This is an optimization exercise on Yosys and OpenROAD, whose aim is small area, not a production implementation.
The RTL was checked by simulation tests, not by an equivalence proof against the original design.
Some runs may be left out. An edit can pass the tests and still lose a function that they never use.
No driver is modelled on the clock port, so clocking that relies on it looks cheaper here than on a real chip.
Power figures rest on the tool's default switching activity, not on a simulated workload.

run_1/clk_routes.png
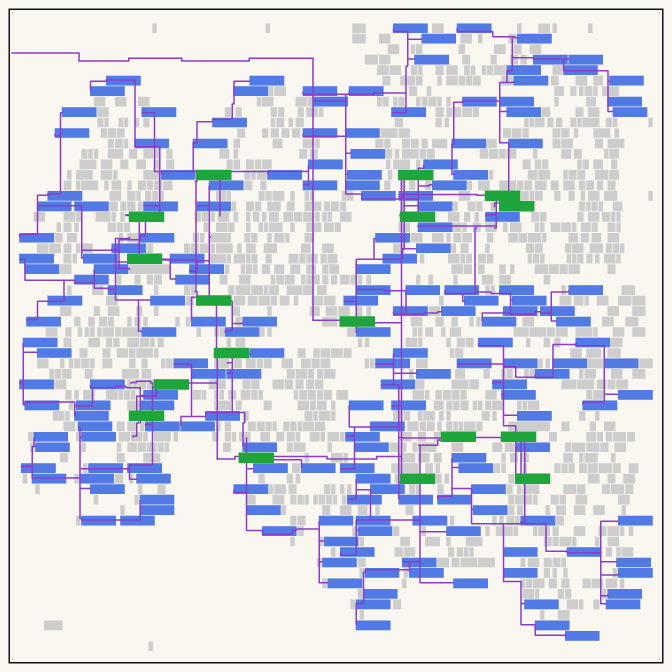
run_1/by_instance.png
Bar = 50 um. Other sequential cells in the stronger grey, the rest of the logic in the fainter grey.
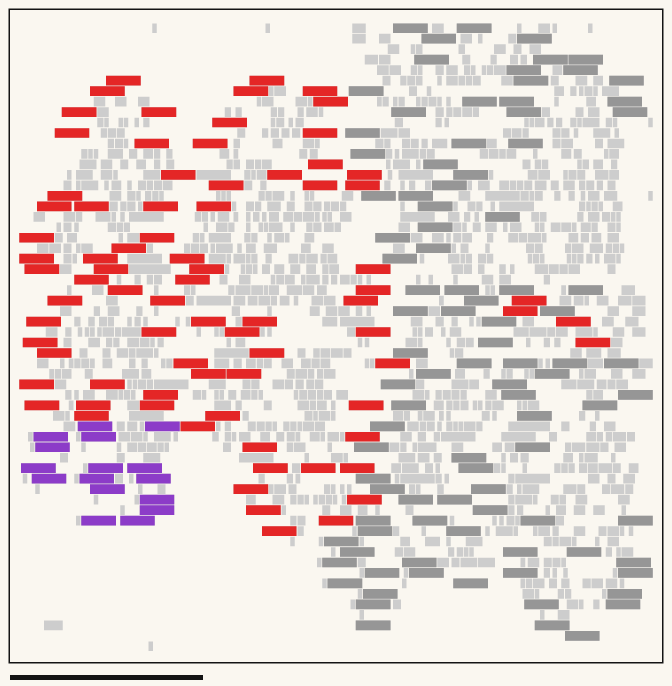
run_1/detail.png
Region (30, 30) to (55, 55) um. Cells in grey, sequential cells in the stronger grey; small squares are vias.
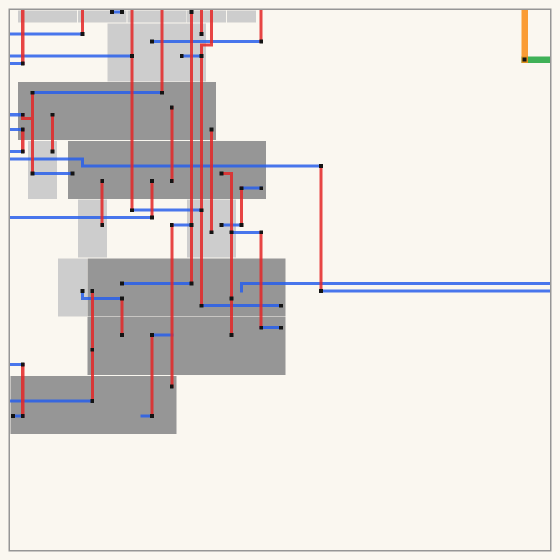
### flow/design.v
module clk_divider
#(
	parameter DIVISOR = 2  
)
(
	input clk,  
	input rst_n,  
	output en  
);
reg [15:0] cnt;  
always @ (posedge clk, negedge rst_n) begin
	if (!rst_n) begin
		cnt <= 16'b0;
	end
	else begin
		cnt <= cnt + 16'b1;
		if (cnt >= (DIVISOR - 1)) begin
			cnt <= 16'b0;
		end
	end
end
assign en = (cnt == 16'b0);
endmodule
module synch
#(
	parameter HS_Tpw = 10'd95,
	parameter HS_Ts = 10'd799,
	parameter VS_Tpw = 10'd1,
	parameter VS_Ts = 10'd524,
	parameter HS_Tbp = 10'd48,
	parameter HS_Tfp = 10'd17,
	parameter VS_Tbp = 10'd33,
	parameter VS_Tfp = 10'd11
)
(
	input clk,  
	input en,  
	input rst_n,  
	output reg HS,  
	output reg VS,  
	output reg [15:0] cnt_x,  
	output reg [15:0] cnt_y  
);
reg [15:0] pixel_cnt;  
reg [15:0] line_cnt;  
always @ (posedge clk, negedge rst_n) begin
	if (!rst_n) begin
		pixel_cnt <= 16'd0;
		line_cnt <= 16'd0;
		HS <= 1'd0;
		VS <= 1'd0;
		cnt_x <= 0;
		cnt_y <= 0;
	end
	else if (en) begin
		pixel_cnt <= pixel_cnt + 16'd1;
		if (pixel_cnt == HS_Ts) begin
			pixel_cnt <= 16'd0;
			HS <= 1'd0;
			line_cnt <= line_cnt + 16'd1;
			if ((line_cnt >= (VS_Tpw + VS_Tbp)) && (line_cnt <= (VS_Ts - VS_Tfp))) begin
				cnt_y <= cnt_y + 1;
			end
			else begin 
				cnt_y <= 0;
			end
			if (line_cnt == VS_Ts) begin
				line_cnt <= 16'd0;
				VS <= 1'd0;
			end
			else if (line_cnt >= VS_Tpw)
				VS <= 1'd1;
		end
		else if (pixel_cnt >= HS_Tpw)
			HS <= 1'd1;
		if ((pixel_cnt >= (HS_Tpw + HS_Tbp)) && (pixel_cnt <= (HS_Ts - HS_Tfp))) begin
			cnt_x <= cnt_x + 1;
		end
		else
			cnt_x <= 0;
	end
end
endmodule
module controller
#(
	parameter VIDEO_W = 640,
	parameter VIDEO_H = 480,
	parameter HS_Tpw = 10'd95,
	parameter HS_Ts = 10'd799,
	parameter VS_Tpw = 10'd1,
	parameter VS_Ts = 10'd524,
	parameter HS_Tbp = 10'd48,
	parameter HS_Tfp = 10'd17,
	parameter VS_Tbp = 10'd33,
	parameter VS_Tfp = 10'd11
)
(
	input clk,  
	input en,  
	input rst_n,  
	output reg HS,  
	output reg VS,  
	output [5:0] VGA_B,  
	output [5:0] VGA_G,  
	output [5:0] VGA_R  
);
wire cHS, cVS;  
wire [15:0] pixel_cnt;  
wire [15:0] line_cnt;  
synch #( .HS_Tpw(HS_Tpw), 
			.HS_Ts(HS_Ts), 
			.VS_Tpw(VS_Tpw), 
			.VS_Ts(VS_Ts), 
			.HS_Tbp(HS_Tbp), 
			.HS_Tfp(HS_Tfp), 
			.VS_Tbp(VS_Tbp), 
			.VS_Tfp(VS_Tfp)) synchronyser
	(
		.clk(clk),
		.en(en),
		.rst_n(rst_n),
		.HS(cHS),
		.VS(cVS),
		.cnt_x(pixel_cnt),
		.cnt_y(line_cnt)
	);
integer j;
reg [3:0] squareX;  
reg [3:0] squareY;  
reg [5:0] blue;  
always @ (posedge clk, negedge rst_n) begin
	if (!rst_n) begin
		squareX <= 0;
		squareY <= 0;
		blue <= 0;
	end
	else if (en) begin
		for (j = 1; j < 17; j = j + 1) begin
			if (pixel_cnt == (VIDEO_W/16) * j) begin
				squareX <= squareX + 1;
			end
		end
		if (pixel_cnt > 0 && pixel_cnt <= VIDEO_W && line_cnt > 0 && line_cnt <= VIDEO_H/16)
			squareY <= 0;
		else if (pixel_cnt > 0 && pixel_cnt <= VIDEO_W && line_cnt > VIDEO_H/16 && line_cnt <= VIDEO_H*2/16)
			squareY <= 1;
		else if (pixel_cnt > 0 && pixel_cnt <= VIDEO_W && line_cnt > VIDEO_H*2/16 && line_cnt <= VIDEO_H*3/16)
			squareY <= 2;
		else if (pixel_cnt > 0 && pixel_cnt <= VIDEO_W && line_cnt > VIDEO_H*3/16 && line_cnt <= VIDEO_H*4/16)
			squareY <= 3;
		else if (pixel_cnt > 0 && pixel_cnt <= VIDEO_W && line_cnt > VIDEO_H*4/16 && line_cnt <= VIDEO_H*5/16)
			squareY <= 4;
		else if (pixel_cnt > 0 && pixel_cnt <= VIDEO_W && line_cnt > VIDEO_H*5/16 && line_cnt <= VIDEO_H*6/16)
			squareY <= 5;
		else if (pixel_cnt > 0 && pixel_cnt <= VIDEO_W && line_cnt > VIDEO_H*6/16 && line_cnt <= VIDEO_H*7/16)
			squareY <= 6;
		else if (pixel_cnt > 0 && pixel_cnt <= VIDEO_W && line_cnt > VIDEO_H*7/16 && line_cnt <= VIDEO_H*8/16)
			squareY <= 7;
		else if (pixel_cnt > 0 && pixel_cnt <= VIDEO_W && line_cnt > VIDEO_H*8/16 && line_cnt <= VIDEO_H*9/16)
			squareY <= 8;
		else if (pixel_cnt > 0 && pixel_cnt <= VIDEO_W && line_cnt > VIDEO_H*9/16 && line_cnt <= VIDEO_H*10/16)
			squareY <= 9;
		else if (pixel_cnt > 0 && pixel_cnt <= VIDEO_W && line_cnt > VIDEO_H*10/16 && line_cnt <= VIDEO_H*11/16)
			squareY <= 10;
		else if (pixel_cnt > 0 && pixel_cnt <= VIDEO_W && line_cnt > VIDEO_H*11/16 && line_cnt <= VIDEO_H*12/16)
			squareY <= 11;
		else if (pixel_cnt > 0 && pixel_cnt <= VIDEO_W && line_cnt > VIDEO_H*12/16 && line_cnt <= VIDEO_H*13/16)
			squareY <= 12;
		else if (pixel_cnt > 0 && pixel_cnt <= VIDEO_W && line_cnt > VIDEO_H*13/16 && line_cnt <= VIDEO_H*14/16)
			squareY <= 13;
		else if (pixel_cnt > 0 && pixel_cnt <= VIDEO_W && line_cnt > VIDEO_H*14/16 && line_cnt <= VIDEO_H*15/16)
			squareY <= 14;
		else if (pixel_cnt > 0 && pixel_cnt <= VIDEO_W && line_cnt > VIDEO_H*15/16 && line_cnt <= VIDEO_H)
			squareY <= 15;
		else 
			squareY <= 0;			
		if (pixel_cnt > 0 && pixel_cnt <= VIDEO_W && line_cnt > 0 && line_cnt <= VIDEO_H)
			blue <= 6'b000100;
		else
			blue <= 0;
	end
end
assign VGA_B = pixel_cnt <= VIDEO_W && line_cnt <= VIDEO_H ? blue : 0;
assign VGA_G = pixel_cnt <= VIDEO_W && line_cnt <= VIDEO_H ? {2'b00, squareY} : 0;
assign VGA_R = pixel_cnt <= VIDEO_W && line_cnt <= VIDEO_H ? {2'b00, squareX} : 0;
reg mHS, mVS;  
always @ (posedge clk, negedge rst_n) begin
	if (!rst_n) begin
		mHS <= 1'b0;
		mVS <= 1'b0;
		HS <= 1'b0;
		VS <= 1'b0;
	end
	else if (en) begin
		mHS <= cHS;
		mVS <= cVS;
		HS <= mHS;
		VS <= mVS;
	end
end
endmodule
module VGA
#(
	parameter HS_Tpw640_480 = 16'd95,  
	parameter HS_Ts640_480 = 16'd799,  
	parameter VS_Tpw640_480 = 16'd1,  
	parameter VS_Ts640_480 = 16'd524,  
	parameter HS_Tbp640_480 = 16'd48,  
	parameter HS_Tfp640_480 = 16'd17,  
	parameter VS_Tbp640_480 = 16'd33,  
	parameter VS_Tfp640_480 = 16'd11,  
	parameter HS_Tpw800_600 = 16'd119,  
	parameter HS_Ts800_600 = 16'd1039,  
	parameter VS_Tpw800_600 = 16'd5,  
	parameter VS_Ts800_600 = 16'd665,  
	parameter HS_Tbp800_600 = 16'd64,  
	parameter HS_Tfp800_600 = 16'd57,  
	parameter VS_Tbp800_600 = 16'd23,  
	parameter VS_Tfp800_600 = 16'd38  
)
(
	input clk,  
	input rst_n,  
	(*mark_debug = "true"*) input sw,  
	(*mark_debug = "true"*) output [5:0] VGA_B,  
	(*mark_debug = "true"*) output [5:0] VGA_G,  
	(*mark_debug = "true"*) output [5:0] VGA_R,  
	(*mark_debug = "true"*) output VGA_HS,  
	(*mark_debug = "true"*) output VGA_VS  
);
wire VGA_clk640_480;  
(*mark_debug = "true"*) wire [5:0] VGA_B640_480;  
(*mark_debug = "true"*) wire [5:0] VGA_G640_480;  
(*mark_debug = "true"*) wire [5:0] VGA_R640_480;  
wire VGA_HS640_480;  
wire VGA_VS640_480;  
wire VGA_clk800_600;  
(*mark_debug = "true"*) wire [5:0] VGA_B800_600;  
(*mark_debug = "true"*) wire [5:0] VGA_G800_600;  
(*mark_debug = "true"*) wire [5:0] VGA_R800_600;  
wire VGA_HS800_600;  
wire VGA_VS800_600;  
clk_divider #(.DIVISOR(4)) divider640_480 
	(
		.clk(clk),
		.rst_n(rst_n),
		.en(VGA_clk640_480)
	);
clk_divider #(.DIVISOR(2)) divider800_600
	(
		.clk(clk),
		.rst_n(rst_n),
		.en(VGA_clk800_600)
	);
controller #( 
			.VIDEO_W(640),
			.VIDEO_H(480),
			.HS_Tpw(HS_Tpw640_480), 
			.HS_Ts(HS_Ts640_480), 
			.VS_Tpw(VS_Tpw640_480), 
			.VS_Ts(VS_Ts640_480), 
			.HS_Tbp(HS_Tbp640_480), 
			.HS_Tfp(HS_Tfp640_480), 
			.VS_Tbp(VS_Tbp640_480), 
			.VS_Tfp(VS_Tfp640_480)) controller640_480
	(
		.clk(clk),
		.en(VGA_clk640_480),
		.rst_n(rst_n),
		.HS(VGA_HS640_480),
		.VS(VGA_VS640_480),
		.VGA_B(VGA_B640_480),
		.VGA_G(VGA_G640_480),
		.VGA_R(VGA_R640_480)
	);
controller #( 
			.VIDEO_W(800),
			.VIDEO_H(600),
			.HS_Tpw(HS_Tpw800_600), 
			.HS_Ts(HS_Ts800_600), 
			.VS_Tpw(VS_Tpw800_600), 
			.VS_Ts(VS_Ts800_600), 
			.HS_Tbp(HS_Tbp800_600), 
			.HS_Tfp(HS_Tfp800_600), 
			.VS_Tbp(VS_Tbp800_600), 
			.VS_Tfp(VS_Tfp800_600)) controller800_600
	(
		.clk(clk),
		.en(VGA_clk800_600),
		.rst_n(rst_n),
		.HS(VGA_HS800_600),
		.VS(VGA_VS800_600),
		.VGA_B(VGA_B800_600),
		.VGA_G(VGA_G800_600),
		.VGA_R(VGA_R800_600)
	);
assign VGA_B = !sw ? VGA_B640_480 : VGA_B800_600;
assign VGA_G = !sw ? VGA_G640_480 : VGA_G800_600;
assign VGA_R = !sw ? VGA_R640_480 : VGA_R800_600;
assign VGA_HS = !sw ? VGA_HS640_480 : VGA_HS800_600;
assign VGA_VS = !sw ? VGA_VS640_480 : VGA_VS800_600;
endmodule
### flow/constraint.sdc
create_clock -name core_clock -period 10.0 [get_ports {clk}]
set_input_delay 2.0000 -clock core_clock [delete_from_list [all_inputs] [get_ports {clk}]]
set_output_delay 2.0000 -clock core_clock [all_outputs]
set_load 0.01 [all_outputs]
### flow/run.sh
#!/bin/bash
# synth_recipe.tcl (not shown) runs the flow's synth.tcl, then flattens the netlist and writes it again
# the make line also repeats each setting of config.mk as NAME=value (left out here)
make -C /OpenROAD-flow-scripts/flow DESIGN_CONFIG=/design/flow/config.mk WORK_HOME=/design/flow/orfs CLKGATE_MAP_FILE= SYNTH_SCRIPT=/design/flow/synth_recipe.tcl finish
### flow/config.mk
export PLATFORM = sky130hd
export DESIGN_NAME = VGA
export DESIGN_NICKNAME = VGA
export VERILOG_FILES = /design/flow/design.v
export SDC_FILE = /design/flow/constraint.sdc
export NUM_CORES = 4
export LEC_CHECK = 0
export CAP_MARGIN = 20
export CORE_MARGIN = 2
export CORE_UTILIZATION = 40
export SLEW_MARGIN = 20
==> flow_summary.ini, run 1 <==
[sta]
worst_slew_pin_slew_ns = 1.110
fin_crit_ns = 6.446
setup_tns_ns = 0
max_freq_ghz = 0.1551
setup_ws_ns = 3.554

[synth]
synth_top_area_cell = dfrtp_1
async_flop_share_pct = 100.0
synth_area_leaders = dfrtp_1, xnor2_1, nand2_1
ys_ff_latch = 190
synthCells = 1226

[clocking]
root_buffer = clkbuf_16
cts_tree = built
postCtsHoldBufs = 0
cts.repair.resized = 0
cts_sinks = 190
htree_levels = 4

[power]
ir_drop_v = 0.0001006
finalPower_uw = 1491
powerComb_uw = 22.3
pwr_density_cell_nw_per_um2 = 124.4

[global_routing]
grt_remaining_overflow = 0

[setup_path]
rr_startpoint = divider800_600.cnt[0]$_DFF_PN0_
path_max_fanout = 9

[place]
place_hpwl_mm = 16.68
place_congestion = 0.8629

[detailed_routing]
route.met2.wl_mm = 11.15
routed_wl_mm = 23.97

[floorplan]
row_count = 60
fp.dieW_um = 169.3

[outcome]
status = finished clean
## Picture notes: clk_routes.png
[blue] flip-flops | count: 190
[green] clock drivers | count: 17
[purple] clock wires | length: 2450 um
flops lie: widely spread

## Picture notes: by_instance.png
| colour | scope | sequential cells |
|---|---|---|
| red | controller640_480 | 79 |
| purple | divider640_480 | 16 |

## Picture notes: detail.png
| colour | layer |
|---|---|
| green | metal 3 |
| blue | metal 1 |
| red | metal 2 |
| orange | metal 4 |
most frequent: dfrtp_1 (5), conb_1 (3)
cells with their middle in the window: 10
netlist names of flops here include: divider640_480.cnt (5)
sequential cells in the window: 5

## run 1: critical path, stage by stage
cell and delay, ns:
clkdlybuf4s50_1 0.53, inv_1 0.12, nor4_2 0.97, a22o_1 0.29
clkdlybuf4s50_1 0.54
## run 1: per-layer routing
| metal | track usage (%) | vias up |
|---|---|---|
| met5 | 0 | - |
| met4 | 5.351 | 0 |
| met3 | 2.635 | 29 |
| met2 | 28.43 | 143 |
| met1 | 24.18 | 4309 |
| li1 | - | 4386 |
## run 1: final cells by class
| class | count | area [sq um] |
|---|---|---|
| Multi-Input combinational cell | 952 | 5831 |
| Clock inverter | 11 | 148.9 |
| Clock buffer | 21 | 450.4 |
| Fill cell | 2611 | 14890 |
| Inverter | 47 | 176.4 |
| Sequential cell | 190 | 4755 |
| Timing Repair Buffer | 21 | 193.9 |
| Tap cell | 341 | 426.7 |
## run 1: layout by cell type (no fill, tap or decap), types with 12 or more instances in the layout
master           netlist  layout
nor2_1               104     104
xnor2_1               55      55
clkbuf_16              0      17
dfrtp_1              190     190
nand2_1              126     126
nand4_1               35      35
nor3_1                44      44
inv_1                 47      47
or3_1                 15      15
nand2b_1              12      12
nor4_1                31      30
ha_1                  29      29
a21oi_1               27      27
xor2_1                28      28
conb_1                 1      36
nand3_1               66      66
and2_1                13      13
o31ai_1               31      31
nor2b_1               17      17
a22o_1                14      14
o21ai_0               73      73
and3_1                35      35
clkdlybuf4s50_1        0      12
## run 1: how the worst max path moves through the flow
stage | start | endpoint | slack [ns] | cells after the start
global route | sw | VGA_G[0] | 3.48 | 5
floorplan | sw | VGA_B[2] | 5.13 | 3
detailed placement | sw | VGA_G[1] | 3.54 | 5
global placement | sw | VGA_G[3] | 3.58 | 5
CTS | sw | VGA_G[2] | 3.54 | 5
finish | sw | VGA_G[1] | 3.55 | 5
## run 1: cells by family (layout without fill, tap and decap cells)
kind of cell | count (synthesis) | in the layout | synth area share (%)
AO/OA/AOI/OAI | 234 | 234 | 14.54
XOR/XNOR | 83 | 83 | 6.651
adder cells (fa/ha/maj) | 29 | 29 | 3.320
buffers and inverters | 119 | 100 | 4.407
flip-flops | 190 | 190 | 43.50
multiplexers | 5 | 5 | 0.5151
other | 1 | 36 | 0.03431
AND/OR/NAND/NOR | 565 | 565 | 27.03
--- run 2 (diff from run 1) ---
==> flow/design.v (replaced) <==
module VGA
#(
	parameter HS_Tpw640_480 = 16'd95,
	parameter HS_Ts640_480 = 16'd799,
	parameter VS_Tpw640_480 = 16'd1,
	parameter VS_Ts640_480 = 16'd524,
	parameter HS_Tbp640_480 = 16'd48,
	parameter HS_Tfp640_480 = 16'd17,
	parameter VS_Tbp640_480 = 16'd33,
	parameter VS_Tfp640_480 = 16'd11,
	parameter HS_Tpw800_600 = 16'd119,
	parameter HS_Ts800_600 = 16'd1039,
	parameter VS_Tpw800_600 = 16'd5,
	parameter VS_Ts800_600 = 16'd665,
	parameter HS_Tbp800_600 = 16'd64,
	parameter HS_Tfp800_600 = 16'd57,
	parameter VS_Tbp800_600 = 16'd23,
	parameter VS_Tfp800_600 = 16'd38
)
(
	input clk,
	input rst_n,
	input sw,
	output [5:0] VGA_B,
	output [5:0] VGA_G,
	output [5:0] VGA_R,
	output VGA_HS,
	output VGA_VS
);
reg [1:0] ph;
wire ta = (ph == 2'd0);
wire tb = ~ph[0];
always @(posedge clk, negedge rst_n)
	if (!rst_n) ph <= 2'd0;
	else ph <= ph + 2'd1;
reg [5:0] ahs;
reg [4:0] ahm;
reg [4:0] avs;
reg [4:0] avm;
reg ahsync, avsync;
wire ahs_end = (ahs == 6'd39);
wire ah_wrap = ahs_end && (ahm == 5'd19);
wire a_line  = (ahm == 5'd16) && (ahs == 6'd15);  
wire a_sync  = (ahm == 5'd16) && (ahs == 6'd17);  
wire a_hson  = (ahm == 5'd18) && (ahs == 6'd33);  
wire avs_end = (avs == 5'd29);
wire av_wrap = (avm == 5'd17) && (avs == 5'd14);
always @(posedge clk, negedge rst_n)
	if (!rst_n) begin
		ahs <= 6'd16;
		ahm <= 5'd16;
		avs <= 5'd10;
		avm <= 5'd16;
		ahsync <= 1'b0;
		avsync <= 1'b0;
	end
	else if (ta) begin
		if (ahs_end) begin
			ahs <= 6'd0;
			ahm <= ah_wrap ? 5'd0 : ahm + 5'd1;
		end
		else
			ahs <= ahs + 6'd1;
		if (a_line) begin
			if (av_wrap) begin
				avs <= 5'd0;
				avm <= 5'd0;
			end
			else if (avs_end) begin
				avs <= 5'd0;
				avm <= avm + 5'd1;
			end
			else
				avs <= avs + 5'd1;
		end
		if (a_sync)
			ahsync <= 1'b0;
		else if (a_hson)
			ahsync <= 1'b1;
		if (a_sync && avm == 5'd16 && avs == 5'd10)       
			avsync <= 1'b0;
		else if (a_sync && avm == 5'd16 && avs == 5'd12)  
			avsync <= 1'b1;
	end
wire a_hwin = (ahm < 5'd16 && !(ahm == 5'd0 && ahs == 6'd0)) || (ahm == 5'd16 && ahs == 6'd0);
wire a_on = a_hwin && !avm[4];
wire [3:0] a_r = ahm[4] ? 4'd0 : ahm[3:0];
wire [3:0] a_g = a_on ? avm[3:0] : 4'd0;
reg [5:0] bhs;
reg [4:0] bhm;
reg [5:0] bvs;
reg [4:0] bvm;
reg bhsync, bvsync;
wire bhs_end = (bhs == 6'd49);
wire bh_wrap = (bhm == 5'd20) && (bhs == 6'd39);
wire b_line  = (bhm == 5'd17) && (bhs == 6'd5);   
wire b_sync  = (bhm == 5'd17) && (bhs == 6'd7);   
wire b_hson  = (bhm == 5'd19) && (bhs == 6'd27);  
wire bvs_end = (bvs == {5'b10010, bvm[0]});        
wire bv_wrap = (bvm == 5'd17) && (bvs == 6'd28);
always @(posedge clk, negedge rst_n)
	if (!rst_n) begin
		bhs <= 6'd6;
		bhm <= 5'd17;
		bvs <= 6'd0;
		bvm <= 5'd17;
		bhsync <= 1'b0;
		bvsync <= 1'b0;
	end
	else if (tb) begin
		if (bh_wrap) begin
			bhs <= 6'd0;
			bhm <= 5'd0;
		end
		else if (bhs_end) begin
			bhs <= 6'd0;
			bhm <= bhm + 5'd1;
		end
		else
			bhs <= bhs + 6'd1;
		if (b_line) begin
			if (bv_wrap) begin
				bvs <= 6'd0;
				bvm <= 5'd0;
			end
			else if (bvs_end) begin
				bvs <= 6'd0;
				bvm <= bvm + 5'd1;
			end
			else
				bvs <= bvs + 6'd1;
		end
		if (b_sync)
			bhsync <= 1'b0;
		else if (b_hson)
			bhsync <= 1'b1;
		if (b_sync && bvm == 5'd17 && bvs == 6'd0)       
			bvsync <= 1'b0;
		else if (b_sync && bvm == 5'd17 && bvs == 6'd6)  
			bvsync <= 1'b1;
	end
wire b_hwin = (bhm < 5'd16 && !(bhm == 5'd0 && bhs == 6'd0)) || (bhm == 5'd16 && bhs == 6'd0);
wire b_on = b_hwin && !bvm[4];
wire [3:0] b_r = bhm[4] ? 4'd0 : bhm[3:0];
wire [3:0] b_g = b_on ? bvm[3:0] : 4'd0;
assign VGA_R = {2'b00, sw ? b_r : a_r};
assign VGA_G = {2'b00, sw ? b_g : a_g};
assign VGA_B = {3'b000, sw ? b_on : a_on, 2'b00};
assign VGA_HS = sw ? bhsync : ahsync;
assign VGA_VS = sw ? bvsync : avsync;
endmodule
run_2/flops_by_reg.png
Other sequential cells in the stronger grey, the rest of the logic in the fainter grey.
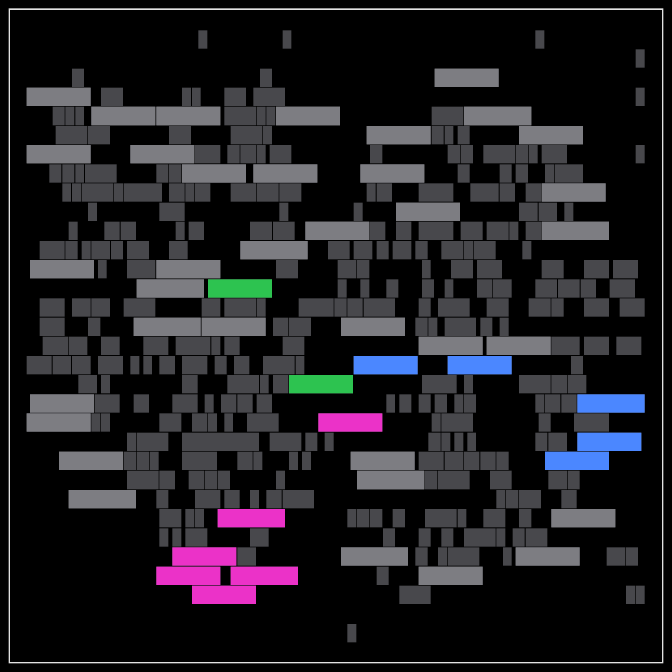
| colour | name in the netlist | sequential cells |
|---|---|---|
| blue | avm | 5 |
| magenta | bhs | 6 |
| green | ph | 2 |
sequential share of cell area: 36.34%
FF+latch area: 1240 sq um
Sequential Power: 198 uW

==> run 2 against run 1 <==
Flip-flop and latch count down 141. Clock skew down 0.0062 ns. Critical path depth down 1. Non-clock buffer count down 7. Hold slack improved by 0.033 ns. Final cell count down 72%. Critical path type unchanged. Critical endpoint is now VGA_G[0]. Largest power group unchanged. Highest routed layer unchanged.
==> flow_summary.ini, run 2 <==
[sta]
setup_tns_ns = 0
max_freq_ghz = 0.1654
fin_crit_ns = 6.046

[setup_path]
worst_path_most_repeated_cell = clkdlybuf4s50_1
path_delay_family = buffers and inverters
rr_startpoint = ph[0]$_DFF_PN0_
critPathMaxStageDelay_ns = 0.79
path_cells = clkdlybuf4s50_1 -> nor3b_1 -> a22o_1 -> clkdlybuf4s50_1
path_max_fanout = 12
crit_buf_inv = 2
cp_slowest_cell = clkdlybuf4s50_1

[synth]
synthSimpleGateAreaFrac_pct = 23.96
synth_mux_area_share_pct = 2.352
synth_top_area_cell = dfrtp_1
synth_top_family_by_area = simple AND/OR/NAND/NOR gates
synth_area_leaders = dfrtp_1, ha_1, dfstp_2
synth_compound_area_share_pct = 14.19
ys_ff_latch = 49
synthCells = 336
synth_xor_area_share_pct = 2.791

[floorplan]
row_count = 32
fp.dieW_um = 92.57

[power]
pwr_density_cell_nw_per_um2 = 104.0
finalPower_uw = 354.7
ir_drop_v = 0.00004345

[cells_and_area]
final_cell_mix = dfrtp_1, nand2_1, o21ai_0
layout_commonest_cell = dfrtp_1

[outcome]
status = finished clean

[clocking]
root_buffer = clkbuf_8
postCtsHoldBufs = 0
htree_levels = 2
cts_sinks = 49
cts_tree = built

[place]
place_hpwl_mm = 4.498
place_congestion = 0.8167

[global_routing]
grt_remaining_overflow = 0

[detailed_routing]
routed_wl_mm = 6.142
run_2/clk_routes.png
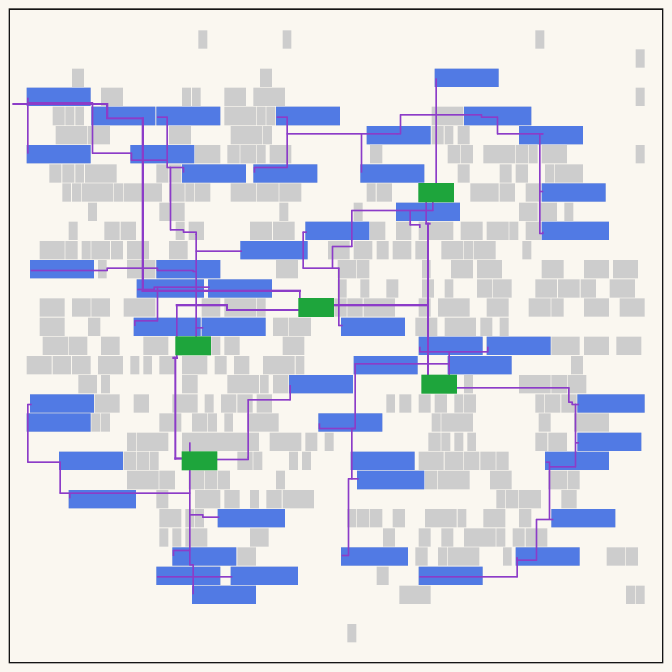
[blue] flip-flops | count: 49
[green] clock drivers | count: 5
[purple] clock wires | length: 666 um
flops lie: widely spread
Clk power: 148 uW
Clk pwr share: 41.8%
latest clock arrival within the worst-skew pair: 0.30 ns
clock skew: 0.006795 ns

-- run 2: cell types whose count changed in the layout (fill, tap and decap cells not counted), moves of 35 or more --
cell | before | now
o21ai_0 | 73 | 27
and3_1 | 35 | 0
dfrtp_1 | 190 | 38
nor2_1 | 104 | 16
nand2_1 | 126 | 31
xnor2_1 | 55 | 6
nand3_1 | 66 | 16
nor3_1 | 44 | 6
-- run 2: worst reg2reg max path, cell delays in order (launching register included) --
cell,delay (ns)
dfrtp_1,0.47
clkinv_1,0.19
ha_1,0.33
and4_1,0.27
nand4b_1,0.45
inv_1,0.38
o21ai_1,0.18
o41ai_1,0.28
-- run 2: worst max-delay path by stage --
stage                     start  slack, ns  cells after the start  endpoint
after floorplan              sw       5.34                      2    VGA_HS
after global placement       sw       4.08                      4  VGA_G[0]
after detailed placement     sw       4.00                      4  VGA_G[0]
after CTS                    sw       3.99                      4  VGA_G[0]
after global routing         sw       3.84                      4  VGA_G[2]
final                        sw       3.95                      4  VGA_G[0]
-- run 2: cell families after synthesis --
kind of cell,Yosys count
multiplexers,7
adder cells (fa/ha/maj),25
XOR/XNOR,10
flip-flops,49
AND/OR/NAND/NOR,129
buffers and inverters,45
AO/OA/AOI/OAI,70
other,1
-- run 2: layout make-up --
| type | count | area [sq um] |
|---|---|---|
| fill | 740 | 4235 |
| multi-input combinational | 250 | 1705 |
| sequential | 49 | 1240 |
| timing repair buffer | 14 | 132.6 |
| tap | 102 | 127.6 |
| inverter | 24 | 90.09 |
| clock buffer | 7 | 86.33 |
| clock inverter | 1 | 30.03 |
-- run 2: per-layer routing --
layer / global-route usage (%) / routed length (um) / vias up / share of wire [%]
li1: - / - / 1197 / -
met3: 2.604 / 176 / 9 / 2.9
met4: 4.851 / 78 / 0 / 1.3
met5: 0 / 0 / - / 0
met1: 20.67 / 3049 / 1185 / 50
met2: 26.03 / 2838 / 39 / 46
-- run 2: through the flow --
stage                     instances  util [%]  setup WS [ns]
final                           447     44.62          3.954
after global routing            447     44.62          3.840
after CTS                       447     44.62          3.992
after detailed placement        439     43.10          4.004
after global placement          439     43.10          4.078
after floorplan                 344         -          5.344
-- run 2: where the power goes --
group | switching [uW] | total [uW] | internal [uW] | leakage [uW]
clock network | 66.6 | 148 | 81.6 | 0.0000585
registers | 0 | 198 | 198 | 0.000609
logic | 6.81 | 8.33 | 1.52 | 0.000741
--- run 3 (diff from run 2) ---
--- a/flow/config.mk
+++ b/flow/config.mk
@@ -9,3 +9,6 @@
 export CORE_MARGIN = 2
-export CORE_UTILIZATION = 40
+export CORE_UTILIZATION = 70
+export CTS_BUF_LIST = sky130_fd_sc_hd__clkbuf_8 sky130_fd_sc_hd__clkbuf_16
+export CTS_CLUSTER_DIAMETER = 500
+export CTS_CLUSTER_SIZE = 60
 export SLEW_MARGIN = 20
run_3/sizes.png
Bar = 20 um.
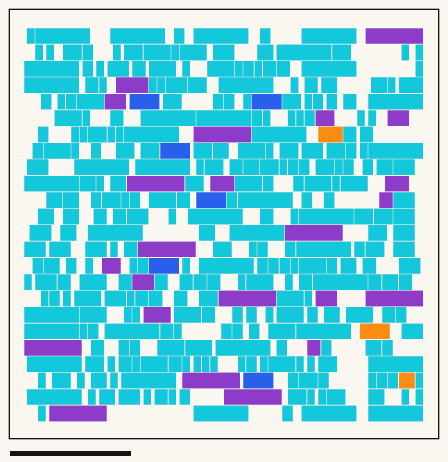
| colour | size | cells | share |
|---|---|---|---|
| blue | _6 and larger | 6 | 1.7% |
| orange | _3 and _4 cells | 3 | 0.87% |
| cyan | _0 and _1 cells | 312 | 91% |
| purple | _2 cells | 23 | 6.7% |

==> run 3 against run 2 <==
Setup slack better by 0.019 ns. Largest power group unchanged. Synthesized cell count unchanged. Die area down 41%. Sequential share of layout area up 1.0 points. Maximum frequency up 0.31%. Utilization up 32 points. Combinational power down 3.0%.
==> flow_summary.ini, run 3 <==
[outcome]
status = finished clean

[synth]
synth_top_family_by_area = simple AND/OR/NAND/NOR gates
synth_top_area_cell = dfrtp_1
synth_mux_area_share_pct = 2.352
synthCells = 336
synthSimpleGateAreaFrac_pct = 23.96
synth_area_leaders = dfrtp_1, ha_1, dfstp_2
yosysMostFrequentCell = dfrtp_1
ys_ff_latch = 49
synth_compound_area_share_pct = 14.19
synth_xor_area_share_pct = 2.791

[clocking]
cts_sinks = 49
post-cts-setup-buffers = 0
postCtsHoldBufs = 0
cts_tree = built
root_buffer = clkbuf_8
htree_levels = 2
clk_latency_ns = 0.31

[floorplan]
fp.dieW_um = 70.96
row_count = 24
dieArea_sq_um = 5035

[sta]
fin_crit_ns = 6.027
max_freq_ghz = 0.1659
finalSetupViolations = 0
timing_hold_violations_final = 0
worst_slew_pin_slew_ns = 0.6172
setup_ws_ns = 3.973
clock_skew_ns = 0.01019
setup_tns_ns = 0

[setup_path]
crit_required_ns = 8.00
path_max_fanout = 12
cp.arrival_ns = 4.03
worstSetupPathType = input port to primary output

[power]
finalPower_uw = 327.3
pwr_density_cell_nw_per_um2 = 98.64
ir_drop_v = 0.00005810

[global_routing]
track_usage_pct = 27.30
grt_remaining_overflow = 0

[detailed_routing]
routed_wl_mm = 6.260

[cells_and_area]
design_area_sq_um = 3318
fill_cells = 327
layout_commonest_cell = dfrtp_1
final_cell_mix = dfrtp_1, nand2_1, o21ai_0

[place]
place_congestion = 0.8101
place_hpwl_mm = 4.533
preCtsSetupSlack_ns = 3.997
run_3/placement.png
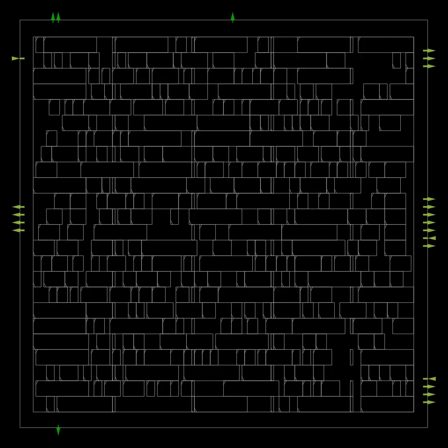
TAP cells: 52
CORE AREA: 4324 sq um
final cell count without fillers: 396

==> run 3: cell counts after synthesis <==
No cell type changed its count.
==> run 3: layout make-up <==
cell class	count	area (sq um)	area share, %
Multi-Input combinational cell	250	1705	51.40
Sequential cell	49	1240	37.37
Timing Repair Buffer	13	127.6	3.846
Inverter	24	90.09	2.715
Clock buffer	6	82.58	2.489
Tap cell	52	65.06	1.961
Clock inverter	2	7.507	0.2262
==> run 3: kinds of logic (layout without fill, tap and decap cells) <==
logic type,after synthesis,count (layout)
AND/OR/NAND/NOR,129,129
AO/OA/AOI/OAI,70,70
flip-flops,49,49
buffers and inverters,45,45
adder cells (fa/ha/maj),25,25
XOR/XNOR,10,10
multiplexers,7,7
other,1,9
==> run 3: power by group <==
group          internal (uW)  switching, uW  total, uW  leakage [uW]
logic                   1.38           6.70       8.08      0.000738
registers                198              0        198      0.000609
clock network           54.6           66.4        121     0.0000538
==> run 3: worst max-delay path, cell delays in order <==
cell and delay, ns:
clkdlybuf4s50_1 0.77, nor3b_1 0.50, a22o_1 0.22, clkdlybuf4s50_1 0.54
==> run 3: routing by layer <==
layer	track usage (%)	vias up	routed length, um
met2	47.14	41	3113
met4	7.757	0	84
met3	3.419	8	180
li1	-	1198	-
met5	0	-	0
met1	36.41	1170	2882
==> run 3: path summary, 6_finish.rpt <==
| kind | startpoint | end |
|---|---|---|
| min in group asynchronous | rst_n | avm[3]$_DFFE_PN0P_ |
| worst max register to register | ph[0]$_DFF_PN0_ | avs[4]$_DFFE_PN0P_ |
| worst max-delay path | sw | VGA_G[0] |
| worst min register to register | bhsync$_DFFE_PN0P_ | bhsync$_DFFE_PN0P_ |
| worst min-delay path | bhsync$_DFFE_PN0P_ | bhsync$_DFFE_PN0P_ |
| max in group asynchronous | rst_n | ahs[0]$_DFFE_PN0P_ |
==> run 3: through the flow <==
step                      instances  utilization, %
after global routing            396           76.74
after floorplan                 344               -
after CTS                       396           76.68
after global placement          388           74.59
after detailed placement        388           74.59
final                           396           76.74
--- run 4 (diff from run 3) ---
==> flow/flow/run.sh (new file) <==
#!/bin/bash
# Standard layout with a lighter clock tree (no dummy loads, one cluster)
# and minimum-size port buffers. Output of each make step goes to the ORFS
# logs; the overall output goes to flow.log here.
set -euo pipefail
export CTS_ARGS="-sink_clustering_enable -repair_clock_nets -sink_clustering_size 100 -sink_clustering_max_diameter 500 -buf_list sky130_fd_sc_hd__clkbuf_16 -dont_use_dummy_load"
export BUFFER_PORTS_ARGS="-buffer_cell sky130_fd_sc_hd__buf_1"
bash standard.sh > flow.log 2>&1
==> flow/standard.sh (new file) <==
#!/bin/bash
# synth_recipe.tcl (not shown) runs the flow's synth.tcl, then flattens the netlist and writes it again
# the make line also repeats each setting of config.mk as NAME=value (left out here)
make -C /OpenROAD-flow-scripts/flow DESIGN_CONFIG=/design/flow/config.mk WORK_HOME=/design/flow/orfs CLKGATE_MAP_FILE= SYNTH_SCRIPT=/design/flow/synth_recipe.tcl "${@:-finish}"
--- a/flow/config.mk
+++ b/flow/config.mk
@@ -9,6 +9,3 @@
 export CORE_MARGIN = 2
-export CORE_UTILIZATION = 70
-export CTS_BUF_LIST = sky130_fd_sc_hd__clkbuf_8 sky130_fd_sc_hd__clkbuf_16
-export CTS_CLUSTER_DIAMETER = 500
-export CTS_CLUSTER_SIZE = 60
+export CORE_UTILIZATION = 40
 export SLEW_MARGIN = 20
removed: flow/run.sh
run_4/flops_by_reg.png
Other sequential cells in the stronger grey, the rest of the logic in the fainter grey.
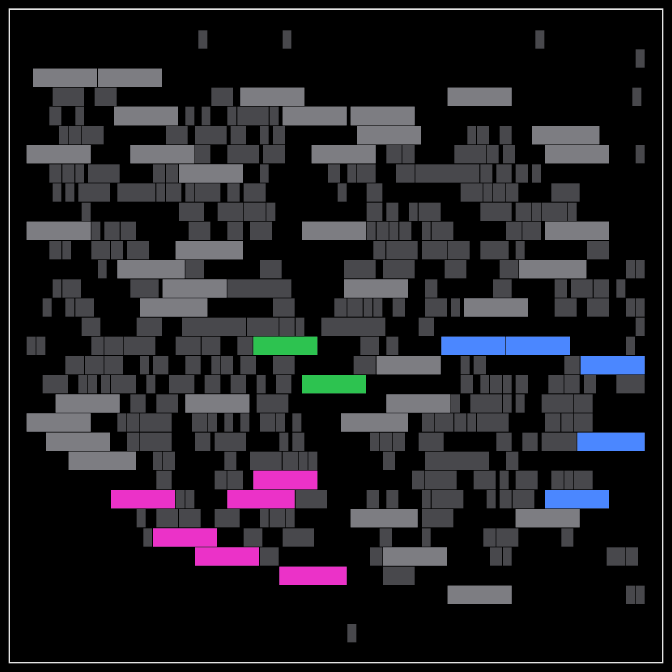
| colour | name in the netlist | sequential cells |
|---|---|---|
| blue | avm | 5 |
| green | ph | 2 |
| magenta | bhs | 6 |
post-layout util: 43.75%
sequential share of cell area: 37.06%

==> run 4 against run 3 <==
Sequential power barely moved. Register-to-register slack got worse by 0.08 ns. Die area rose by 70%. Global-route usage decreased by 12 points. Final cell count rose by 12%. Still clean on timing, DRC and antenna. Total power grew 12%. First-iteration DRC count decreased by 52%. Area after synthesis did not move. Critical path depth is the same. Utilization down 33 points.
==> flow_summary.ini, run 4 <==
[outcome]
status = finished clean

[place]
place_congestion = 0.8012
post-place-cells = 439
place_hpwl_mm = 4.601

[setup_path]
path_max_fanout = 12
rr_startpoint = ph[0]$_DFF_PN0_
cp.arrival_ns = 3.35
crit_required_ns = 8.00
r2r-end = avs[4]$_DFFE_PN0P_
r2r_slack_ns = 7.33
worstSetupPathType = input port to primary output

[sta]
clock_skew_ns = 0.01417
setup_tns_ns = 0
timing_hold_violations_final = 0
setup_ws_ns = 4.649
finalSetupViolations = 0
worst_slew_pin_slew_ns = 0.6311
fin_crit_ns = 5.351

[synth]
ys_ff_latch = 49
synth_mux_area_share_pct = 2.352
synthCells = 336
synth_top_area_cell = dfrtp_1
synth_compound_area_share_pct = 14.19
synthSimpleGateAreaFrac_pct = 23.96
yosysMostFrequentCell = dfrtp_1
synth_area_leaders = dfrtp_1, ha_1, dfstp_2
synth_xor_area_share_pct = 2.791
synth.top_cell.area_share_pct = 30.30
synth_top_family_by_area = simple AND/OR/NAND/NOR gates

[power]
pwr_density_cell_nw_per_um2 = 109.4
comb_power_share_pct = 2.2
switchingPower_uw = 77.84
power.internal_uw = 288.0
ir_drop_v = 0.00005604
finalPower_uw = 365.9

[floorplan]
dieArea_sq_um = 8569
fp.dieW_um = 92.57
row_count = 32
coreArea_sq_um = 7647

[clocking]
post-cts-setup-buffers = 0
postCtsHoldBufs = 0
cts_tree = built
root_buffer = clkbuf_16
cts_sinks = 49
htree_levels = 2

[global_routing]
met2_usage_pct = 25.43
track_usage_pct = 15.69
grt_util_met1_pct = 21.56
top_usage_layer = met2
met3_usage_pct = 2.848
grt_remaining_overflow = 0

[cells_and_area]
final_cell_mix = dfrtp_1, nand2_1, o21ai_0
layout_commonest_cell = dfrtp_1
design_area_sq_um = 3346
instances_no_fill = 444

[detailed_routing]
routed_wl_mm = 6.412

[hold_path]
min_to = ahsync$_DFFE_PN0P_
run_4/detail.png
Region (11, 11) to (36, 36) um. Cells in grey, sequential cells in the stronger grey; small squares are vias.
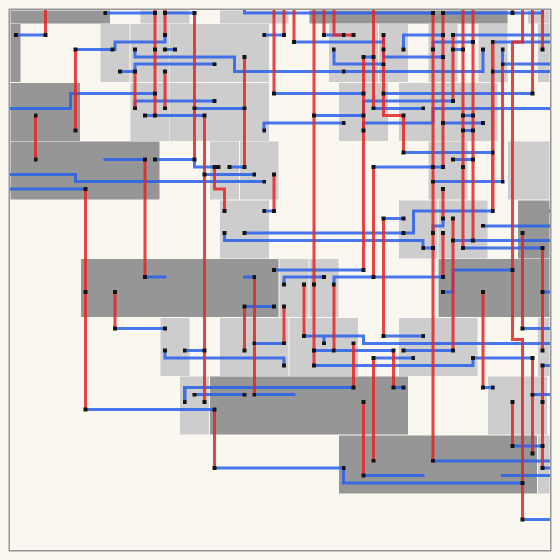
| colour | layer |
|---|---|
| red | metal 2 |
| blue | metal 1 |
most frequent: nor2_1 (4), nand2_1 (3), dfrtp_1 (3)
sequential cells in the window: 5
netlist names of flops here include: bhs (4), bhm (1)
cells with their middle in the window: 30

run 4: changes by cell type in the layout (fill, tap and decap cells not counted), sizes merged:
cell,change
buf,+12
clkdlybuf4s50,-12
inv,-2
run 4: worst max path at each step:
stage	slack (ns)	to	start	cells past startpoint
finish	4.65	VGA_G[1]	sw	4
global route	4.51	VGA_G[1]	sw	4
global placement	4.81	VGA_G[0]	sw	4
floorplan	5.34	VGA_HS	sw	2
CTS	4.67	VGA_G[1]	sw	4
detailed placement	4.68	VGA_G[1]	sw	4
run 4: worst max-delay path: stages:
cell and delay [ns]:
buf_1 0.45, nor3b_1 0.53, a22o_1 0.22, buf_1 0.15
run 4: area by class of cell:
class	count	area (sq um)
Inverter	24	90.09
Fill cell	756	4302
Timing Repair Buffer	14	57.56
Tap cell	102	127.6
Multi-Input combinational cell	250	1705
Sequential cell	49	1240
Clock buffer	5	125.1
run 4: layer usage:
metal	part of all wire (%)	routed length, um
met4	1.1	69
met3	3.1	199
met2	45	2915
met1	50	3227
met5	0	0
run 4: cells by family after synthesis:
logic type,Yosys count
adder cells (fa/ha/maj),25
XOR/XNOR,10
multiplexers,7
AND/OR/NAND/NOR,129
other,1
flip-flops,49
buffers and inverters,45
AO/OA/AOI/OAI,70
run 4: power by group through the flow:
stage / Sequential [uW] / Clock (uW) / Combinational (uW)
2_1_floorplan: 202 / 0 / 5.58
3_3_place_gp: 202 / 0 / 8.01
3_5_place_dp: 202 / 0 / 8.22
4_1_cts: 198 / 165 / 8.25
5_1_grt: 198 / 171 / 9.21
6_report: 198 / 160 / 7.89
run 4: through the flow:
stage	utilization, %	hold slack (ns)
finish	43.75	0.5006
global route	43.75	0.5308
CTS	43.75	0.5040
detailed placement	42.11	0.4801
global placement	42.11	0.5008
floorplan	-	0.4584
## Run 5: files that changed since run 4, shown whole
==> flow/design.v <==
module VGA
#(
	parameter HS_Tpw640_480 = 16'd95,
	parameter HS_Ts640_480 = 16'd799,
	parameter VS_Tpw640_480 = 16'd1,
	parameter VS_Ts640_480 = 16'd524,
	parameter HS_Tbp640_480 = 16'd48,
	parameter HS_Tfp640_480 = 16'd17,
	parameter VS_Tbp640_480 = 16'd33,
	parameter VS_Tfp640_480 = 16'd11,
	parameter HS_Tpw800_600 = 16'd119,
	parameter HS_Ts800_600 = 16'd1039,
	parameter VS_Tpw800_600 = 16'd5,
	parameter VS_Ts800_600 = 16'd665,
	parameter HS_Tbp800_600 = 16'd64,
	parameter HS_Tfp800_600 = 16'd57,
	parameter VS_Tbp800_600 = 16'd23,
	parameter VS_Tfp800_600 = 16'd38
)
(
	input clk,
	input rst_n,
	input sw,
	output [5:0] VGA_B,
	output [5:0] VGA_G,
	output [5:0] VGA_R,
	output VGA_HS,
	output VGA_VS
);
reg [7:0] as;
reg [4:0] am;
reg [4:0] avs;   
reg [4:0] avm;   
reg ahsync, ahw;
reg ff;          
wire a_f    = as[7] ^ as[0] ^ (~as[5] & as[6]);
wire a_end  = (as & 8'd233) == (8'd86 & 8'd233);    
wire a_s71  = (as & 8'd190) == (8'd73 & 8'd190);    
wire a_s135 = (as & 8'd159) == (8'd193 & 8'd159);   
wire a_s3   = (as & 8'd157) == (8'd106 & 8'd157);   
wire a_ev   = a_s71 && am == 5'd16;     
wire a_hson = a_s135 && am == 5'd18;    
wire avs_end = (avs == 5'd29);
wire av_wrap = (avm == 5'd17) && (avs == 5'd14);
always @(posedge clk, negedge rst_n)
	if (!rst_n) begin
		as <= 8'd244;   
		am <= 5'd16;
		avs <= 5'd9;
		avm <= 5'd16;
		ahsync <= 1'b0;
		ahw <= 1'b0;
		ff <= 1'b1;
	end
	else begin
		as <= {as[6:0], a_f};
		ff <= ff & as[7];
		if (a_end)
			am <= (am == 5'd19) ? 5'd0 : am + 5'd1;
		if (a_ev) begin
			if (av_wrap) begin
				avs <= 5'd0;
				avm <= 5'd0;
			end
			else if (avs_end) begin
				avs <= 5'd0;
				avm <= avm + 5'd1;
			end
			else
				avs <= avs + 5'd1;
		end
		if (a_ev)
			ahsync <= 1'b0;
		else if (a_hson)
			ahsync <= 1'b1;
		if (a_s3 && am[3:0] == 4'd0)
			ahw <= ~am[4];
	end
wire a_on = ahw && !avm[4];
wire [3:0] a_r = am[4] ? 4'd0 : am[3:0];
wire [3:0] a_g = a_on ? avm[3:0] : 4'd0;
wire a_vs = !ff && !(avm == 5'd16 && avs[4:1] == 4'b0101);
reg [6:0] bs;
reg [4:0] bm;
reg [5:0] bvs;   
reg [4:0] bvm;   
reg bhsync, bhw;
wire b_short = bm[4] & bm[2];                       
wire b_s79  = (bs & 7'd47) == (7'd100 & 7'd47);     
wire b_jump = b_short & b_s79;
wire b_f    = bs[6] ^ bs[1] ^ (bs[0] & ~bs[4]) ^ b_jump;
wire b_end  = (bs & 7'd109) == (7'd36 & 7'd109);    
wire b_s15  = (bs & 7'd95) == (7'd9 & 7'd95);       
wire b_s55  = (bs & 7'd126) == (7'd25 & 7'd126);    
wire b_s1   = (bs & 7'd63) == (7'd17 & 7'd63);      
wire b_ev   = b_s15 && bm == 5'd17;     
wire b_hson = b_s55 && bm == 5'd19;     
wire bvs_end = (bvs == {5'b10010, bvm[0]});         
wire bv_wrap = (bvm == 5'd17) && (bvs == 6'd28);
always @(posedge clk, negedge rst_n)
	if (!rst_n) begin
		bs <= 7'd98;    
		bm <= 5'd17;
		bvs <= 6'd36;
		bvm <= 5'd16;
		bhsync <= 1'b0;
		bhw <= 1'b0;
	end
	else begin
		bs <= {bs[5:0], b_f};
		if (b_jump)
			bm <= 5'd0;
		else if (b_end)
			bm <= bm + 5'd1;
		if (b_ev) begin
			if (bv_wrap) begin
				bvs <= 6'd0;
				bvm <= 5'd0;
			end
			else if (bvs_end) begin
				bvs <= 6'd0;
				bvm <= bvm + 5'd1;
			end
			else
				bvs <= bvs + 6'd1;
		end
		if (b_ev)
			bhsync <= 1'b0;
		else if (b_hson)
			bhsync <= 1'b1;
		if (b_s1 && bm[3:0] == 4'd0)
			bhw <= ~bm[4];
	end
wire b_on = bhw && !bvm[4];
wire [3:0] b_r = bm[4] ? 4'd0 : bm[3:0];
wire [3:0] b_g = b_on ? bvm[3:0] : 4'd0;
wire b_vs = !ff && !(bvm == 5'd17 && bvs <= 6'd5);
assign VGA_R = {2'b00, sw ? b_r : a_r};
assign VGA_G = {2'b00, sw ? b_g : a_g};
assign VGA_B = {3'b000, sw ? b_on : a_on, 2'b00};
assign VGA_HS = sw ? bhsync : ahsync;
assign VGA_VS = sw ? b_vs : a_vs;
endmodule
==> flow/flow/run.sh <==
#!/bin/bash
# Own layout flow:
#  1. the standard synthesis (standard.sh synth);
#  2. the logic between its registers re-mapped by Yosys/ABC for area, every
#     register kept as the standard synthesis made it (same cells, same names);
#  3. the standard layout of that netlist, with port buffers of the
#     smallest buffer and a clock tree without dummy loads.
# Each tool's output goes to a log file in this folder.
set -euo pipefail
W=$PWD
R=$W/orfs/results/$FLOW_PLATFORM/VGA/base
LIB=$FLOW_HOME/platforms/$FLOW_PLATFORM/lib/sky130_fd_sc_hd__tt_025C_1v80.lib

bash standard.sh synth > std_synth.log 2>&1

python3 flow/mkcells.py $LIB $W/cells_comb.v $W/abc_dont_use.txt > mkcells.log 2>&1
cp $R/1_2_yosys.v $W/std_netlist.v
cat > $W/resyn.ys <<Y
read_liberty -lib $LIB
read_verilog -overwrite $W/cells_comb.v
read_verilog $W/std_netlist.v
hierarchy -top $FLOW_TOP
flatten
techmap
opt -purge
abc -liberty $LIB $(cat $W/abc_dont_use.txt) -script "+strash;&get,-n;&deepsyn,-T,20;&put;dc2;dch,-f;amap;topo"
rename -hide w:*.*
opt_clean -purge
hilomap -singleton -hicell sky130_fd_sc_hd__conb_1 HI -locell sky130_fd_sc_hd__conb_1 LO
splitnets
opt_clean -purge
stat -liberty $LIB
write_verilog -noattr -noexpr -nohex -nodec $W/resyn.v
Y
yosys -l $W/resyn.log -q $W/resyn.ys > /dev/null 2>&1
cp $W/resyn.v $R/1_2_yosys.v
touch $R/1_2_yosys.v

export CTS_ARGS="-sink_clustering_enable -repair_clock_nets -buf_list sky130_fd_sc_hd__clkbuf_8 -dont_use_dummy_load"
export BUFFER_PORTS_ARGS="-buffer_cell sky130_fd_sc_hd__buf_1"
bash standard.sh > std_layout.log 2>&1
==> flow/flow/mkcells.py <==
# Writes, from the platform's liberty file:
#   argv[2]: Verilog models of its combinational cells (so Yosys can re-map the
#            logic between the registers of the standard synthesis), and
#   argv[3]: ABC -dont_use arguments that leave only the size-1 logic cells.
import re, sys
lib = open(sys.argv[1]).read()
models, dont = [], []
for m in re.finditer(r'\n    cell \("(sky130_fd_sc_hd__(\w+))"\) \{(.*?)\n    \}', lib, re.S):
    name, short, body = m.group(1), m.group(2), m.group(3)
    seq = 'ff (' in body or 'latch (' in body or 'statetable' in body
    keep = (not seq and re.search(r'_(0|1)$', short) and not short.startswith((
        'lpflow', 'probe', 'clk', 'dly', 'ebuf', 'einv', 'buf', 'fill', 'tap', 'decap',
        'diode', 'conb', 'macro', 'sdf', 'sdl', 'df', 'dl', 'edf', 'sedf', 'bufinv'))
        and 'dont_use : true' not in body)
    if not keep:
        dont.append(name)
    if seq:
        continue
    pins = re.findall(r'pin \("(\w+)"\) \{(.*?)\n        \}', body, re.S)
    ins = [p for p, b in pins if 'direction : "input"' in b]
    outs = [(p, re.search(r'function : "(.*?)"', b)) for p, b in pins if 'direction : "output"' in b]
    if not outs or any(f is None for _, f in outs):
        continue
    decl = ', '.join(['input ' + i for i in ins] + ['output ' + o for o, _ in outs])
    assigns = ''.join(f"  assign {o} = {f.group(1).replace('!', '~')};\n" for o, f in outs)
    models.append(f"module {name}({decl});\n{assigns}endmodule")
open(sys.argv[2], 'w').write('\n'.join(models) + '\n')
open(sys.argv[3], 'w').write(' '.join('-dont_use ' + n for n in dont) + '\n')
print(len(models), 'models,', len(dont), 'cells not used')
run_5/sizes.png
Bar = 20 um.
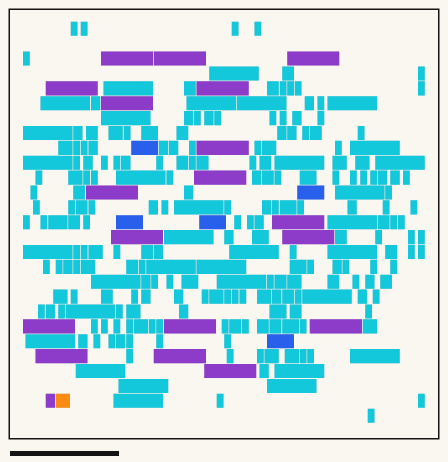
| colour | size | cells | share |
|---|---|---|---|
| purple | _2 cells | 19 | 7.3% |
| blue | _6 and larger | 5 | 1.9% |
| cyan | _0 and _1 cells | 235 | 90% |
| orange | _3 and _4 cells | 1 | 0.38% |

==> run 5 against run 4 <==
Area after synthesis fell by 30%. Combinational power fell by 5.8%. First-iteration DRC count rose by 4.7%. Final cell count fell by 25%. Cell area fell by 27%. Global-route usage fell by 0.82 points. Synthesized cell count fell by 31%. Die area fell by 29%. Critical endpoint is now VGA_VS. Highest routed layer unchanged.
==> flow_summary.ini, run 5 <==
[clocking]
post-cts-setup-buffers = 0
root_buffer = clkbuf_8
cts_tree = built
postCtsHoldBufs = 0
htree_levels = 2
cts.repair.resized = 0
cts_sinks = 51

[sta]
fin_crit_ns = 5.078
clock_skew_ns = 0.01900
hold_ws_ns = 0.3719
setup_ws_ns = 4.922
timing_hold_violations_final = 0
finalSetupViolations = 0

[setup_path]
cp.arrival_ns = 3.08
startpoint = sw
cp_slowest_cell = a2111oi_0
rr_startpoint = am[0]$_DFFE_PN0N_
worstSetupPathType = input port to primary output
crit_required_ns = 8.00
path_cells = buf_1 -> inv_1 -> a2111oi_0 -> nor3_1 -> buf_1
start_kind = input port
worst_path_most_repeated_cell = buf_1

[outcome]
status = finished clean

[detailed_routing]
dr.pass1.iters = 4
routed_wl_mm = 3.986

[place]
place_congestion = 0.7936

[floorplan]
dieArea_sq_um = 6122
fp.dieW_um = 78.24
coreArea_sq_um = 5405
row_count = 27

[global_routing]
grt_remaining_overflow = 0
track_usage_pct = 14.87

[cells_and_area]
fill_cells = 523
multi_input_area_sq_um = 782.0
largest_reg_flops = 8
final_cell_mix = inv_1, nor2_1, dfrtp_1
layout_commonest_cell = inv_1

[power]
ir_drop_v = 0.00007309
pwr_density_cell_nw_per_um2 = 129.8
finalPower_uw = 318.3

[synth]
synthCells = 233
run_5/flops_by_reg.png
Other sequential cells in the stronger grey, the rest of the logic in the fainter grey.
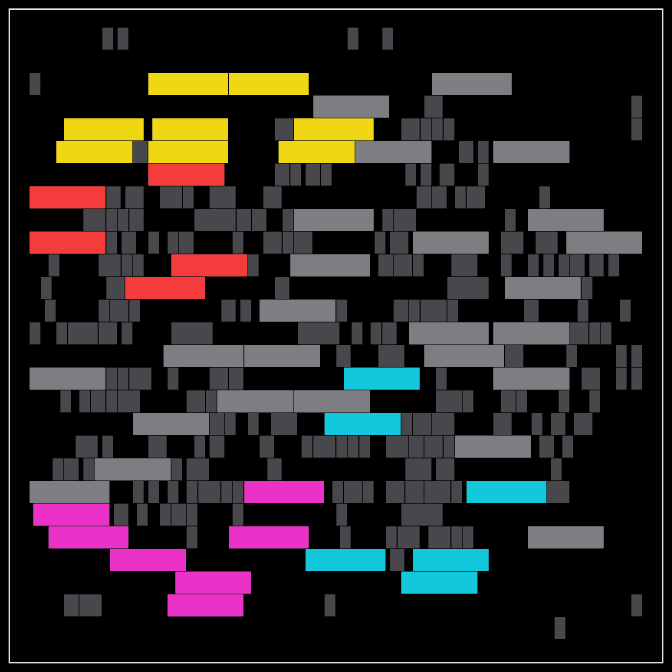
| colour | name in the netlist | sequential cells |
|---|---|---|
| magenta | bs | 7 |
| red | am | 5 |
| cyan | bvs | 6 |
| yellow | as | 8 |
not coloured: 25
sequential share of cell area: 52.99%
FF+latch area: 1299 sq um
Sequential Power: 207 uW

[run 5: changes by cell type in the layout (fill, tap and decap cells not counted), sizes merged, moves of 7 or more]
cell,change
a211oi,+8
nand2,-16
dfstp,+7
inv,+18
o31ai,-7
o21ai,-23
nor2,+18
ha,-25
nand4,-14
nand3,-9
[run 5: through the flow]
| stage | cells | cell area, sq um | utilization [%] |
|---|---|---|---|
| 2_1_floorplan | 241 | 2235 | - |
| 3_3_place_gp | 327 | 2382 | 44.07 |
| 3_5_place_dp | 327 | 2382 | 44.07 |
| 4_1_cts | 332 | 2451 | 45.35 |
| 5_1_grt | 332 | 2451 | 45.35 |
| 6_report | 332 | 2451 | 45.35 |
[run 5: final timing paths]
kind                       cells after the start  slack [ns]                  to
max in group asynchronous                      2        7.77  bhsync$_DFFE_PN0P_
min reg2reg                                    0        0.37     as[7]$_DFF_PN1_
min                                            0        0.37     as[7]$_DFF_PN1_
min in group asynchronous                      2        1.79     bs[0]$_DFF_PN0_
max                                            5        4.92              VGA_VS
max reg2reg                                   15        7.04  avm[4]$_DFFE_PN1P_
[run 5: power breakdown]
part	leakage, uW	switching, uW	internal, uW
clock	0.0000359	59.1	45.2
combinational	0.000272	6.58	0.848
sequential	0.000647	0	207
[run 5: area by class of cell]
cell class / count / share of cell area [%]
Clock buffer: 5 / 2.808
Timing Repair Buffer: 14 / 2.348
Inverter: 41 / 6.279
Sequential cell: 51 / 52.99
Multi-Input combinational cell: 149 / 31.90
Tap cell: 72 / 3.675
[run 5: routing by layer]
| layer | track usage, % | vias up | part of all wire [%] |
|---|---|---|---|
| met5 | 0 | - | 0 |
| met4 | 5.263 | 0 | 1.6 |
| met3 | 3.448 | 7 | 3.2 |
| met2 | 23.45 | 23 | 45 |
| met1 | 20.21 | 739 | 50 |
| li1 | - | 854 | - |
[run 5: critical path: cells and delay by family]
family,cells,cell delay (ns)
buffers and inverters,3,0.53
AO/OA/AOI/OAI,1,0.43
AND/OR/NAND/NOR,1,0.12
--- run 6 (diff from run 5) ---
--- a/flow/flow/run.sh
+++ b/flow/flow/run.sh
@@ -6,3 +6,6 @@
 #  3. the standard layout of that netlist, with port buffers of the
-#     smallest buffer and a clock tree without dummy loads.
+#     smallest buffer, one tie cell for all constant outputs, and the clock
+#     net split into four groups of flip-flops by position, each driven by
+#     one clock buffer (flow/clktree.tcl, run before CTS, which then has no
+#     clock net left to buffer).
 # Each tool's output goes to a log file in this folder.
@@ -38,3 +41,4 @@
 
-export CTS_ARGS="-sink_clustering_enable -repair_clock_nets -buf_list sky130_fd_sc_hd__clkbuf_8 -dont_use_dummy_load"
+export PRE_CTS_TCL=$W/flow/clktree.tcl
+export SKIP_REPAIR_TIE_FANOUT=1
 export BUFFER_PORTS_ARGS="-buffer_cell sky130_fd_sc_hd__buf_1"
==> flow/flow/clktree.tcl (new file) <==
# Clock distribution: the flip-flops are split into NCLK groups by position
# (k-means), each group driven by one clock buffer placed at its centre; the
# buffers' inputs hang directly on the clock port's net.
proc clk_groups {} {
  set k 4
  set cell sky130_fd_sc_hd__clkbuf_8
  set net [get_nets clk]
  set pins {}
  foreach p [get_pins -of_objects $net] {
    if {[get_property $p direction] eq "input"} { lappend pins $p }
  }
  set pts {}
  foreach p $pins {
    set inst [[sta::sta_to_db_pin $p] getInst]
    set bb [$inst getBBox]
    lappend pts [list [expr {([$bb xMin]+[$bb xMax])/2.0}] [expr {([$bb yMin]+[$bb yMax])/2.0}]]
  }
  set n [llength $pts]
  # init centres: spread along sorted x+y
  set order [lsort -real -indices [lmap q $pts {expr {[lindex $q 0]+[lindex $q 1]}}]]
  set cs {}
  for {set i 0} {$i < $k} {incr i} { lappend cs [lindex $pts [lindex $order [expr {int(($i+0.5)*$n/$k)}]]] }
  for {set it 0} {$it < 50} {incr it} {
    set asg {}
    foreach q $pts {
      set best 0; set bd 1e30
      for {set i 0} {$i < $k} {incr i} {
        set c [lindex $cs $i]
        set d [expr {abs([lindex $q 0]-[lindex $c 0]) + abs([lindex $q 1]-[lindex $c 1])}]
        if {$d < $bd} { set bd $d; set best $i }
      }
      lappend asg $best
    }
    set ncs {}
    for {set i 0} {$i < $k} {incr i} {
      set sx 0; set sy 0; set m 0
      foreach q $pts a $asg { if {$a == $i} { set sx [expr {$sx+[lindex $q 0]}]; set sy [expr {$sy+[lindex $q 1]}]; incr m } }
      if {$m > 0} { lappend ncs [list [expr {$sx/$m}] [expr {$sy/$m}]] } else { lappend ncs [lindex $cs $i] }
    }
    set cs $ncs
  }
  set dbu [[ord::get_db_block] getDbUnitsPerMicron]
  for {set i 0} {$i < $k} {incr i} {
    set g {}
    foreach p $pins a $asg { if {$a == $i} { lappend g $p } }
    if {[llength $g] == 0} continue
    set c [lindex $cs $i]
    insert_buffer -buffer_cell $cell -net clk -load_pins $g -location [list [expr {[lindex $c 0]/$dbu}] [expr {[lindex $c 1]/$dbu}]] -buffer_name clkbuf_g$i -net_name clknet_g$i
    puts "clock group $i: [llength $g] flip-flops"
  }
}
clk_groups
run_6/clk_routes.png
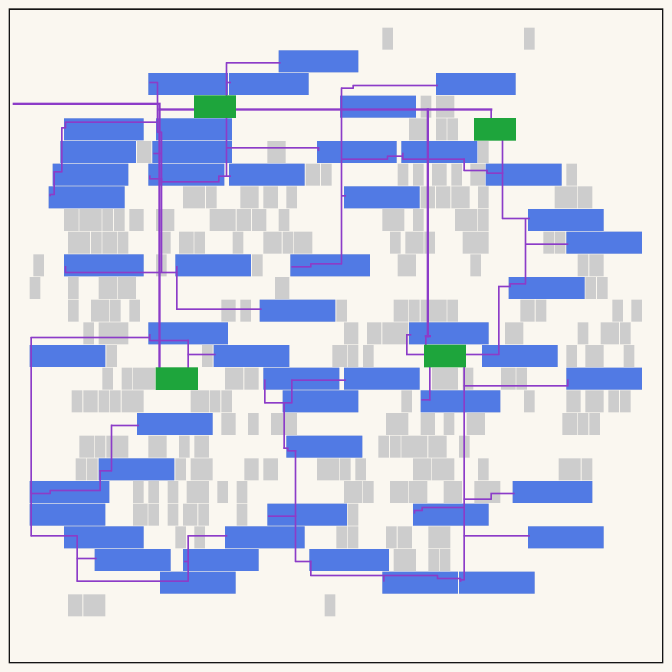
[purple] clock wires | length: 600 um
[green] clock drivers | count: 4
[blue] flip-flops | count: 51
flops lie: widely spread
routed clock nets: 5
latest clock arrival within the worst-skew pair: 0.15 ns
clock skew: 0.01523 ns

==> run 6 against run 5 <==
Hold slack worse by 0.017 ns. Cell area is 1.8% lower. Synthesized cell count stayed put. Setup slack better by 0.020 ns. First-iteration DRC count is 11% lower. Still clean. Utilization is 0.81 points lower. Routed wire length is 1.9% higher. Critical endpoint unchanged. Clock power is 14% lower. Total power is 4.8% lower.
==> flow_summary.ini, run 6 <==
[outcome]
status = finished clean

[setup_path]
rr_startpoint = am[0]$_DFFE_PN0N_
r2r_slack_ns = 7.07
cp.arrival_ns = 3.06
reg2reg_depth = 15
crit_required_ns = 8.00
startpoint = sw
start_kind = input port
r2r-end = avm[4]$_DFFE_PN1P_
worstSetupPathType = input port to primary output
path_max_fanout = 6
critPathCapture = VGA_VS

[global_routing]
antenna_found_initial = 0
track_usage_pct = 13.92
grt_remaining_overflow = 0
grt_pass1_wl_mm = 7.231

[detailed_routing]
routed_wl_mm = 4.060
post_drt_via_cell_ratio = 4.947
dr.pass1.iters = 4

[cells_and_area]
num-nets-final = 256
top_register = as
layout_commonest_cell = inv_1
final_core_util_pct = 44.54
largest_reg_flops = 8
final_cell_mix = inv_1, nor2_1, dfrtp_1
design_area_sq_um = 2407

[clocking]
post-cts-setup-buffers = 0
cts.repair.resized = 0
clk_pin_slew_ns = 0.09
postCtsHoldBufs = 0

[floorplan]
coreArea_sq_um = 5405
dieArea_sq_um = 6122
fp.dieW_um = 78.24

[place]
place_hpwl_mm = 2.988
place_congestion = 0.8250
post_dp_cell_area_sq_um = 2352
numPortBuffers = 13

[sta]
slew_viol_final = 0
min_period_over_period_pct = 50.58
fin_crit_ns = 5.058
rsz0062_at_grt = false
timing_hold_violations_final = 0
hold_ws_ns = 0.3547
setup_ws_ns = 4.942
finalSetupViolations = 0

[synth]
synthCells = 233

[power]
ir_drop_v = 0.00006789
pwr_density_cell_nw_per_um2 = 125.9
p_leak_uw = 0.0009217
run_6/placement.png
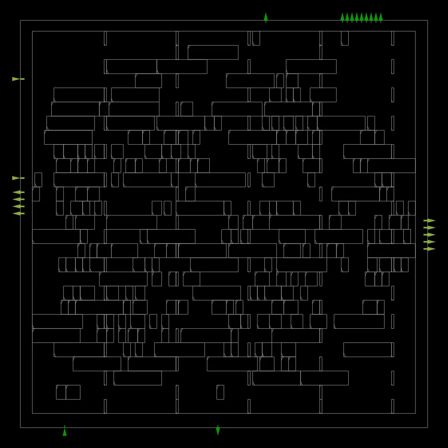
final sequential cell count: 51
Rows: 27
Filler Cell Count: 541
final cell count without fillers: 323

-- run 6: cell types whose count changed in the layout (fill, tap and decap cells not counted) --
cell / before / now
conb_1: 9 / 1
clkbuf_8: 5 / 4
-- run 6: worst max-delay path: stages --
cell and delay, ns:
buf_1 0.26, inv_1 0.14, a2111oi_0 0.39, nor3_1 0.13, buf_1 0.15
-- run 6: cell type report, clock buffers not listed --
type / count / area [sq um] / share of cell area, %
flip-flops and latches: 51 / 1299 / 53.95
multi-input cells: 141 / 752.0 / 31.24
inverters: 41 / 153.9 / 6.393
well taps: 72 / 90.09 / 3.742
repair buffers: 14 / 57.56 / 2.391
-- run 6: power by group --
part	internal, uW	total [uW]	switching, uW
Sequential	206	206	0
Clock	36.8	89.1	52.3
Combinational	0.848	7.43	6.58
Total	244	303	58.9
-- run 6: how the worst min path moves through the flow --
stage / startpoint / end / slack, ns / cells past startpoint
after global placement: as[6]$_DFF_PN1_ / as[7]$_DFF_PN1_ / 0.36 / 0
after global routing: bs[5]$_DFF_PN1_ / bs[6]$_DFF_PN1_ / 0.37 / 0
after detailed placement: as[4]$_DFF_PN1_ / as[5]$_DFF_PN1_ / 0.36 / 0
final: bs[5]$_DFF_PN1_ / bs[6]$_DFF_PN1_ / 0.35 / 0
after CTS: bs[5]$_DFF_PN1_ / bs[6]$_DFF_PN1_ / 0.36 / 0
after floorplan: as[1]$_DFF_PN0_ / as[2]$_DFF_PN1_ / 0.35 / 0
-- run 6: metal layers --
layer / up-vias / global-route usage, % / wire, um
li1: 841 / - / -
met3: 4 / 0.9195 / 93
met2: 16 / 22.41 / 1785
met1: 737 / 21.42 / 2121
met5: - / 0 / 0
met4: 0 / 1.579 / 59
-- run 6: stage by stage --
| step | power (uW) | instances |
|---|---|---|
| after CTS | 285.1 | 323 |
| after floorplan | 212.7 | 233 |
| after global placement | 218.0 | 319 |
| final | 303.0 | 323 |
| after detailed placement | 218.0 | 319 |
| after global routing | 315.5 | 323 |
--- run 7 (diff from run 6) ---
--- a/flow/design.v
+++ b/flow/design.v
@@ -40,6 +40,6 @@
 wire a_s3   = (as & 8'd157) == (8'd106 & 8'd157);   
-wire a_ev   = a_s71 && am == 5'd16;     
-wire a_hson = a_s135 && am == 5'd18;    
-wire avs_end = (avs == 5'd29);
-wire av_wrap = (avm == 5'd17) && (avs == 5'd14);
+wire a_ev   = a_s71 && am[4] && !am[1] && !am[0];   
+wire a_hson = a_s135 && am[4] && am[1] && !am[0];  
+wire avs_end = avs[4] && avs[3] && avs[2] && avs[0];   
+wire av_wrap = avm[4] && avm[0] && avs[3] && avs[2] && avs[1];   
 always @(posedge clk, negedge rst_n)
@@ -58,3 +58,3 @@
 		if (a_end)
-			am <= (am == 5'd19) ? 5'd0 : am + 5'd1;
+			am <= (am[4] && am[1] && am[0]) ? 5'd0 : am + 5'd1;   
 		if (a_ev) begin
@@ -81,3 +81,3 @@
 wire [3:0] a_g = a_on ? avm[3:0] : 4'd0;
-wire a_vs = !ff && !(avm == 5'd16 && avs[4:1] == 4'b0101);
+wire a_vs = !ff && !(avm[4] && !avm[0] && avs[4:1] == 4'b0101);   
 reg [6:0] bs;
@@ -95,6 +95,6 @@
 wire b_s1   = (bs & 7'd63) == (7'd17 & 7'd63);      
-wire b_ev   = b_s15 && bm == 5'd17;     
-wire b_hson = b_s55 && bm == 5'd19;     
-wire bvs_end = (bvs == {5'b10010, bvm[0]});         
-wire bv_wrap = (bvm == 5'd17) && (bvs == 6'd28);
+wire b_ev   = b_s15 && bm[4] && !bm[1] && bm[0];   
+wire b_hson = b_s55 && bm[4] && bm[1] && bm[0];    
+wire bvs_end = bvs[5] && bvs[2] && (bvs[0] == bvm[0]);   
+wire bv_wrap = bvm[4] && bvm[0] && bvs[4] && bvs[3] && bvs[2];   
 always @(posedge clk, negedge rst_n)
@@ -136,3 +136,3 @@
 wire [3:0] b_g = b_on ? bvm[3:0] : 4'd0;
-wire b_vs = !ff && !(bvm == 5'd17 && bvs <= 6'd5);
+wire b_vs = !ff && !(bvm[4] && bvm[0] && !bvs[4] && !bvs[3] && !(bvs[2] && bvs[1]));   
 assign VGA_R = {2'b00, sw ? b_r : a_r};
--- a/flow/flow/run.sh
+++ b/flow/flow/run.sh
@@ -5,2 +5,3 @@
 #     register kept as the standard synthesis made it (same cells, same names);
+#     the register-free logic is rebuilt from the standard netlist's cells.
 #  3. the standard layout of that netlist, with port buffers of the
@@ -20,3 +21,6 @@
 cp $R/1_2_yosys.v $W/std_netlist.v
-cat > $W/resyn.ys <<Y
+# Three ABC runs (different random seeds) in parallel; the smallest netlist
+# is kept.
+for S in 0 1 2; do
+cat > $W/resyn_$S.ys <<Y
 read_liberty -lib $LIB
@@ -28,3 +32,3 @@
 opt -purge
-abc -liberty $LIB $(cat $W/abc_dont_use.txt) -script "+strash;&get,-n;&deepsyn,-T,20;&put;dc2;dch,-f;amap;topo"
+abc -liberty $LIB $(cat $W/abc_dont_use.txt) -script "+strash;&get,-n;&deepsyn,-T,40,-S,$S;&put;dc2;dch,-f;amap;topo"
 rename -hide w:*.*
@@ -34,10 +38,14 @@
 opt_clean -purge
-stat -liberty $LIB
-write_verilog -noattr -noexpr -nohex -nodec $W/resyn.v
+tee -o $W/resyn_$S.area stat -liberty $LIB
+write_verilog -noattr -noexpr -nohex -nodec $W/resyn_$S.v
 Y
-yosys -l $W/resyn.log -q $W/resyn.ys > /dev/null 2>&1
-cp $W/resyn.v $R/1_2_yosys.v
+yosys -l $W/resyn_$S.log -q $W/resyn_$S.ys > /dev/null 2>&1 &
+done
+wait
+BEST=$(for S in 0 1 2; do echo "$(grep 'Chip area' $W/resyn_$S.area | awk '{print $NF}') $S"; done | sort -g | head -1 | awk '{print $2}')
+echo "smallest netlist: seed $BEST" > resyn_choice.log
+cp $W/resyn_$BEST.v $R/1_2_yosys.v
 touch $R/1_2_yosys.v
 
-export PRE_CTS_TCL=$W/flow/clktree.tcl
+export PRE_CTS_TCL=$W/flow/clktree.tcl CLK_GROUPS=4 CLK_BUF=sky130_fd_sc_hd__clkbuf_8
 export SKIP_REPAIR_TIE_FANOUT=1
--- a/flow/flow/clktree.tcl
+++ b/flow/flow/clktree.tcl
@@ -4,4 +4,4 @@
 proc clk_groups {} {
-  set k 4
-  set cell sky130_fd_sc_hd__clkbuf_8
+  set k $::env(CLK_GROUPS)
+  set cell $::env(CLK_BUF)
   set net [get_nets clk]
run_7/placement.png
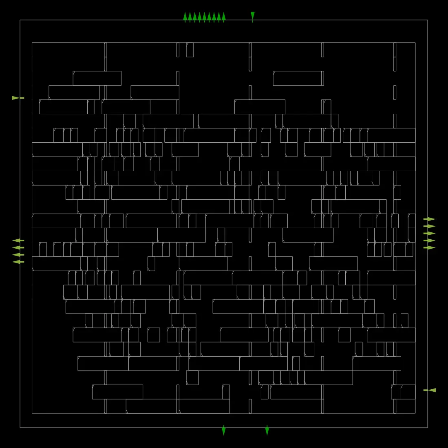
TAP cells: 70
CORE AREA: 5172 sq um
Rows: 26
Filler Cell Count: 520
sequential share of cell area: 54.46%

==> run 7 against run 6 <==
Maximum frequency grew 3.5%. Critical path type unchanged. Sequential share of layout area is 0.51 points higher. Clock skew rose by 0.0069 ns. Hold slack got worse by 0.016 ns. Sequential power about the same. Clock power fell by 2.8%. Flip-flop and latch count did not move. Utilization rose by 1.6 points. First-iteration DRC count is 30% lower. Still clean on timing, DRC and antenna. Cell area is 0.94% lower. Register-to-register slack got worse by 0.11 ns.
==> flow_summary.ini, run 7 <==
[outcome]
status = finished clean

[setup_path]
cp_slowest_cell = buf_1
crit_required_ns = 8.00
r2r-end = avm[3]$_DFFE_PN0P_
reg2reg_depth = 10
critPathCapture = VGA_G[3]
r2r_slack_ns = 6.96
cp.arrival_ns = 2.89
path_cells = buf_1 -> inv_1 -> nand2_1 -> nor2_1 -> inv_1 -> o22ai_1 -> buf_1
path_max_fanout = 6
start_kind = input port
worstSetupPathType = input port to primary output
critPathMaxStageDelay_ns = 0.17
rr_startpoint = am[0]$_DFFE_PN0N_

[place]
post_dp_cell_area_sq_um = 2330
place_hpwl_mm = 3.017
numPortBuffers = 13
place_congestion = 0.7837

[sta]
rsz0062_at_grt = false
timing_hold_violations_final = 0
clock_skew_ns = 0.02216
hold_ws_ns = 0.3386
slew_viol_final = 0
min_period_over_period_pct = 48.88

[clocking]
postCtsHoldBufs = 0
post-cts-setup-buffers = 0
clk_pin_slew_ns = 0.09
clk_latency_ns = 0.15
cts.repair.resized = 0

[detailed_routing]
post_drt_via_cell_ratio = 4.880
dr.pass1.iters = 4
routed_wl_mm = 4.031

[cells_and_area]
layout_commonest_cell = nor2_1
design_area_sq_um = 2385
largest_reg_flops = 8
multi_input_area_sq_um = 758.2
top_register = as
instances_no_fill = 324
final_cell_mix = nor2_1, dfrtp_1, inv_1

[floorplan]
dieArea_sq_um = 6049
fp.dieW_um = 77.78
die_height_um = 77.78

[power]
p_leak_uw = 0.0009503
ir_drop_v = 0.00007584
pwr_density_cell_nw_per_um2 = 125.9

[global_routing]
track_usage_pct = 14.01
grt_remaining_overflow = 0
grt_pass1_wl_mm = 7.210
antenna_found_initial = 0
run_7/sizes.png
Bar = 20 um.
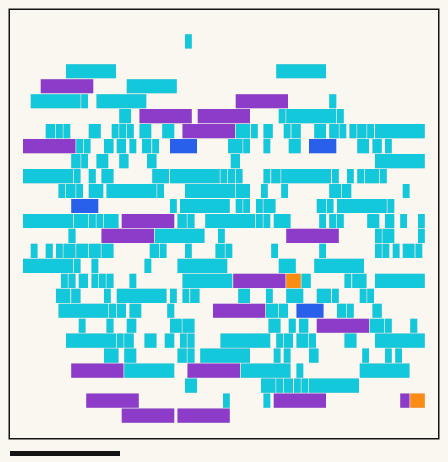
| colour | size | cells | share |
|---|---|---|---|
| cyan | _0 and _1 cells | 229 | 90% |
| purple | _2 cells | 19 | 7.5% |
| orange | _3 and _4 cells | 2 | 0.79% |
| blue | _6 and larger | 4 | 1.6% |
fin worst setup slack: 5.112 ns
Layout area overhead: 9.540%

[run 7: layout make-up, clock buffers not listed]
cell class	instances	share of cell area, %
Inverter	32	5.037
Sequential cell	51	54.46
Multi-Input combinational cell	152	31.79
Tap cell	70	3.673
Timing Repair Buffer	15	2.728
[run 7: routing by layer]
| metal | wire length (um) | up-vias | track usage (%) |
|---|---|---|---|
| met5 | 0 | - | 0 |
| met4 | 44 | 0 | 1.250 |
| met3 | 113 | 5 | 1.279 |
| met2 | 1862 | 16 | 23.97 |
| met1 | 2011 | 738 | 20.09 |
| li1 | - | 822 | - |
[run 7: through the flow]
step	utilization [%]	total power, uW
3_5_place_dp	45.04	217.7
5_1_grt	46.11	313.1
3_3_place_gp	45.04	217.6
2_1_floorplan	-	212.6
6_report	46.11	300.2
4_1_cts	46.11	284.7
[run 7: worst min path at each step]
stage	startpoint	endpoint	slack [ns]	depth (start not counted)
6_report	as[4]$_DFF_PN1_	as[5]$_DFF_PN1_	0.34	0
5_1_grt	as[4]$_DFF_PN1_	as[5]$_DFF_PN1_	0.35	0
4_1_cts	as[4]$_DFF_PN1_	as[5]$_DFF_PN1_	0.36	0
3_5_place_dp	as[4]$_DFF_PN1_	as[5]$_DFF_PN1_	0.36	0
3_3_place_gp	as[4]$_DFF_PN1_	as[5]$_DFF_PN1_	0.36	0
2_1_floorplan	as[1]$_DFF_PN0_	as[2]$_DFF_PN1_	0.35	0
[run 7: critical path, delay by kind of cell]
kind                   cells  cell delay (ns)
AO/OA/AOI/OAI              1             0.15
buffers and inverters      4             0.53
AND/OR/NAND/NOR            2             0.21
[run 7: where the power goes]
group	total (uW)	leakage [uW]	switching [uW]	internal (uW)
clock	86.6	0.0000288	49.9	36.7
sequential	207	0.000647	0	207
combinational	7.06	0.000275	6.32	0.739
--- run 8 (diff from run 7) ---
--- a/flow/design.v
+++ b/flow/design.v
@@ -29,8 +29,12 @@
 );
-reg [7:0] as;
-reg [4:0] am;
+reg [7:0] asx;   
+reg [4:0] amx;   
+wire [7:0] as = ~asx;
+wire [4:0] am = amx ^ 5'd16;
 reg [4:0] avs;   
-reg [4:0] avm;   
+reg [4:0] avmx;  
+wire [4:0] avm = avmx ^ 5'd16;
 reg ahsync, ahw;
-reg ff;          
+reg ffx;         
+wire ff = ~ffx;
 wire a_f    = as[7] ^ as[0] ^ (~as[5] & as[6]);
@@ -42,30 +46,27 @@
 wire a_hson = a_s135 && am[4] && am[1] && !am[0];  
-wire avs_end = avs[4] && avs[3] && avs[2] && avs[0];   
-wire av_wrap = avm[4] && avm[0] && avs[3] && avs[2] && avs[1];   
+wire av_wrap = avm[4] && avm[0] && avs[2] && avs[0];   
+wire [15:0] av_g = 16'h8FBF;
+wire av_f = avs[4] ^ av_g[avs[3:0]] ^ av_wrap;
+wire avs_end = avs[4] && !avs[3] && avs[2] && avs[0];   
 always @(posedge clk, negedge rst_n)
 	if (!rst_n) begin
-		as <= 8'd244;   
-		am <= 5'd16;
-		avs <= 5'd9;
-		avm <= 5'd16;
+		asx <= 8'd11;   
+		amx <= 5'd0;    
+		avs <= 5'd24;   
+		avmx <= 5'd0;   
 		ahsync <= 1'b0;
 		ahw <= 1'b0;
-		ff <= 1'b1;
+		ffx <= 1'b0;
 	end
 	else begin
-		as <= {as[6:0], a_f};
-		ff <= ff & as[7];
+		asx <= ~{as[6:0], a_f};
+		ffx <= ffx | ~as[7];
 		if (a_end)
-			am <= (am[4] && am[1] && am[0]) ? 5'd0 : am + 5'd1;   
+			amx <= ((am[4] && am[1] && am[0]) ? 5'd0 : am + 5'd1) ^ 5'd16;   
 		if (a_ev) begin
-			if (av_wrap) begin
-				avs <= 5'd0;
-				avm <= 5'd0;
-			end
-			else if (avs_end) begin
-				avs <= 5'd0;
-				avm <= avm + 5'd1;
-			end
-			else
-				avs <= avs + 5'd1;
+			avs <= {avs[3:0], av_f};
+			if (av_wrap)
+				avmx <= 5'd16;
+			else if (avs_end)
+				avmx <= (avm + 5'd1) ^ 5'd16;
 		end
@@ -81,7 +82,10 @@
 wire [3:0] a_g = a_on ? avm[3:0] : 4'd0;
-wire a_vs = !ff && !(avm[4] && !avm[0] && avs[4:1] == 4'b0101);   
+wire a_vs = !ff && !(avm[4] && !avm[0] && avs[3:0] == 4'b0000);   
 reg [6:0] bs;
-reg [4:0] bm;
-reg [5:0] bvs;   
-reg [4:0] bvm;   
+reg [4:0] bmx;   
+reg [5:0] bvsx;  
+reg [4:0] bvmx;  
+wire [4:0] bm = bmx ^ 5'd17;
+wire [5:0] bvs = bvsx ^ 6'd36;
+wire [4:0] bvm = bvmx ^ 5'd16;
 reg bhsync, bhw;
@@ -102,5 +106,5 @@
 		bs <= 7'd98;    
-		bm <= 5'd17;
-		bvs <= 6'd36;
-		bvm <= 5'd16;
+		bmx <= 5'd0;    
+		bvsx <= 6'd0;   
+		bvmx <= 5'd0;   
 		bhsync <= 1'b0;
@@ -111,16 +115,16 @@
 		if (b_jump)
-			bm <= 5'd0;
+			bmx <= 5'd17;
 		else if (b_end)
-			bm <= bm + 5'd1;
+			bmx <= (bm + 5'd1) ^ 5'd17;
 		if (b_ev) begin
 			if (bv_wrap) begin
-				bvs <= 6'd0;
-				bvm <= 5'd0;
+				bvsx <= 6'd36;
+				bvmx <= 5'd16;
 			end
 			else if (bvs_end) begin
-				bvs <= 6'd0;
-				bvm <= bvm + 5'd1;
+				bvsx <= 6'd36;
+				bvmx <= (bvm + 5'd1) ^ 5'd16;
 			end
 			else
-				bvs <= bvs + 6'd1;
+				bvsx <= (bvs + 6'd1) ^ 6'd36;
 		end
--- a/flow/flow/run.sh
+++ b/flow/flow/run.sh
@@ -21,5 +21,5 @@
 cp $R/1_2_yosys.v $W/std_netlist.v
-# Three ABC runs (different random seeds) in parallel; the smallest netlist
+# Four ABC runs (different random seeds) in parallel; the smallest netlist
 # is kept.
-for S in 0 1 2; do
+for S in 0 1 2 3; do
 cat > $W/resyn_$S.ys <<Y
@@ -32,3 +32,3 @@
 opt -purge
-abc -liberty $LIB $(cat $W/abc_dont_use.txt) -script "+strash;&get,-n;&deepsyn,-T,40,-S,$S;&put;dc2;dch,-f;amap;topo"
+abc -liberty $LIB $(cat $W/abc_dont_use.txt) -script "+strash;&get,-n;&deepsyn,-T,30,-S,$S;&put;dc2;dch,-f;amap;topo"
 rename -hide w:*.*
@@ -44,3 +44,3 @@
 wait
-BEST=$(for S in 0 1 2; do echo "$(grep 'Chip area' $W/resyn_$S.area | awk '{print $NF}') $S"; done | sort -g | head -1 | awk '{print $2}')
+BEST=$(for S in 0 1 2 3; do echo "$(grep 'Chip area' $W/resyn_$S.area | awk '{print $NF}') $S"; done | sort -g | head -1 | awk '{print $2}')
 echo "smallest netlist: seed $BEST" > resyn_choice.log
run_8/flops_by_reg.png
Other sequential cells in the stronger grey, the rest of the logic in the fainter grey.
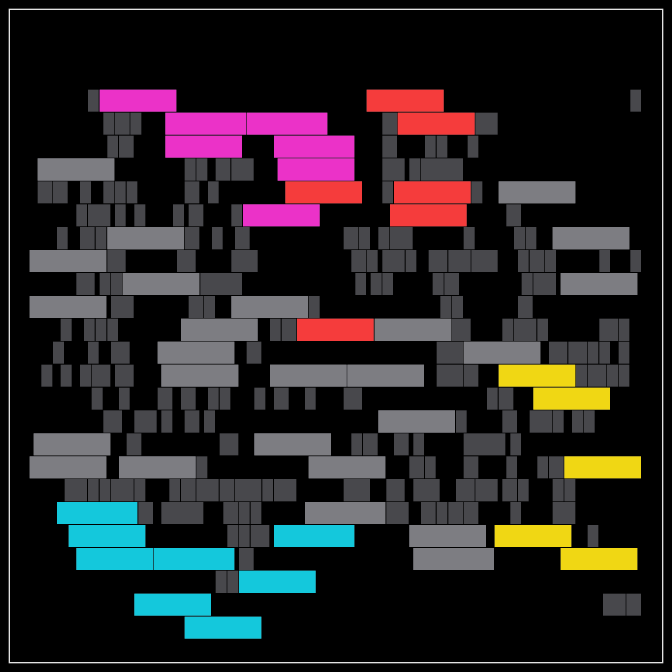
| colour | name in the netlist | sequential cells |
|---|---|---|
| magenta | bs | 7 |
| cyan | asx | 8 |
| yellow | avmx | 5 |
| red | bvsx | 6 |
not coloured: 25

==> run 8 against run 7 <==
Still clean on timing, DRC and antenna. Die area fell by 0.92%. Sequential share of layout area about the same. Setup slack improved by 0.0024 ns. Sequential power is essentially flat. Hold slack gained 0.039 ns. Global-route usage fell by 0.096 points. Final cell count decreased by 1.9%. Routed wire length down 3.2%. Combinational power decreased by 4.7%. Synthesized cell count decreased by 2.6%. Total power barely moved. Critical endpoint is now VGA_VS. Largest power group unchanged.
==> flow_summary.ini, run 8 <==
[cells_and_area]
fill_cells = 541
multi_input_area_sq_um = 723.2
final_cell_mix = dfrtp_1, inv_1, nor2_1
layout_commonest_cell = dfrtp_1

[detailed_routing]
route.met2.wl_mm = 1.607
wl_met1_mm = 2.064
routed_wl_mm = 3.900
dr.pass1.iters = 4

[floorplan]
dieArea_sq_um = 5993
die_height_um = 77.42
row_count = 26
fp.dieW_um = 77.42

[place]
numPortBuffers = 13
place_hpwl_mm = 2.886

[setup_path]
critPathMaxStageDelay_ns = 0.36
cp_slowest_cell = o41ai_1
start_kind = input port
worstSetupPathType = input port to primary output
path_cells = buf_1 -> inv_1 -> o41ai_1 -> a41oi_1 -> buf_1
cp.arrival_ns = 2.89

[sta]
slew_viol_final = 0
clock_skew_ns = 0.01640
hold_ws_ns = 0.3777

[outcome]
status = finished clean

[clocking]
cts.repair.resized = 0
run_8/detail.png
Region (7, 7) to (32, 32) um. Cells in grey, sequential cells in the stronger grey; small squares are vias.
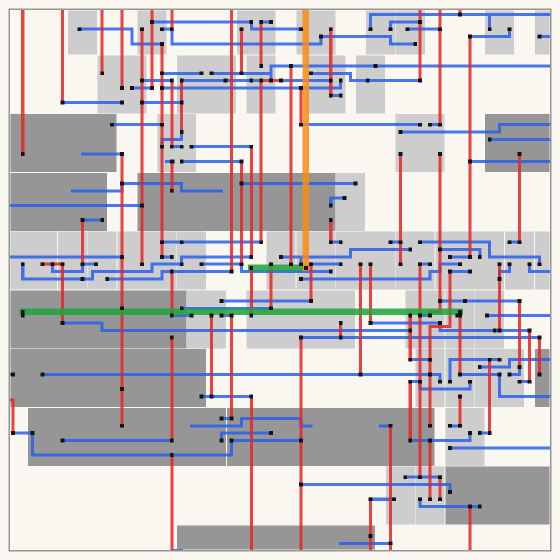
| colour | layer |
|---|---|
| green | metal 3 |
| red | metal 2 |
| blue | metal 1 |
| orange | metal 4 |
netlist names of flops here include: asx (5), amx (2)
sequential cells in the window: 7
most frequent: inv_1 (8), nand2_1 (6)
cells with their middle in the window: 44

[run 8: stage by stage]
stage	utilization, %	instances	power, uW	setup WS (ns)	cell area [sq um]
floorplan	-	229	212.2	5.484	2156
detailed placement	44.91	314	217.3	5.118	2308
CTS	45.98	318	284.4	5.118	2364
global placement	44.91	314	217.3	5.126	2308
finish	45.98	318	300.1	5.114	2364
global route	45.98	318	311.0	5.020	2364
[run 8: worst paths after layout]
check / from / end / slack, ns / depth (start not counted)
setup / recovery: sw / VGA_VS / 5.11 / 5
hold / removal: asx[5]$_DFF_PN0_ / asx[6]$_DFF_PN0_ / 0.38 / 0
setup reg to reg: asx[7]$_DFF_PN0_ / avs[0]$_DFFE_PN0P_ / 7.47 / 10
hold reg to reg: asx[5]$_DFF_PN0_ / asx[6]$_DFF_PN0_ / 0.38 / 0
max in group asynchronous: rst_n / asx[6]$_DFF_PN0_ / 7.62 / 2
min in group asynchronous: rst_n / avmx[2]$_DFFE_PN0P_ / 1.94 / 2
[run 8: layout make-up, clock buffers not listed]
type	instances	area share, %
Tap cell	70	3.706
Inverter	39	6.194
Timing Repair Buffer	15	2.753
Sequential cell	51	54.42
Multi-Input combinational cell	139	30.60
[run 8: routing by layer]
metal / global-route usage, % / up-vias
li1: - / 829
met1: 22.27 / 736
met2: 21.13 / 22
met3: 0.9302 / 6
met4: 2.321 / 0
met5: 0 / -
[run 8: worst reg2reg max path: stages (launching register included)]
cell     delay (ns)
dfrtp_1        0.39
inv_1          0.09
or4_1          0.54
nor3_1         0.16
buf_4          0.19
nand3_1        0.11
nor3_1         0.45
inv_1          0.15
o21ai_0        0.23
nor2_1         0.06
a21oi_1        0.10
[run 8: power by group]
| part | internal, uW | switching (uW) | total (uW) |
|---|---|---|---|
| registers | 206 | 0 | 206 |
| clock network | 36.7 | 50.5 | 87.2 |
| logic | 0.702 | 6.03 | 6.73 |
--- run 9 (diff from run 8) ---
--- a/flow/design.v
+++ b/flow/design.v
@@ -35,6 +35,5 @@
 reg [4:0] avmx;  
-wire [4:0] avm = avmx ^ 5'd16;
+wire [4:0] avm = avmx ^ 5'd24;
+wire first = avm[4] && avm[3];
 reg ahsync, ahw;
-reg ffx;         
-wire ff = ~ffx;
 wire a_f    = as[7] ^ as[0] ^ (~as[5] & as[6]);
@@ -58,3 +57,2 @@
 		ahw <= 1'b0;
-		ffx <= 1'b0;
 	end
@@ -62,3 +60,2 @@
 		asx <= ~{as[6:0], a_f};
-		ffx <= ffx | ~as[7];
 		if (a_end)
@@ -68,5 +65,7 @@
 			if (av_wrap)
-				avmx <= 5'd16;
+				avmx <= 5'd24;
 			else if (avs_end)
-				avmx <= (avm + 5'd1) ^ 5'd16;
+				avmx <= (avm + 5'd1) ^ 5'd24;
+			else if (first)
+				avmx <= 5'd16 ^ 5'd24;
 		end
@@ -82,3 +81,3 @@
 wire [3:0] a_g = a_on ? avm[3:0] : 4'd0;
-wire a_vs = !ff && !(avm[4] && !avm[0] && avs[3:0] == 4'b0000);   
+wire a_vs = !first && !(avm[4] && !avm[0] && avs[3:0] == 4'b0000);   
 reg [6:0] bs;
@@ -140,3 +139,3 @@
 wire [3:0] b_g = b_on ? bvm[3:0] : 4'd0;
-wire b_vs = !ff && !(bvm[4] && bvm[0] && !bvs[4] && !bvs[3] && !(bvs[2] && bvs[1]));   
+wire b_vs = !first && !(bvm[4] && bvm[0] && !bvs[4] && !bvs[3] && !(bvs[2] && bvs[1]));   
 assign VGA_R = {2'b00, sw ? b_r : a_r};
--- a/flow/flow/run.sh
+++ b/flow/flow/run.sh
@@ -5,3 +5,5 @@
 #     register kept as the standard synthesis made it (same cells, same names);
-#     the register-free logic is rebuilt from the standard netlist's cells.
+#     the logic is rebuilt from the standard netlist's cells and re-mapped
+#     eight ways (ABC deepsyn with four seeds, with and without dc2); the
+#     smallest result is kept (resyn_choice.log).
 #  3. the standard layout of that netlist, with port buffers of the
@@ -21,6 +23,7 @@
 cp $R/1_2_yosys.v $W/std_netlist.v
-# Four ABC runs (different random seeds) in parallel; the smallest netlist
-# is kept.
-for S in 0 1 2 3; do
-cat > $W/resyn_$S.ys <<Y
+# Eight ABC runs (four random seeds, each with and without dc2 before
+# mapping), four at a time; the smallest netlist is kept.
+resyn() {
+  local S=$1 PRE=$2 I=$1$2
+  cat > $W/resyn_$I.ys <<Y
 read_liberty -lib $LIB
@@ -32,3 +35,3 @@
 opt -purge
-abc -liberty $LIB $(cat $W/abc_dont_use.txt) -script "+strash;&get,-n;&deepsyn,-T,30,-S,$S;&put;dc2;dch,-f;amap;topo"
+abc -liberty $LIB $(cat $W/abc_dont_use.txt) -script "+strash;&get,-n;&deepsyn,-T,30,-S,$S;&put;$PRE;dch,-f;amap;topo"
 rename -hide w:*.*
@@ -38,11 +41,15 @@
 opt_clean -purge
-tee -o $W/resyn_$S.area stat -liberty $LIB
-write_verilog -noattr -noexpr -nohex -nodec $W/resyn_$S.v
+tee -o $W/resyn_$I.area stat -liberty $LIB
+write_verilog -noattr -noexpr -nohex -nodec $W/resyn_$I.v
 Y
-yosys -l $W/resyn_$S.log -q $W/resyn_$S.ys > /dev/null 2>&1 &
+  yosys -l $W/resyn_$I.log -q $W/resyn_$I.ys > /dev/null 2>&1
+}
+for PRE in strash dc2; do
+  for S in 0 1 2 3; do resyn $S $PRE & done
+  wait
 done
-wait
-BEST=$(for S in 0 1 2 3; do echo "$(grep 'Chip area' $W/resyn_$S.area | awk '{print $NF}') $S"; done | sort -g | head -1 | awk '{print $2}')
-echo "smallest netlist: seed $BEST" > resyn_choice.log
-cp $W/resyn_$BEST.v $R/1_2_yosys.v
+BEST=$(for f in $W/resyn_*.area; do echo "$(grep 'Chip area' $f | awk '{print $NF}') $(basename $f .area)"; done | sort -g | head -1 | awk '{print $2}')
+for f in $W/resyn_*.area; do echo "$(basename $f .area): $(grep 'Chip area' $f | awk '{print $NF}')"; done > resyn_choice.log
+echo "kept: $BEST" >> resyn_choice.log
+cp $W/$BEST.v $R/1_2_yosys.v
 touch $R/1_2_yosys.v
run_9/flops_by_reg.png
Other sequential cells in the stronger grey, the rest of the logic in the fainter grey.
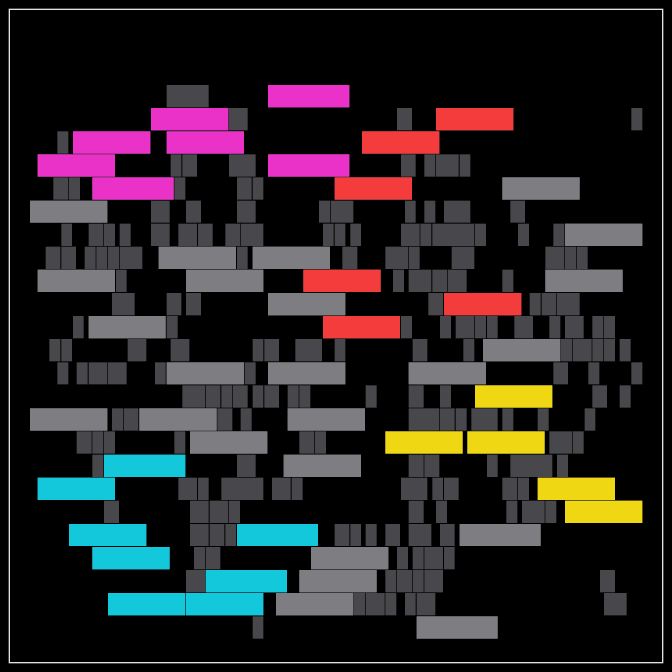
| colour | name in the netlist | sequential cells |
|---|---|---|
| yellow | avmx | 5 |
| red | bvsx | 6 |
| cyan | asx | 8 |
| magenta | bs | 7 |

==> run 9 against run 8 <==
Flip-flop and latch count decreased by 1. Final cell count down 1.6%. Still clean on timing, DRC and antenna. Routed wire length about the same. Critical path depth rose by 1. First-iteration DRC count up 11%. Critical path type unchanged. Cell area fell by 1.9%. Synthesized cell count fell by 1.7%.
==> flow_summary.ini, run 9 <==
[global_routing]
grt_util_met1_pct = 21.58
met3_usage_pct = 0.9412
top_usage_layer = met2
met2_usage_pct = 21.75

[setup_path]
cp.arrival_ns = 3.15
start_kind = input port
startpoint = sw
critPathCapture = VGA_G[1]
rr_startpoint = amx[0]$_DFFE_PN0N_
worstSetupPathType = input port to primary output
crit_cells = 6
path_cells = buf_1 -> inv_1 -> nor3_1 -> inv_1 -> o22ai_1 -> buf_1
cp_slowest_cell = nor3_1
r2r_slack_ns = 7.21
r2r-end = avmx[3]$_DFFE_PN0P_
critPathMaxStageDelay_ns = 0.32
reg2reg_depth = 10

[sta]
fin_crit_ns = 5.146
slew_viol_final = 0
timing_hold_violations_final = 0
worst_slew_pin_slew_ns = 0.8907
hold_ws_ns = 0.3785

[synth]
yosys_warnings = 1
synth_area_sq_um = 2120

[clocking]
postCtsHoldBufs = 0
post-cts-setup-buffers = 0
cts.repair.resized = 0

[cells_and_area]
instances_no_fill = 313
biggestRegsByFlops = asx x8, bs x7, bvsx x6
n_antenna_cell = 0
layout_commonest_cell = dfrtp_1
fill_cells = 501
final_cell_mix = dfrtp_1, inv_1, nor2_1
multi_input_area_sq_um = 734.5

[place]
place_hpwl_mm = 2.856
post-place-cells = 309
numPortBuffers = 13

[floorplan]
die_height_um = 76.80
row_count = 26
dieArea_sq_um = 5897
fp.dieW_um = 76.80

[detailed_routing]
ant_nets = 0
drc = 0
dr.pass1.iters = 4
routed_wl_mm = 3.901

[outcome]
status = finished clean

[flow_run]
max_cap_violations = 0
run_9/clk_routes.png
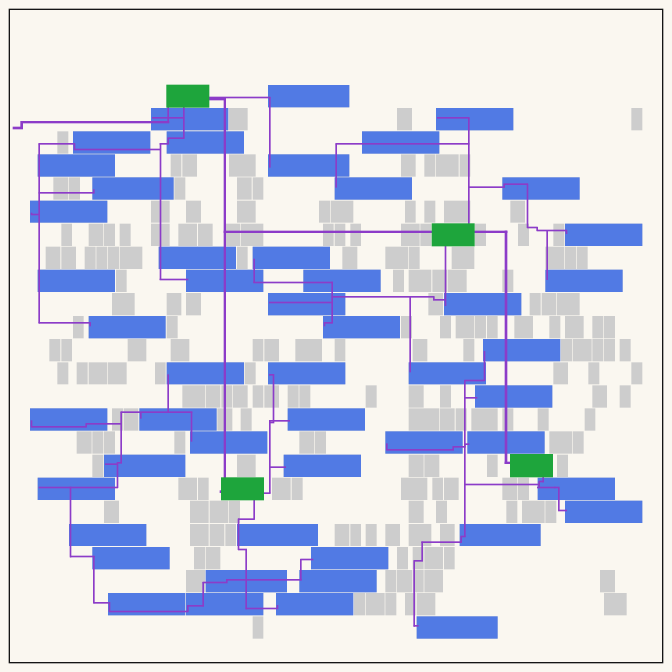
[purple] clock wires | length: 567 um
[blue] flip-flops | count: 50
[green] clock drivers | count: 4
flops lie: widely spread
clock skew: 0.03464 ns
Clk power: 86.1 uW

==> run 9: changes by cell type in the layout (fill, tap and decap cells not counted), sizes merged, moves of 2 or more <==
| cell | delta |
|---|---|
| nand4 | +3 |
| or2 | -2 |
| o21ai | +3 |
| inv | -6 |
| or3 | +2 |
| o21a | -3 |
| nand3 | -3 |
| nor3b | -2 |
| and3 | +2 |
==> run 9: area by class of cell, clock buffers not listed <==
cell class / instances / area share, %
sequential: 50 / 54.37
multi-input combinational: 142 / 31.66
inverter: 33 / 5.340
tap: 70 / 3.776
timing repair buffer: 14 / 2.481
==> run 9: metrics by stage <==
step                      util, %  setup WS [ns]  total power, uW  instance area, sq um
after floorplan                 -          5.392            208.2                  2120
after global placement      44.34          4.917            213.4                  2265
after detailed placement    44.34          4.848            213.5                  2265
after CTS                   45.42          4.846            279.8                  2320
after global routing        45.42          4.659            308.6                  2320
final                       45.42          4.854            295.2                  2320
==> run 9: worst min-delay path by stage <==
| stage | slack, ns | start | endpoint | cells after the start |
|---|---|---|---|---|
| 3_3_place_gp | 0.36 | asx[2]$_DFF_PN0_ | asx[3]$_DFF_PN1_ | 0 |
| 4_1_cts | 0.36 | asx[6]$_DFF_PN0_ | asx[7]$_DFF_PN0_ | 0 |
| 6_report | 0.38 | bs[5]$_DFF_PN1_ | bs[6]$_DFF_PN1_ | 0 |
| 3_5_place_dp | 0.36 | asx[6]$_DFF_PN0_ | asx[7]$_DFF_PN0_ | 0 |
| 5_1_grt | 0.39 | bs[5]$_DFF_PN1_ | bs[6]$_DFF_PN1_ | 0 |
| 2_1_floorplan | 0.35 | asx[2]$_DFF_PN0_ | asx[3]$_DFF_PN1_ | 0 |
==> run 9: power by group <==
part / internal [uW] / switching [uW] / leakage, uW
sequential: 202 / 0 / 0.000646
clock: 36.7 / 49.4 / 0.0000288
combinational: 0.779 / 6.16 / 0.000270
==> run 9: layer usage <==
metal,up-vias,share of wire [%]
met5,-,0
met4,0,1.9
met3,5,3.4
met2,25,43
met1,742,52
li1,821,-
--- run 10 (diff from run 9) ---
--- a/flow/design.v
+++ b/flow/design.v
@@ -32,3 +32,3 @@
 wire [7:0] as = ~asx;
-wire [4:0] am = amx ^ 5'd16;
+wire [4:0] am = amx ^ 5'd24;
 reg [4:0] avs;   
@@ -37,3 +37,3 @@
 wire first = avm[4] && avm[3];
-reg ahsync, ahw;
+reg ahw;
 wire a_f    = as[7] ^ as[0] ^ (~as[5] & as[6]);
@@ -55,3 +55,2 @@
 		avmx <= 5'd0;   
-		ahsync <= 1'b0;
 		ahw <= 1'b0;
@@ -61,3 +60,7 @@
 		if (a_end)
-			amx <= ((am[4] && am[1] && am[0]) ? 5'd0 : am + 5'd1) ^ 5'd16;   
+			amx <= ((am[4] && am[1] && am[0]) ? 5'd0 : am + 5'd1) ^ 5'd24;   
+		else if (a_ev)
+			amx <= (am | 5'd8) ^ 5'd24;    
+		else if (a_hson)
+			amx <= (am & 5'd23) ^ 5'd24;   
 		if (a_ev) begin
@@ -71,6 +74,2 @@
 		end
-		if (a_ev)
-			ahsync <= 1'b0;
-		else if (a_hson)
-			ahsync <= 1'b1;
 		if (a_s3 && am[3:0] == 4'd0)
@@ -80,2 +79,3 @@
 wire [3:0] a_r = am[4] ? 4'd0 : am[3:0];
+wire ahsync = !(am[4] && am[3]);
 wire [3:0] a_g = a_on ? avm[3:0] : 4'd0;
@@ -86,6 +86,6 @@
 reg [4:0] bvmx;  
-wire [4:0] bm = bmx ^ 5'd17;
+wire [4:0] bm = bmx ^ 5'd25;
 wire [5:0] bvs = bvsx ^ 6'd36;
 wire [4:0] bvm = bvmx ^ 5'd16;
-reg bhsync, bhw;
+reg bhw;
 wire b_short = bm[4] & bm[2];                       
@@ -108,3 +108,2 @@
 		bvmx <= 5'd0;   
-		bhsync <= 1'b0;
 		bhw <= 1'b0;
@@ -114,5 +113,9 @@
 		if (b_jump)
-			bmx <= 5'd17;
+			bmx <= 5'd25;
 		else if (b_end)
-			bmx <= (bm + 5'd1) ^ 5'd17;
+			bmx <= (bm + 5'd1) ^ 5'd25;
+		else if (b_ev)
+			bmx <= (bm | 5'd8) ^ 5'd25;    
+		else if (b_hson)
+			bmx <= (bm & 5'd23) ^ 5'd25;   
 		if (b_ev) begin
@@ -129,6 +132,2 @@
 		end
-		if (b_ev)
-			bhsync <= 1'b0;
-		else if (b_hson)
-			bhsync <= 1'b1;
 		if (b_s1 && bm[3:0] == 4'd0)
@@ -138,2 +137,3 @@
 wire [3:0] b_r = bm[4] ? 4'd0 : bm[3:0];
+wire bhsync = !(bm[4] && bm[3]);
 wire [3:0] b_g = b_on ? bvm[3:0] : 4'd0;
run_10/clk_routes.png
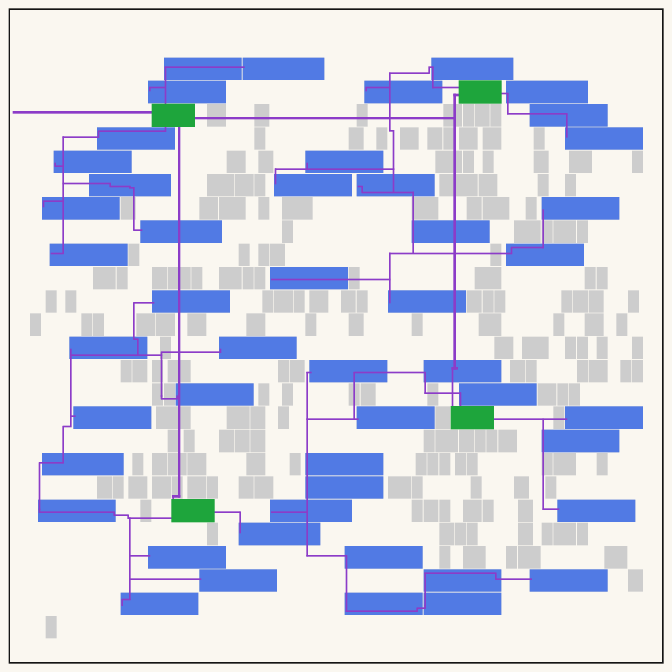
[green] clock drivers | count: 4
[purple] clock wires | length: 548 um
[blue] flip-flops | count: 48
flops lie: widely spread
routed clock nets: 5
clock skew: 0.02072 ns
latest clock arrival within the worst-skew pair: 0.14 ns
Clk power: 84.1 uW
Clk pwr share: 29.5%

==> run 10 against run 9 <==
Flip-flop and latch count shrank 2. Combinational power shrank 3.5%. Clock skew shrank 0.014 ns. First-iteration DRC count grew 14%. Routed wire length grew 1.6%. Cell area shrank 1.4%. Global-route usage grew 0.18 points. Register-to-register slack lost 0.05 ns. Still clean on timing, DRC and antenna.
==> flow_summary.ini, run 10 <==
[clocking]
postCtsHoldBufs = 0
cts.repair.resized = 0
post-cts-setup-buffers = 0

[setup_path]
path_cells = buf_1 -> inv_1 -> nor3_1 -> inv_1 -> o22ai_1 -> buf_1
cp.arrival_ns = 2.98
r2r_slack_ns = 7.16
start_kind = input port
cp_slowest_cell = nor3_1

[detailed_routing]
drc = 0
wl_met3_um = 106
routed.top_layer = met4
ant_nets = 0
wl_met1_mm = 2.160
route.met2.wl_mm = 1.621
dr.pass1.iters = 4
routed_wl_mm = 3.963

[power]
p_sw_share_pct = 18.76
switchingPower_uw = 53.45
p_seq_share_pct = 68.1
power.internal_uw = 231.5

[place]
place_hpwl_mm = 2.934
numPortBuffers = 13
post_dp_cell_area_sq_um = 2232

[sta]
fin_crit_ns = 4.984
slew_viol_final = 0
rsz0062_at_grt = false
timing_hold_violations_final = 0
hold_ws_ns = 0.3633
worst_slew_pin_slew_ns = 0.6986

[cells_and_area]
n_antenna_cell = 0
biggestRegsByFlops = asx x8, bs x7, bvsx x6
fill_cells = 513
final_cell_mix = dfrtp_1, inv_1, nor2_1
layout_commonest_cell = dfrtp_1
multi_input_area_sq_um = 740.7

[global_routing]
grt_pass1_vias = 1545

[flow_run]
max_cap_violations = 0

[floorplan]
fp.dieW_um = 76.23
row_count = 26
die_height_um = 76.23

[synth]
yosys_warnings = 1
synth_area_sq_um = 2087

[outcome]
status = finished clean
run_10/sizes.png
Bar = 20 um.
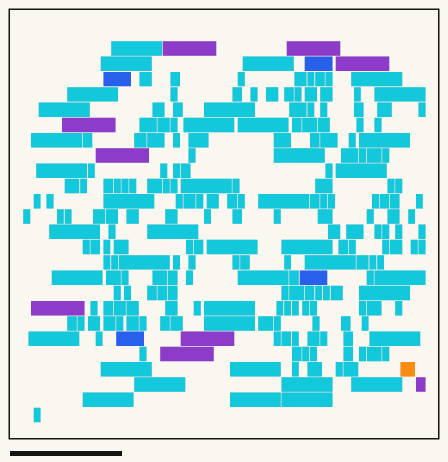
| colour | size | cells | share |
|---|---|---|---|
| purple | _2 cells | 9 | 3.7% |
| blue | _6 and larger | 4 | 1.7% |
| cyan | _0 and _1 cells | 228 | 94% |
| orange | _3 and _4 cells | 1 | 0.41% |
fin worst setup slack: 5.016 ns
Final Instance Area: 2287 sq um
Layout area overhead: 9.592%

## run 10: worst paths after layout
path / from / to / cells past startpoint
max in group asynchronous: rst_n / asx[7]$_DFF_PN0_ / 2
hold / removal: bs[5]$_DFF_PN1_ / bs[6]$_DFF_PN1_ / 0
hold reg to reg: bs[5]$_DFF_PN1_ / bs[6]$_DFF_PN1_ / 0
setup reg to reg: bmx[4]$_DFFE_PN0P_ / bvmx[4]$_DFFE_PN0P_ / 11
setup / recovery: sw / VGA_G[0] / 6
min in group asynchronous: rst_n / bvmx[0]$_DFFE_PN0P_ / 2
## run 10: stage by stage
stage / setup slack [ns] / power (uW) / util [%] / std cells
3_3_place_gp: 5.095 / 204.8 / 43.98 / 308
6_report: 5.016 / 285.0 / 45.07 / 312
3_5_place_dp: 5.009 / 204.9 / 43.98 / 308
5_1_grt: 4.818 / 297.3 / 45.07 / 312
4_1_cts: 5.005 / 270.0 / 45.07 / 312
2_1_floorplan: 5.367 / 200.0 / - / 224
## run 10: metal layers
metal | vias to the layer above | global-route usage [%]
li1 | 822 | -
met1 | 725 | 22.03
met2 | 18 | 21.50
met3 | 5 | 1.185
met4 | 0 | 2.545
met5 | - | 0
## run 10: layout make-up, clock buffers not listed
class / count / area share (%)
Multi-Input combinational cell: 140 / 32.39
Sequential cell: 48 / 52.95
Timing Repair Buffer: 14 / 2.516
Tap cell: 70 / 3.829
Inverter: 36 / 5.908
## run 10: power by group through the flow
| stage | logic (uW) | clock network (uW) | registers, uW |
|---|---|---|---|
| 3_5_place_dp | 7.07 | 0 | 198 |
| 3_3_place_gp | 7.01 | 0 | 198 |
| 2_1_floorplan | 2.09 | 0 | 198 |
| 6_report | 6.70 | 84.1 | 194 |
| 4_1_cts | 7.09 | 65.1 | 198 |
| 5_1_grt | 8.09 | 95.1 | 194 |
--- run 11 (diff from run 10) ---
--- a/flow/design.v
+++ b/flow/design.v
@@ -29,5 +29,4 @@
 );
-reg [7:0] asx;   
+reg [7:0] as;
 reg [4:0] amx;   
-wire [7:0] as = ~asx;
 wire [4:0] am = amx ^ 5'd24;
@@ -37,8 +36,7 @@
 wire first = avm[4] && avm[3];
-reg ahw;
-wire a_f    = as[7] ^ as[0] ^ (~as[5] & as[6]);
-wire a_end  = (as & 8'd233) == (8'd86 & 8'd233);    
-wire a_s71  = (as & 8'd190) == (8'd73 & 8'd190);    
-wire a_s135 = (as & 8'd159) == (8'd193 & 8'd159);   
-wire a_s3   = (as & 8'd157) == (8'd106 & 8'd157);   
+wire a_f    = as[7] ^ (~as[4] & (as[5] | as[6]));
+wire a_end  = (as & 8'd59) == 8'd0;      
+wire a_s71  = (as & 8'd231) == 8'd65;    
+wire a_s135 = (as & 8'd251) == 8'd137;   
+wire a_first = (as & 8'd85) == 8'd0 || (as & 8'd170) == 8'd0;   
 wire a_ev   = a_s71 && am[4] && !am[1] && !am[0];   
@@ -51,3 +49,3 @@
 	if (!rst_n) begin
-		asx <= 8'd11;   
+		as <= 8'd133;   
 		amx <= 5'd0;    
@@ -55,6 +53,5 @@
 		avmx <= 5'd0;   
-		ahw <= 1'b0;
 	end
 	else begin
-		asx <= ~{as[6:0], a_f};
+		as <= {as[6:0], a_f};
 		if (a_end)
@@ -74,5 +71,4 @@
 		end
-		if (a_s3 && am[3:0] == 4'd0)
-			ahw <= ~am[4];
 	end
+wire ahw = !am[4] ^ (am[3:0] == 4'd0 && a_first);
 wire a_on = ahw && !avm[4];
@@ -89,11 +85,10 @@
 wire [4:0] bvm = bvmx ^ 5'd16;
-reg bhw;
 wire b_short = bm[4] & bm[2];                       
-wire b_s79  = (bs & 7'd47) == (7'd100 & 7'd47);     
+wire b_s79  = (bs & 7'd79) == 7'd79;     
 wire b_jump = b_short & b_s79;
-wire b_f    = bs[6] ^ bs[1] ^ (bs[0] & ~bs[4]) ^ b_jump;
-wire b_end  = (bs & 7'd109) == (7'd36 & 7'd109);    
-wire b_s15  = (bs & 7'd95) == (7'd9 & 7'd95);       
-wire b_s55  = (bs & 7'd126) == (7'd25 & 7'd126);    
-wire b_s1   = (bs & 7'd63) == (7'd17 & 7'd63);      
+wire b_f    = bs[6] ^ (~bs[0] | (bs[3] & ~bs[5])) ^ b_jump;
+wire b_end  = (bs & 7'd119) == 7'd7;     
+wire b_s15  = (bs & 7'd127) == 7'd85;    
+wire b_s55  = (bs & 7'd111) == 7'd102;   
+wire b_first = (bs & 7'd31) == 7'd31;    
 wire b_ev   = b_s15 && bm[4] && !bm[1] && bm[0];   
@@ -104,3 +99,3 @@
 	if (!rst_n) begin
-		bs <= 7'd98;    
+		bs <= 7'd21;    
 		bmx <= 5'd0;    
@@ -108,3 +103,2 @@
 		bvmx <= 5'd0;   
-		bhw <= 1'b0;
 	end
@@ -132,5 +126,4 @@
 		end
-		if (b_s1 && bm[3:0] == 4'd0)
-			bhw <= ~bm[4];
 	end
+wire bhw = !bm[4] ^ (bm[3:0] == 4'd0 && b_first);
 wire b_on = bhw && !bvm[4];
--- a/flow/flow/run.sh
+++ b/flow/flow/run.sh
@@ -56,3 +56,3 @@
 
-export PRE_CTS_TCL=$W/flow/clktree.tcl CLK_GROUPS=4 CLK_BUF=sky130_fd_sc_hd__clkbuf_8
+export PRE_CTS_TCL=$W/flow/clktree.tcl CLK_GROUPS=3 CLK_BUF=sky130_fd_sc_hd__clkbuf_8
 export SKIP_REPAIR_TIE_FANOUT=1
run_11/placement.png
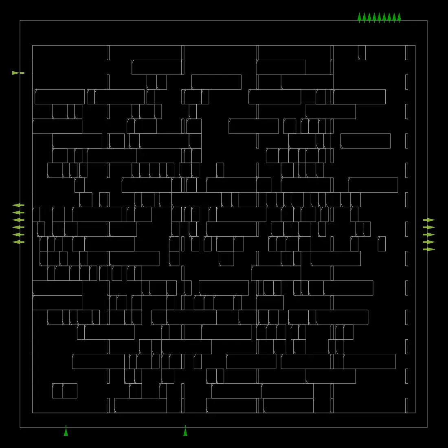
TAP cells: 67
post-layout util: 46.05%
sequential share of cell area: 52.34%
Filler Cell Count: 479

==> run 11 against run 10 <==
Combinational power increased by about 20%. Clock skew increased by 0.0063 ns. Critical path depth unchanged. Largest cell class unchanged. Area after synthesis decreased by 2.5%. Total power decreased by 5.6%. Flip-flop and latch count decreased by 2. Sequential power decreased by 4%.
==> flow_summary.ini, run 11 <==
[power]
p_leak_uw = 0.0009095
clkPwrFrac_pct = 27.9
p_sw_share_pct = 20.03
power.internal_uw = 215.2
ir_drop_v = 0.00007593
p_seq_share_pct = 69.1

[detailed_routing]
dr.pass1.iters = 4
ant_nets = 0
post_drt_via_cell_ratio = 5.230
drc = 0
routed_wl_mm = 4.031

[cells_and_area]
syn_to_final_growth_pct = 8.974
n_antenna_cell = 0
final_cell_mix = dfrtp_1, inv_1, nor2_1
instances_no_fill = 304
layout_commonest_cell = dfrtp_1
biggestRegsByFlops = as x8, bs x7, bvsx x6

[place]
numPortBuffers = 13
place_hpwl_mm = 2.962
post-place-cells = 301
preCtsSetupSlack_ns = 4.958

[global_routing]
grt_pass1_vias = 1504

[sta]
slew_viol_final = 0
rsz0062_at_grt = false
setup_ws_ns = 4.933
hold_ws_ns = 0.4074
timing_hold_violations_final = 0
clock_skew_ns = 0.02706
fin_crit_ns = 5.067

[floorplan]
die_height_um = 75.34
row_count = 25
fp.dieW_um = 75.34

[setup_path]
end_kind = primary output
path_cells = buf_1 -> inv_1 -> nor2_1 -> o21ai_0 -> o22ai_1 -> buf_1
start_kind = input port
cp.arrival_ns = 3.07
cp_slowest_cell = o21ai_0

[clocking]
clk_latency_ns = 0.17
post-cts-setup-buffers = 0
postCtsHoldBufs = 0

[synth]
yosys_warnings = 1
synth_area_sq_um = 2036

[outcome]
status = finished clean

[flow_run]
max_cap_violations = 0
run_11/clk_routes.png
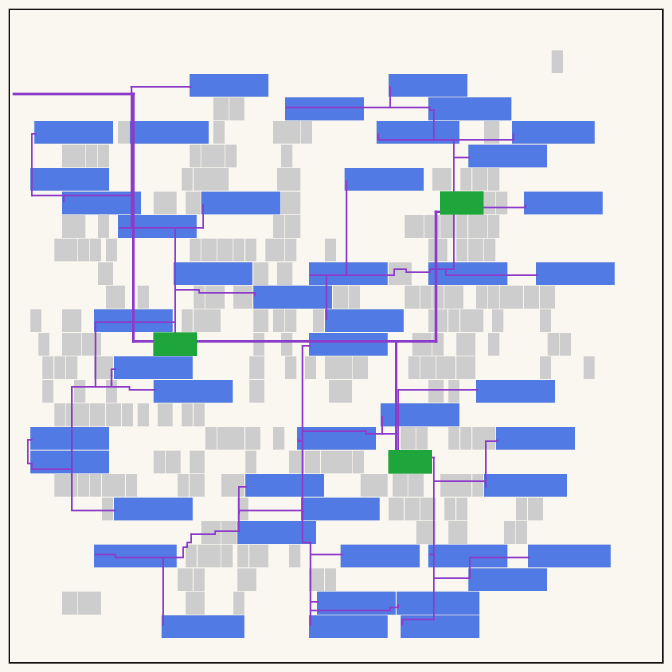
[purple] clock wires | length: 532 um
[green] clock drivers | count: 3
[blue] flip-flops | count: 46
routed clock nets: 4

## run 11: metrics by stage
| step | util (%) | total power (uW) | cell area [sq um] |
|---|---|---|---|
| final | 46.05 | 269.1 | 2218 |
| after floorplan | - | 192.7 | 2036 |
| after CTS | 46.05 | 253.2 | 2218 |
| after global routing | 46.05 | 279.2 | 2218 |
| after global placement | 45.19 | 197.9 | 2177 |
| after detailed placement | 45.19 | 198.0 | 2177 |
## run 11: worst paths after layout
check                           slack (ns)             endpoint  cells after the start       startpoint
worst min register to register        0.41      bs[4]$_DFF_PN1_                      0  bs[3]$_DFF_PN0_
worst max register to register        7.21  avmx[4]$_DFFE_PN0P_                      9  as[5]$_DFF_PN0_
min in group asynchronous             1.91   amx[2]$_DFFE_PN0P_                      2            rst_n
max in group asynchronous             7.69      bs[0]$_DFF_PN1_                      2            rst_n
worst min-delay path                  0.41      bs[4]$_DFF_PN1_                      0  bs[3]$_DFF_PN0_
worst max-delay path                  4.93             VGA_G[3]                      6               sw
## run 11: per-layer routing
metal | global-route usage [%] | part of all wire [%] | vias to the layer above
met4 | 1.559 | 1.4 | 0
met2 | 24.06 | 44 | 32
li1 | - | - | 803
met3 | 1.323 | 4.4 | 6
met5 | 0 | 0 | -
met1 | 23.74 | 50 | 749
## run 11: cell type report, clock buffers not listed
class	count	area [sq um]	area share (%)
Multi-Input combinational cell	137	735.7	33.16
Sequential cell	46	1161	52.34
Inverter	37	138.9	6.261
Tap cell	67	83.83	3.779
Timing Repair Buffer	14	57.56	2.594
## run 11: power groups by stage
| stage | logic [uW] | clock network (uW) | registers, uW |
|---|---|---|---|
| 2_1_floorplan | 3.09 | 0 | 190 |
| 3_3_place_gp | 8.36 | 0 | 190 |
| 3_5_place_dp | 8.39 | 0 | 190 |
| 4_1_cts | 8.43 | 55.2 | 190 |
| 5_1_grt | 9.59 | 83.5 | 186 |
| 6_report | 8.03 | 75.0 | 186 |

==> notes/layouts.md <==
Pictures saved along the way, in no particular order.

Register map, names as in the netlist.
Other sequential cells in the stronger grey, the rest of the logic in the fainter grey.
picture 1
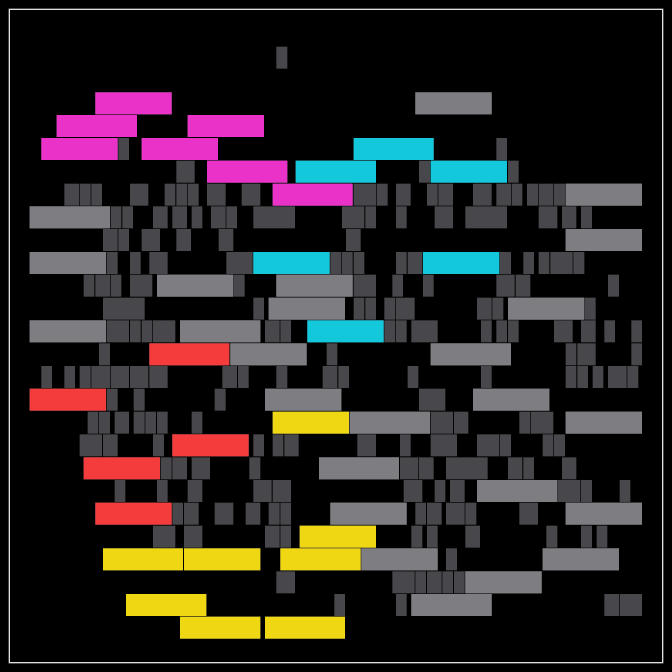
picture 2
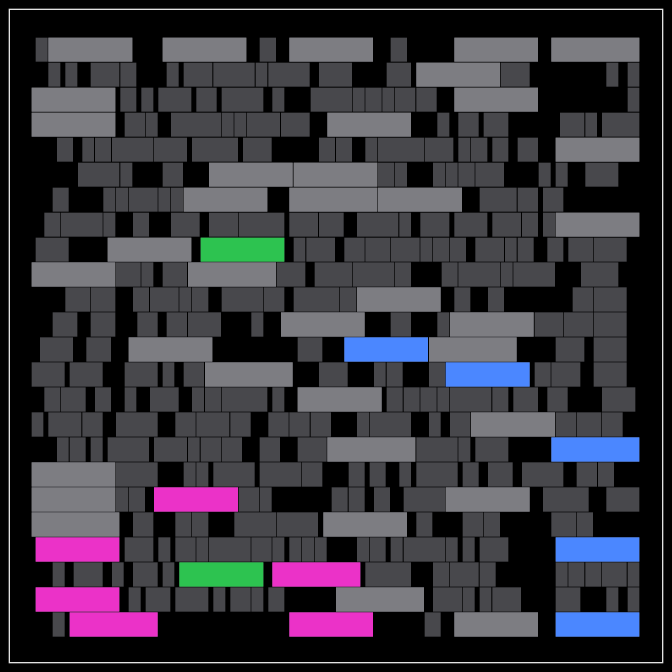
picture 3
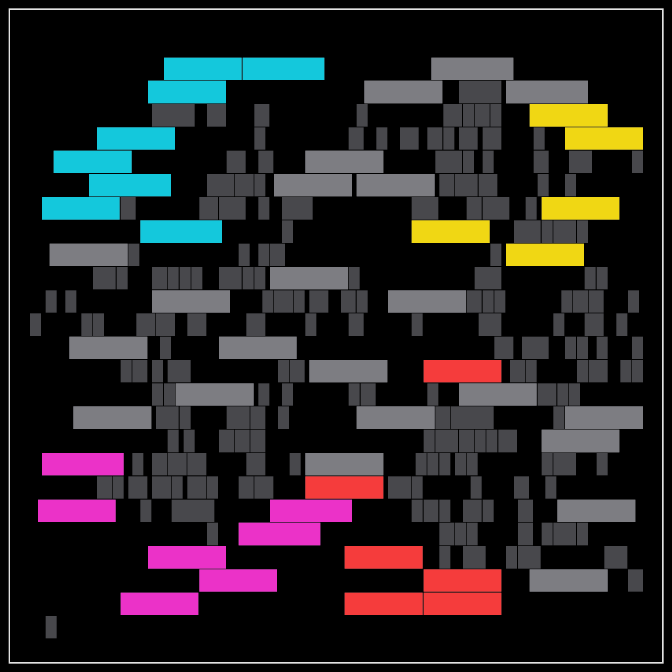
picture 4
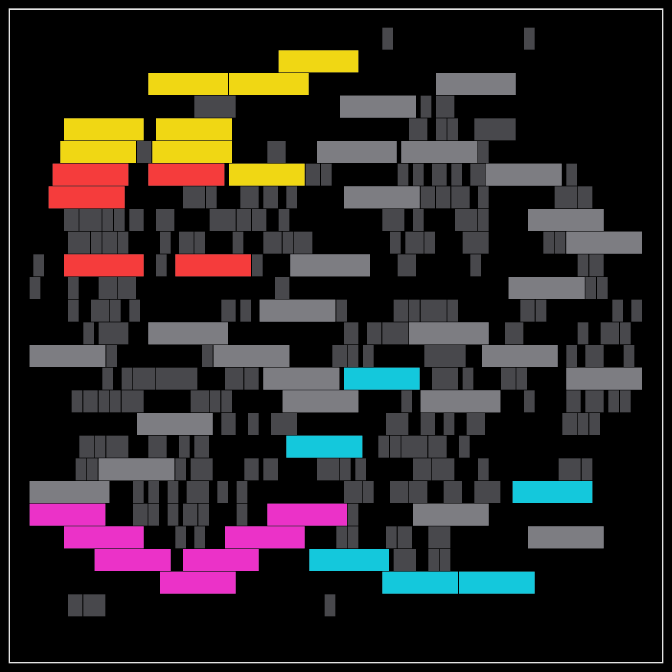
picture 5
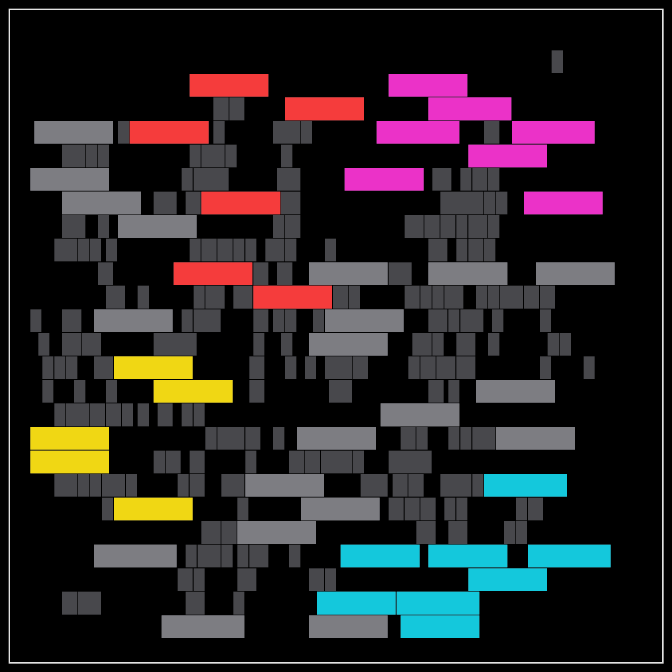
Of these, most cells: picture 2
Picture 2 comes from run 3.
Picture 1 comes from run 7.
Picture 5 comes from run 11.
Picture 3 comes from run 10.
Picture 4 comes from run 6.

Key to picture 4:
| colour | name in the netlist | sequential cells |
|---|---|---|
| magenta | bs | 7 |
| cyan | bvs | 6 |
| red | am | 5 |
| yellow | as | 8 |


==> gallery <==
Cell placement.
(a)
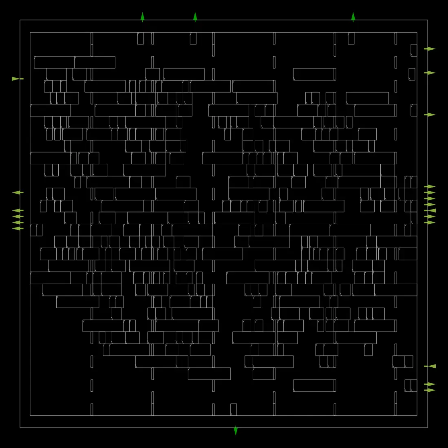
(b)
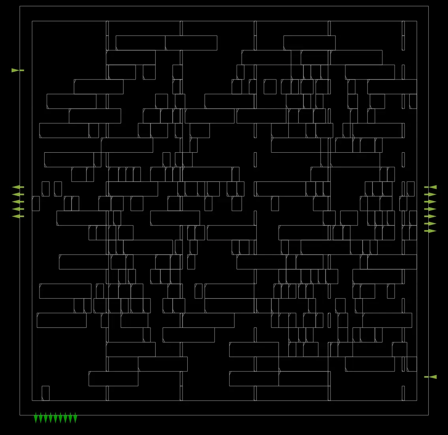
(c)
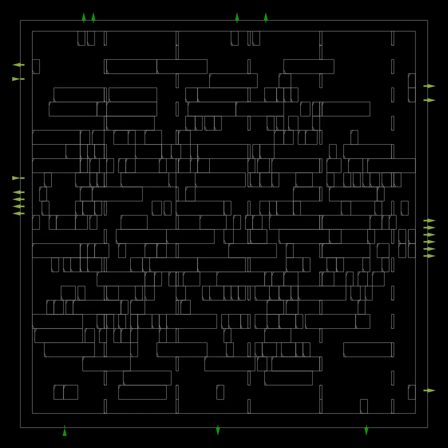
(d)
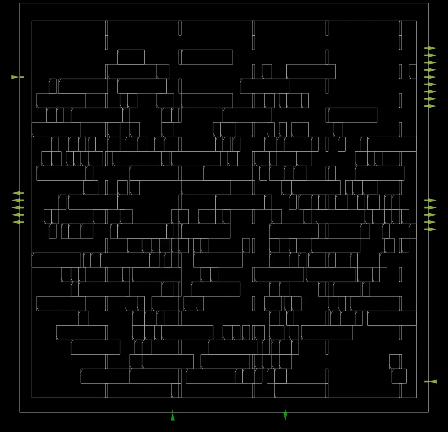
(e)
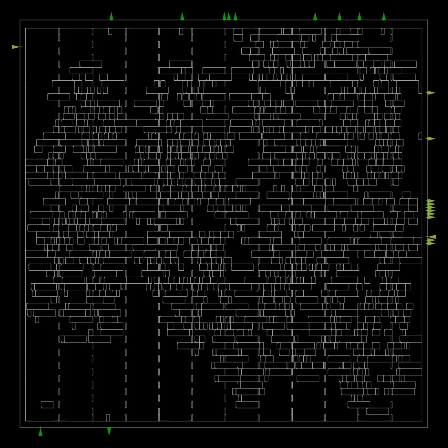
The one with the most cells is (e).
The one with the most sequential cells is (e).
Run 10 is (b).
Run 5 is (c).
Run 4 is (a).
Run 9 is (d).
Run 1 is (e).

==> afterwards: timing with drivers on the ports <==
The flow's constraints put no driver on any port. The routed layouts listed below were extracted and timed again, unchanged, in two steps.
Step 1 sets driving cells, clkbuf_16 on the clock port and buf_2 on the other inputs (assumed; they add their load-dependent delay and slew).
Step 2 times the ports against the registers' clock, not the clock port: input delays grow and output delays shrink by t, the midpoint of the rising clock arrivals with the driver on.
Three values: no drivers, after step 1, after step 2; two values: the first two.
run | t, ns | setup WS [ns] | cell pins on the clock port's net
run 1 | 0.476 | 3.554 / 3.529 / 3.529 | 1
run 2 | 0.329 | 3.954 / 3.929 / 3.929 | 1
run 3 | 0.330 | 3.973 / 3.948 / 3.948 | 1
run 4 | 0.322 | 4.649 / 4.625 / 4.625 | 1
run 5 | 0.319 | 4.922 / 4.900 / 4.900 | 1
run 6 | 0.196 | 4.942 / 4.921 / 4.921 | 4
run 7 | 0.192 | 5.112 / 5.076 / 5.076 | 4
run 8 | 0.197 | 5.114 / 5.091 / 5.091 | 4
run 9 | 0.197 | 4.854 / 4.833 / 4.833 | 4
run 10 | 0.191 | 5.016 / 4.987 / 4.987 | 4
run 11 | 0.203 | 4.933 / 4.902 / 4.902 | 3
After both steps every run listed still meets setup and hold. For run 7, which loses most, drivers alone change the setup slack by -0.036 ns; drivers and shift together by -0.036 ns.
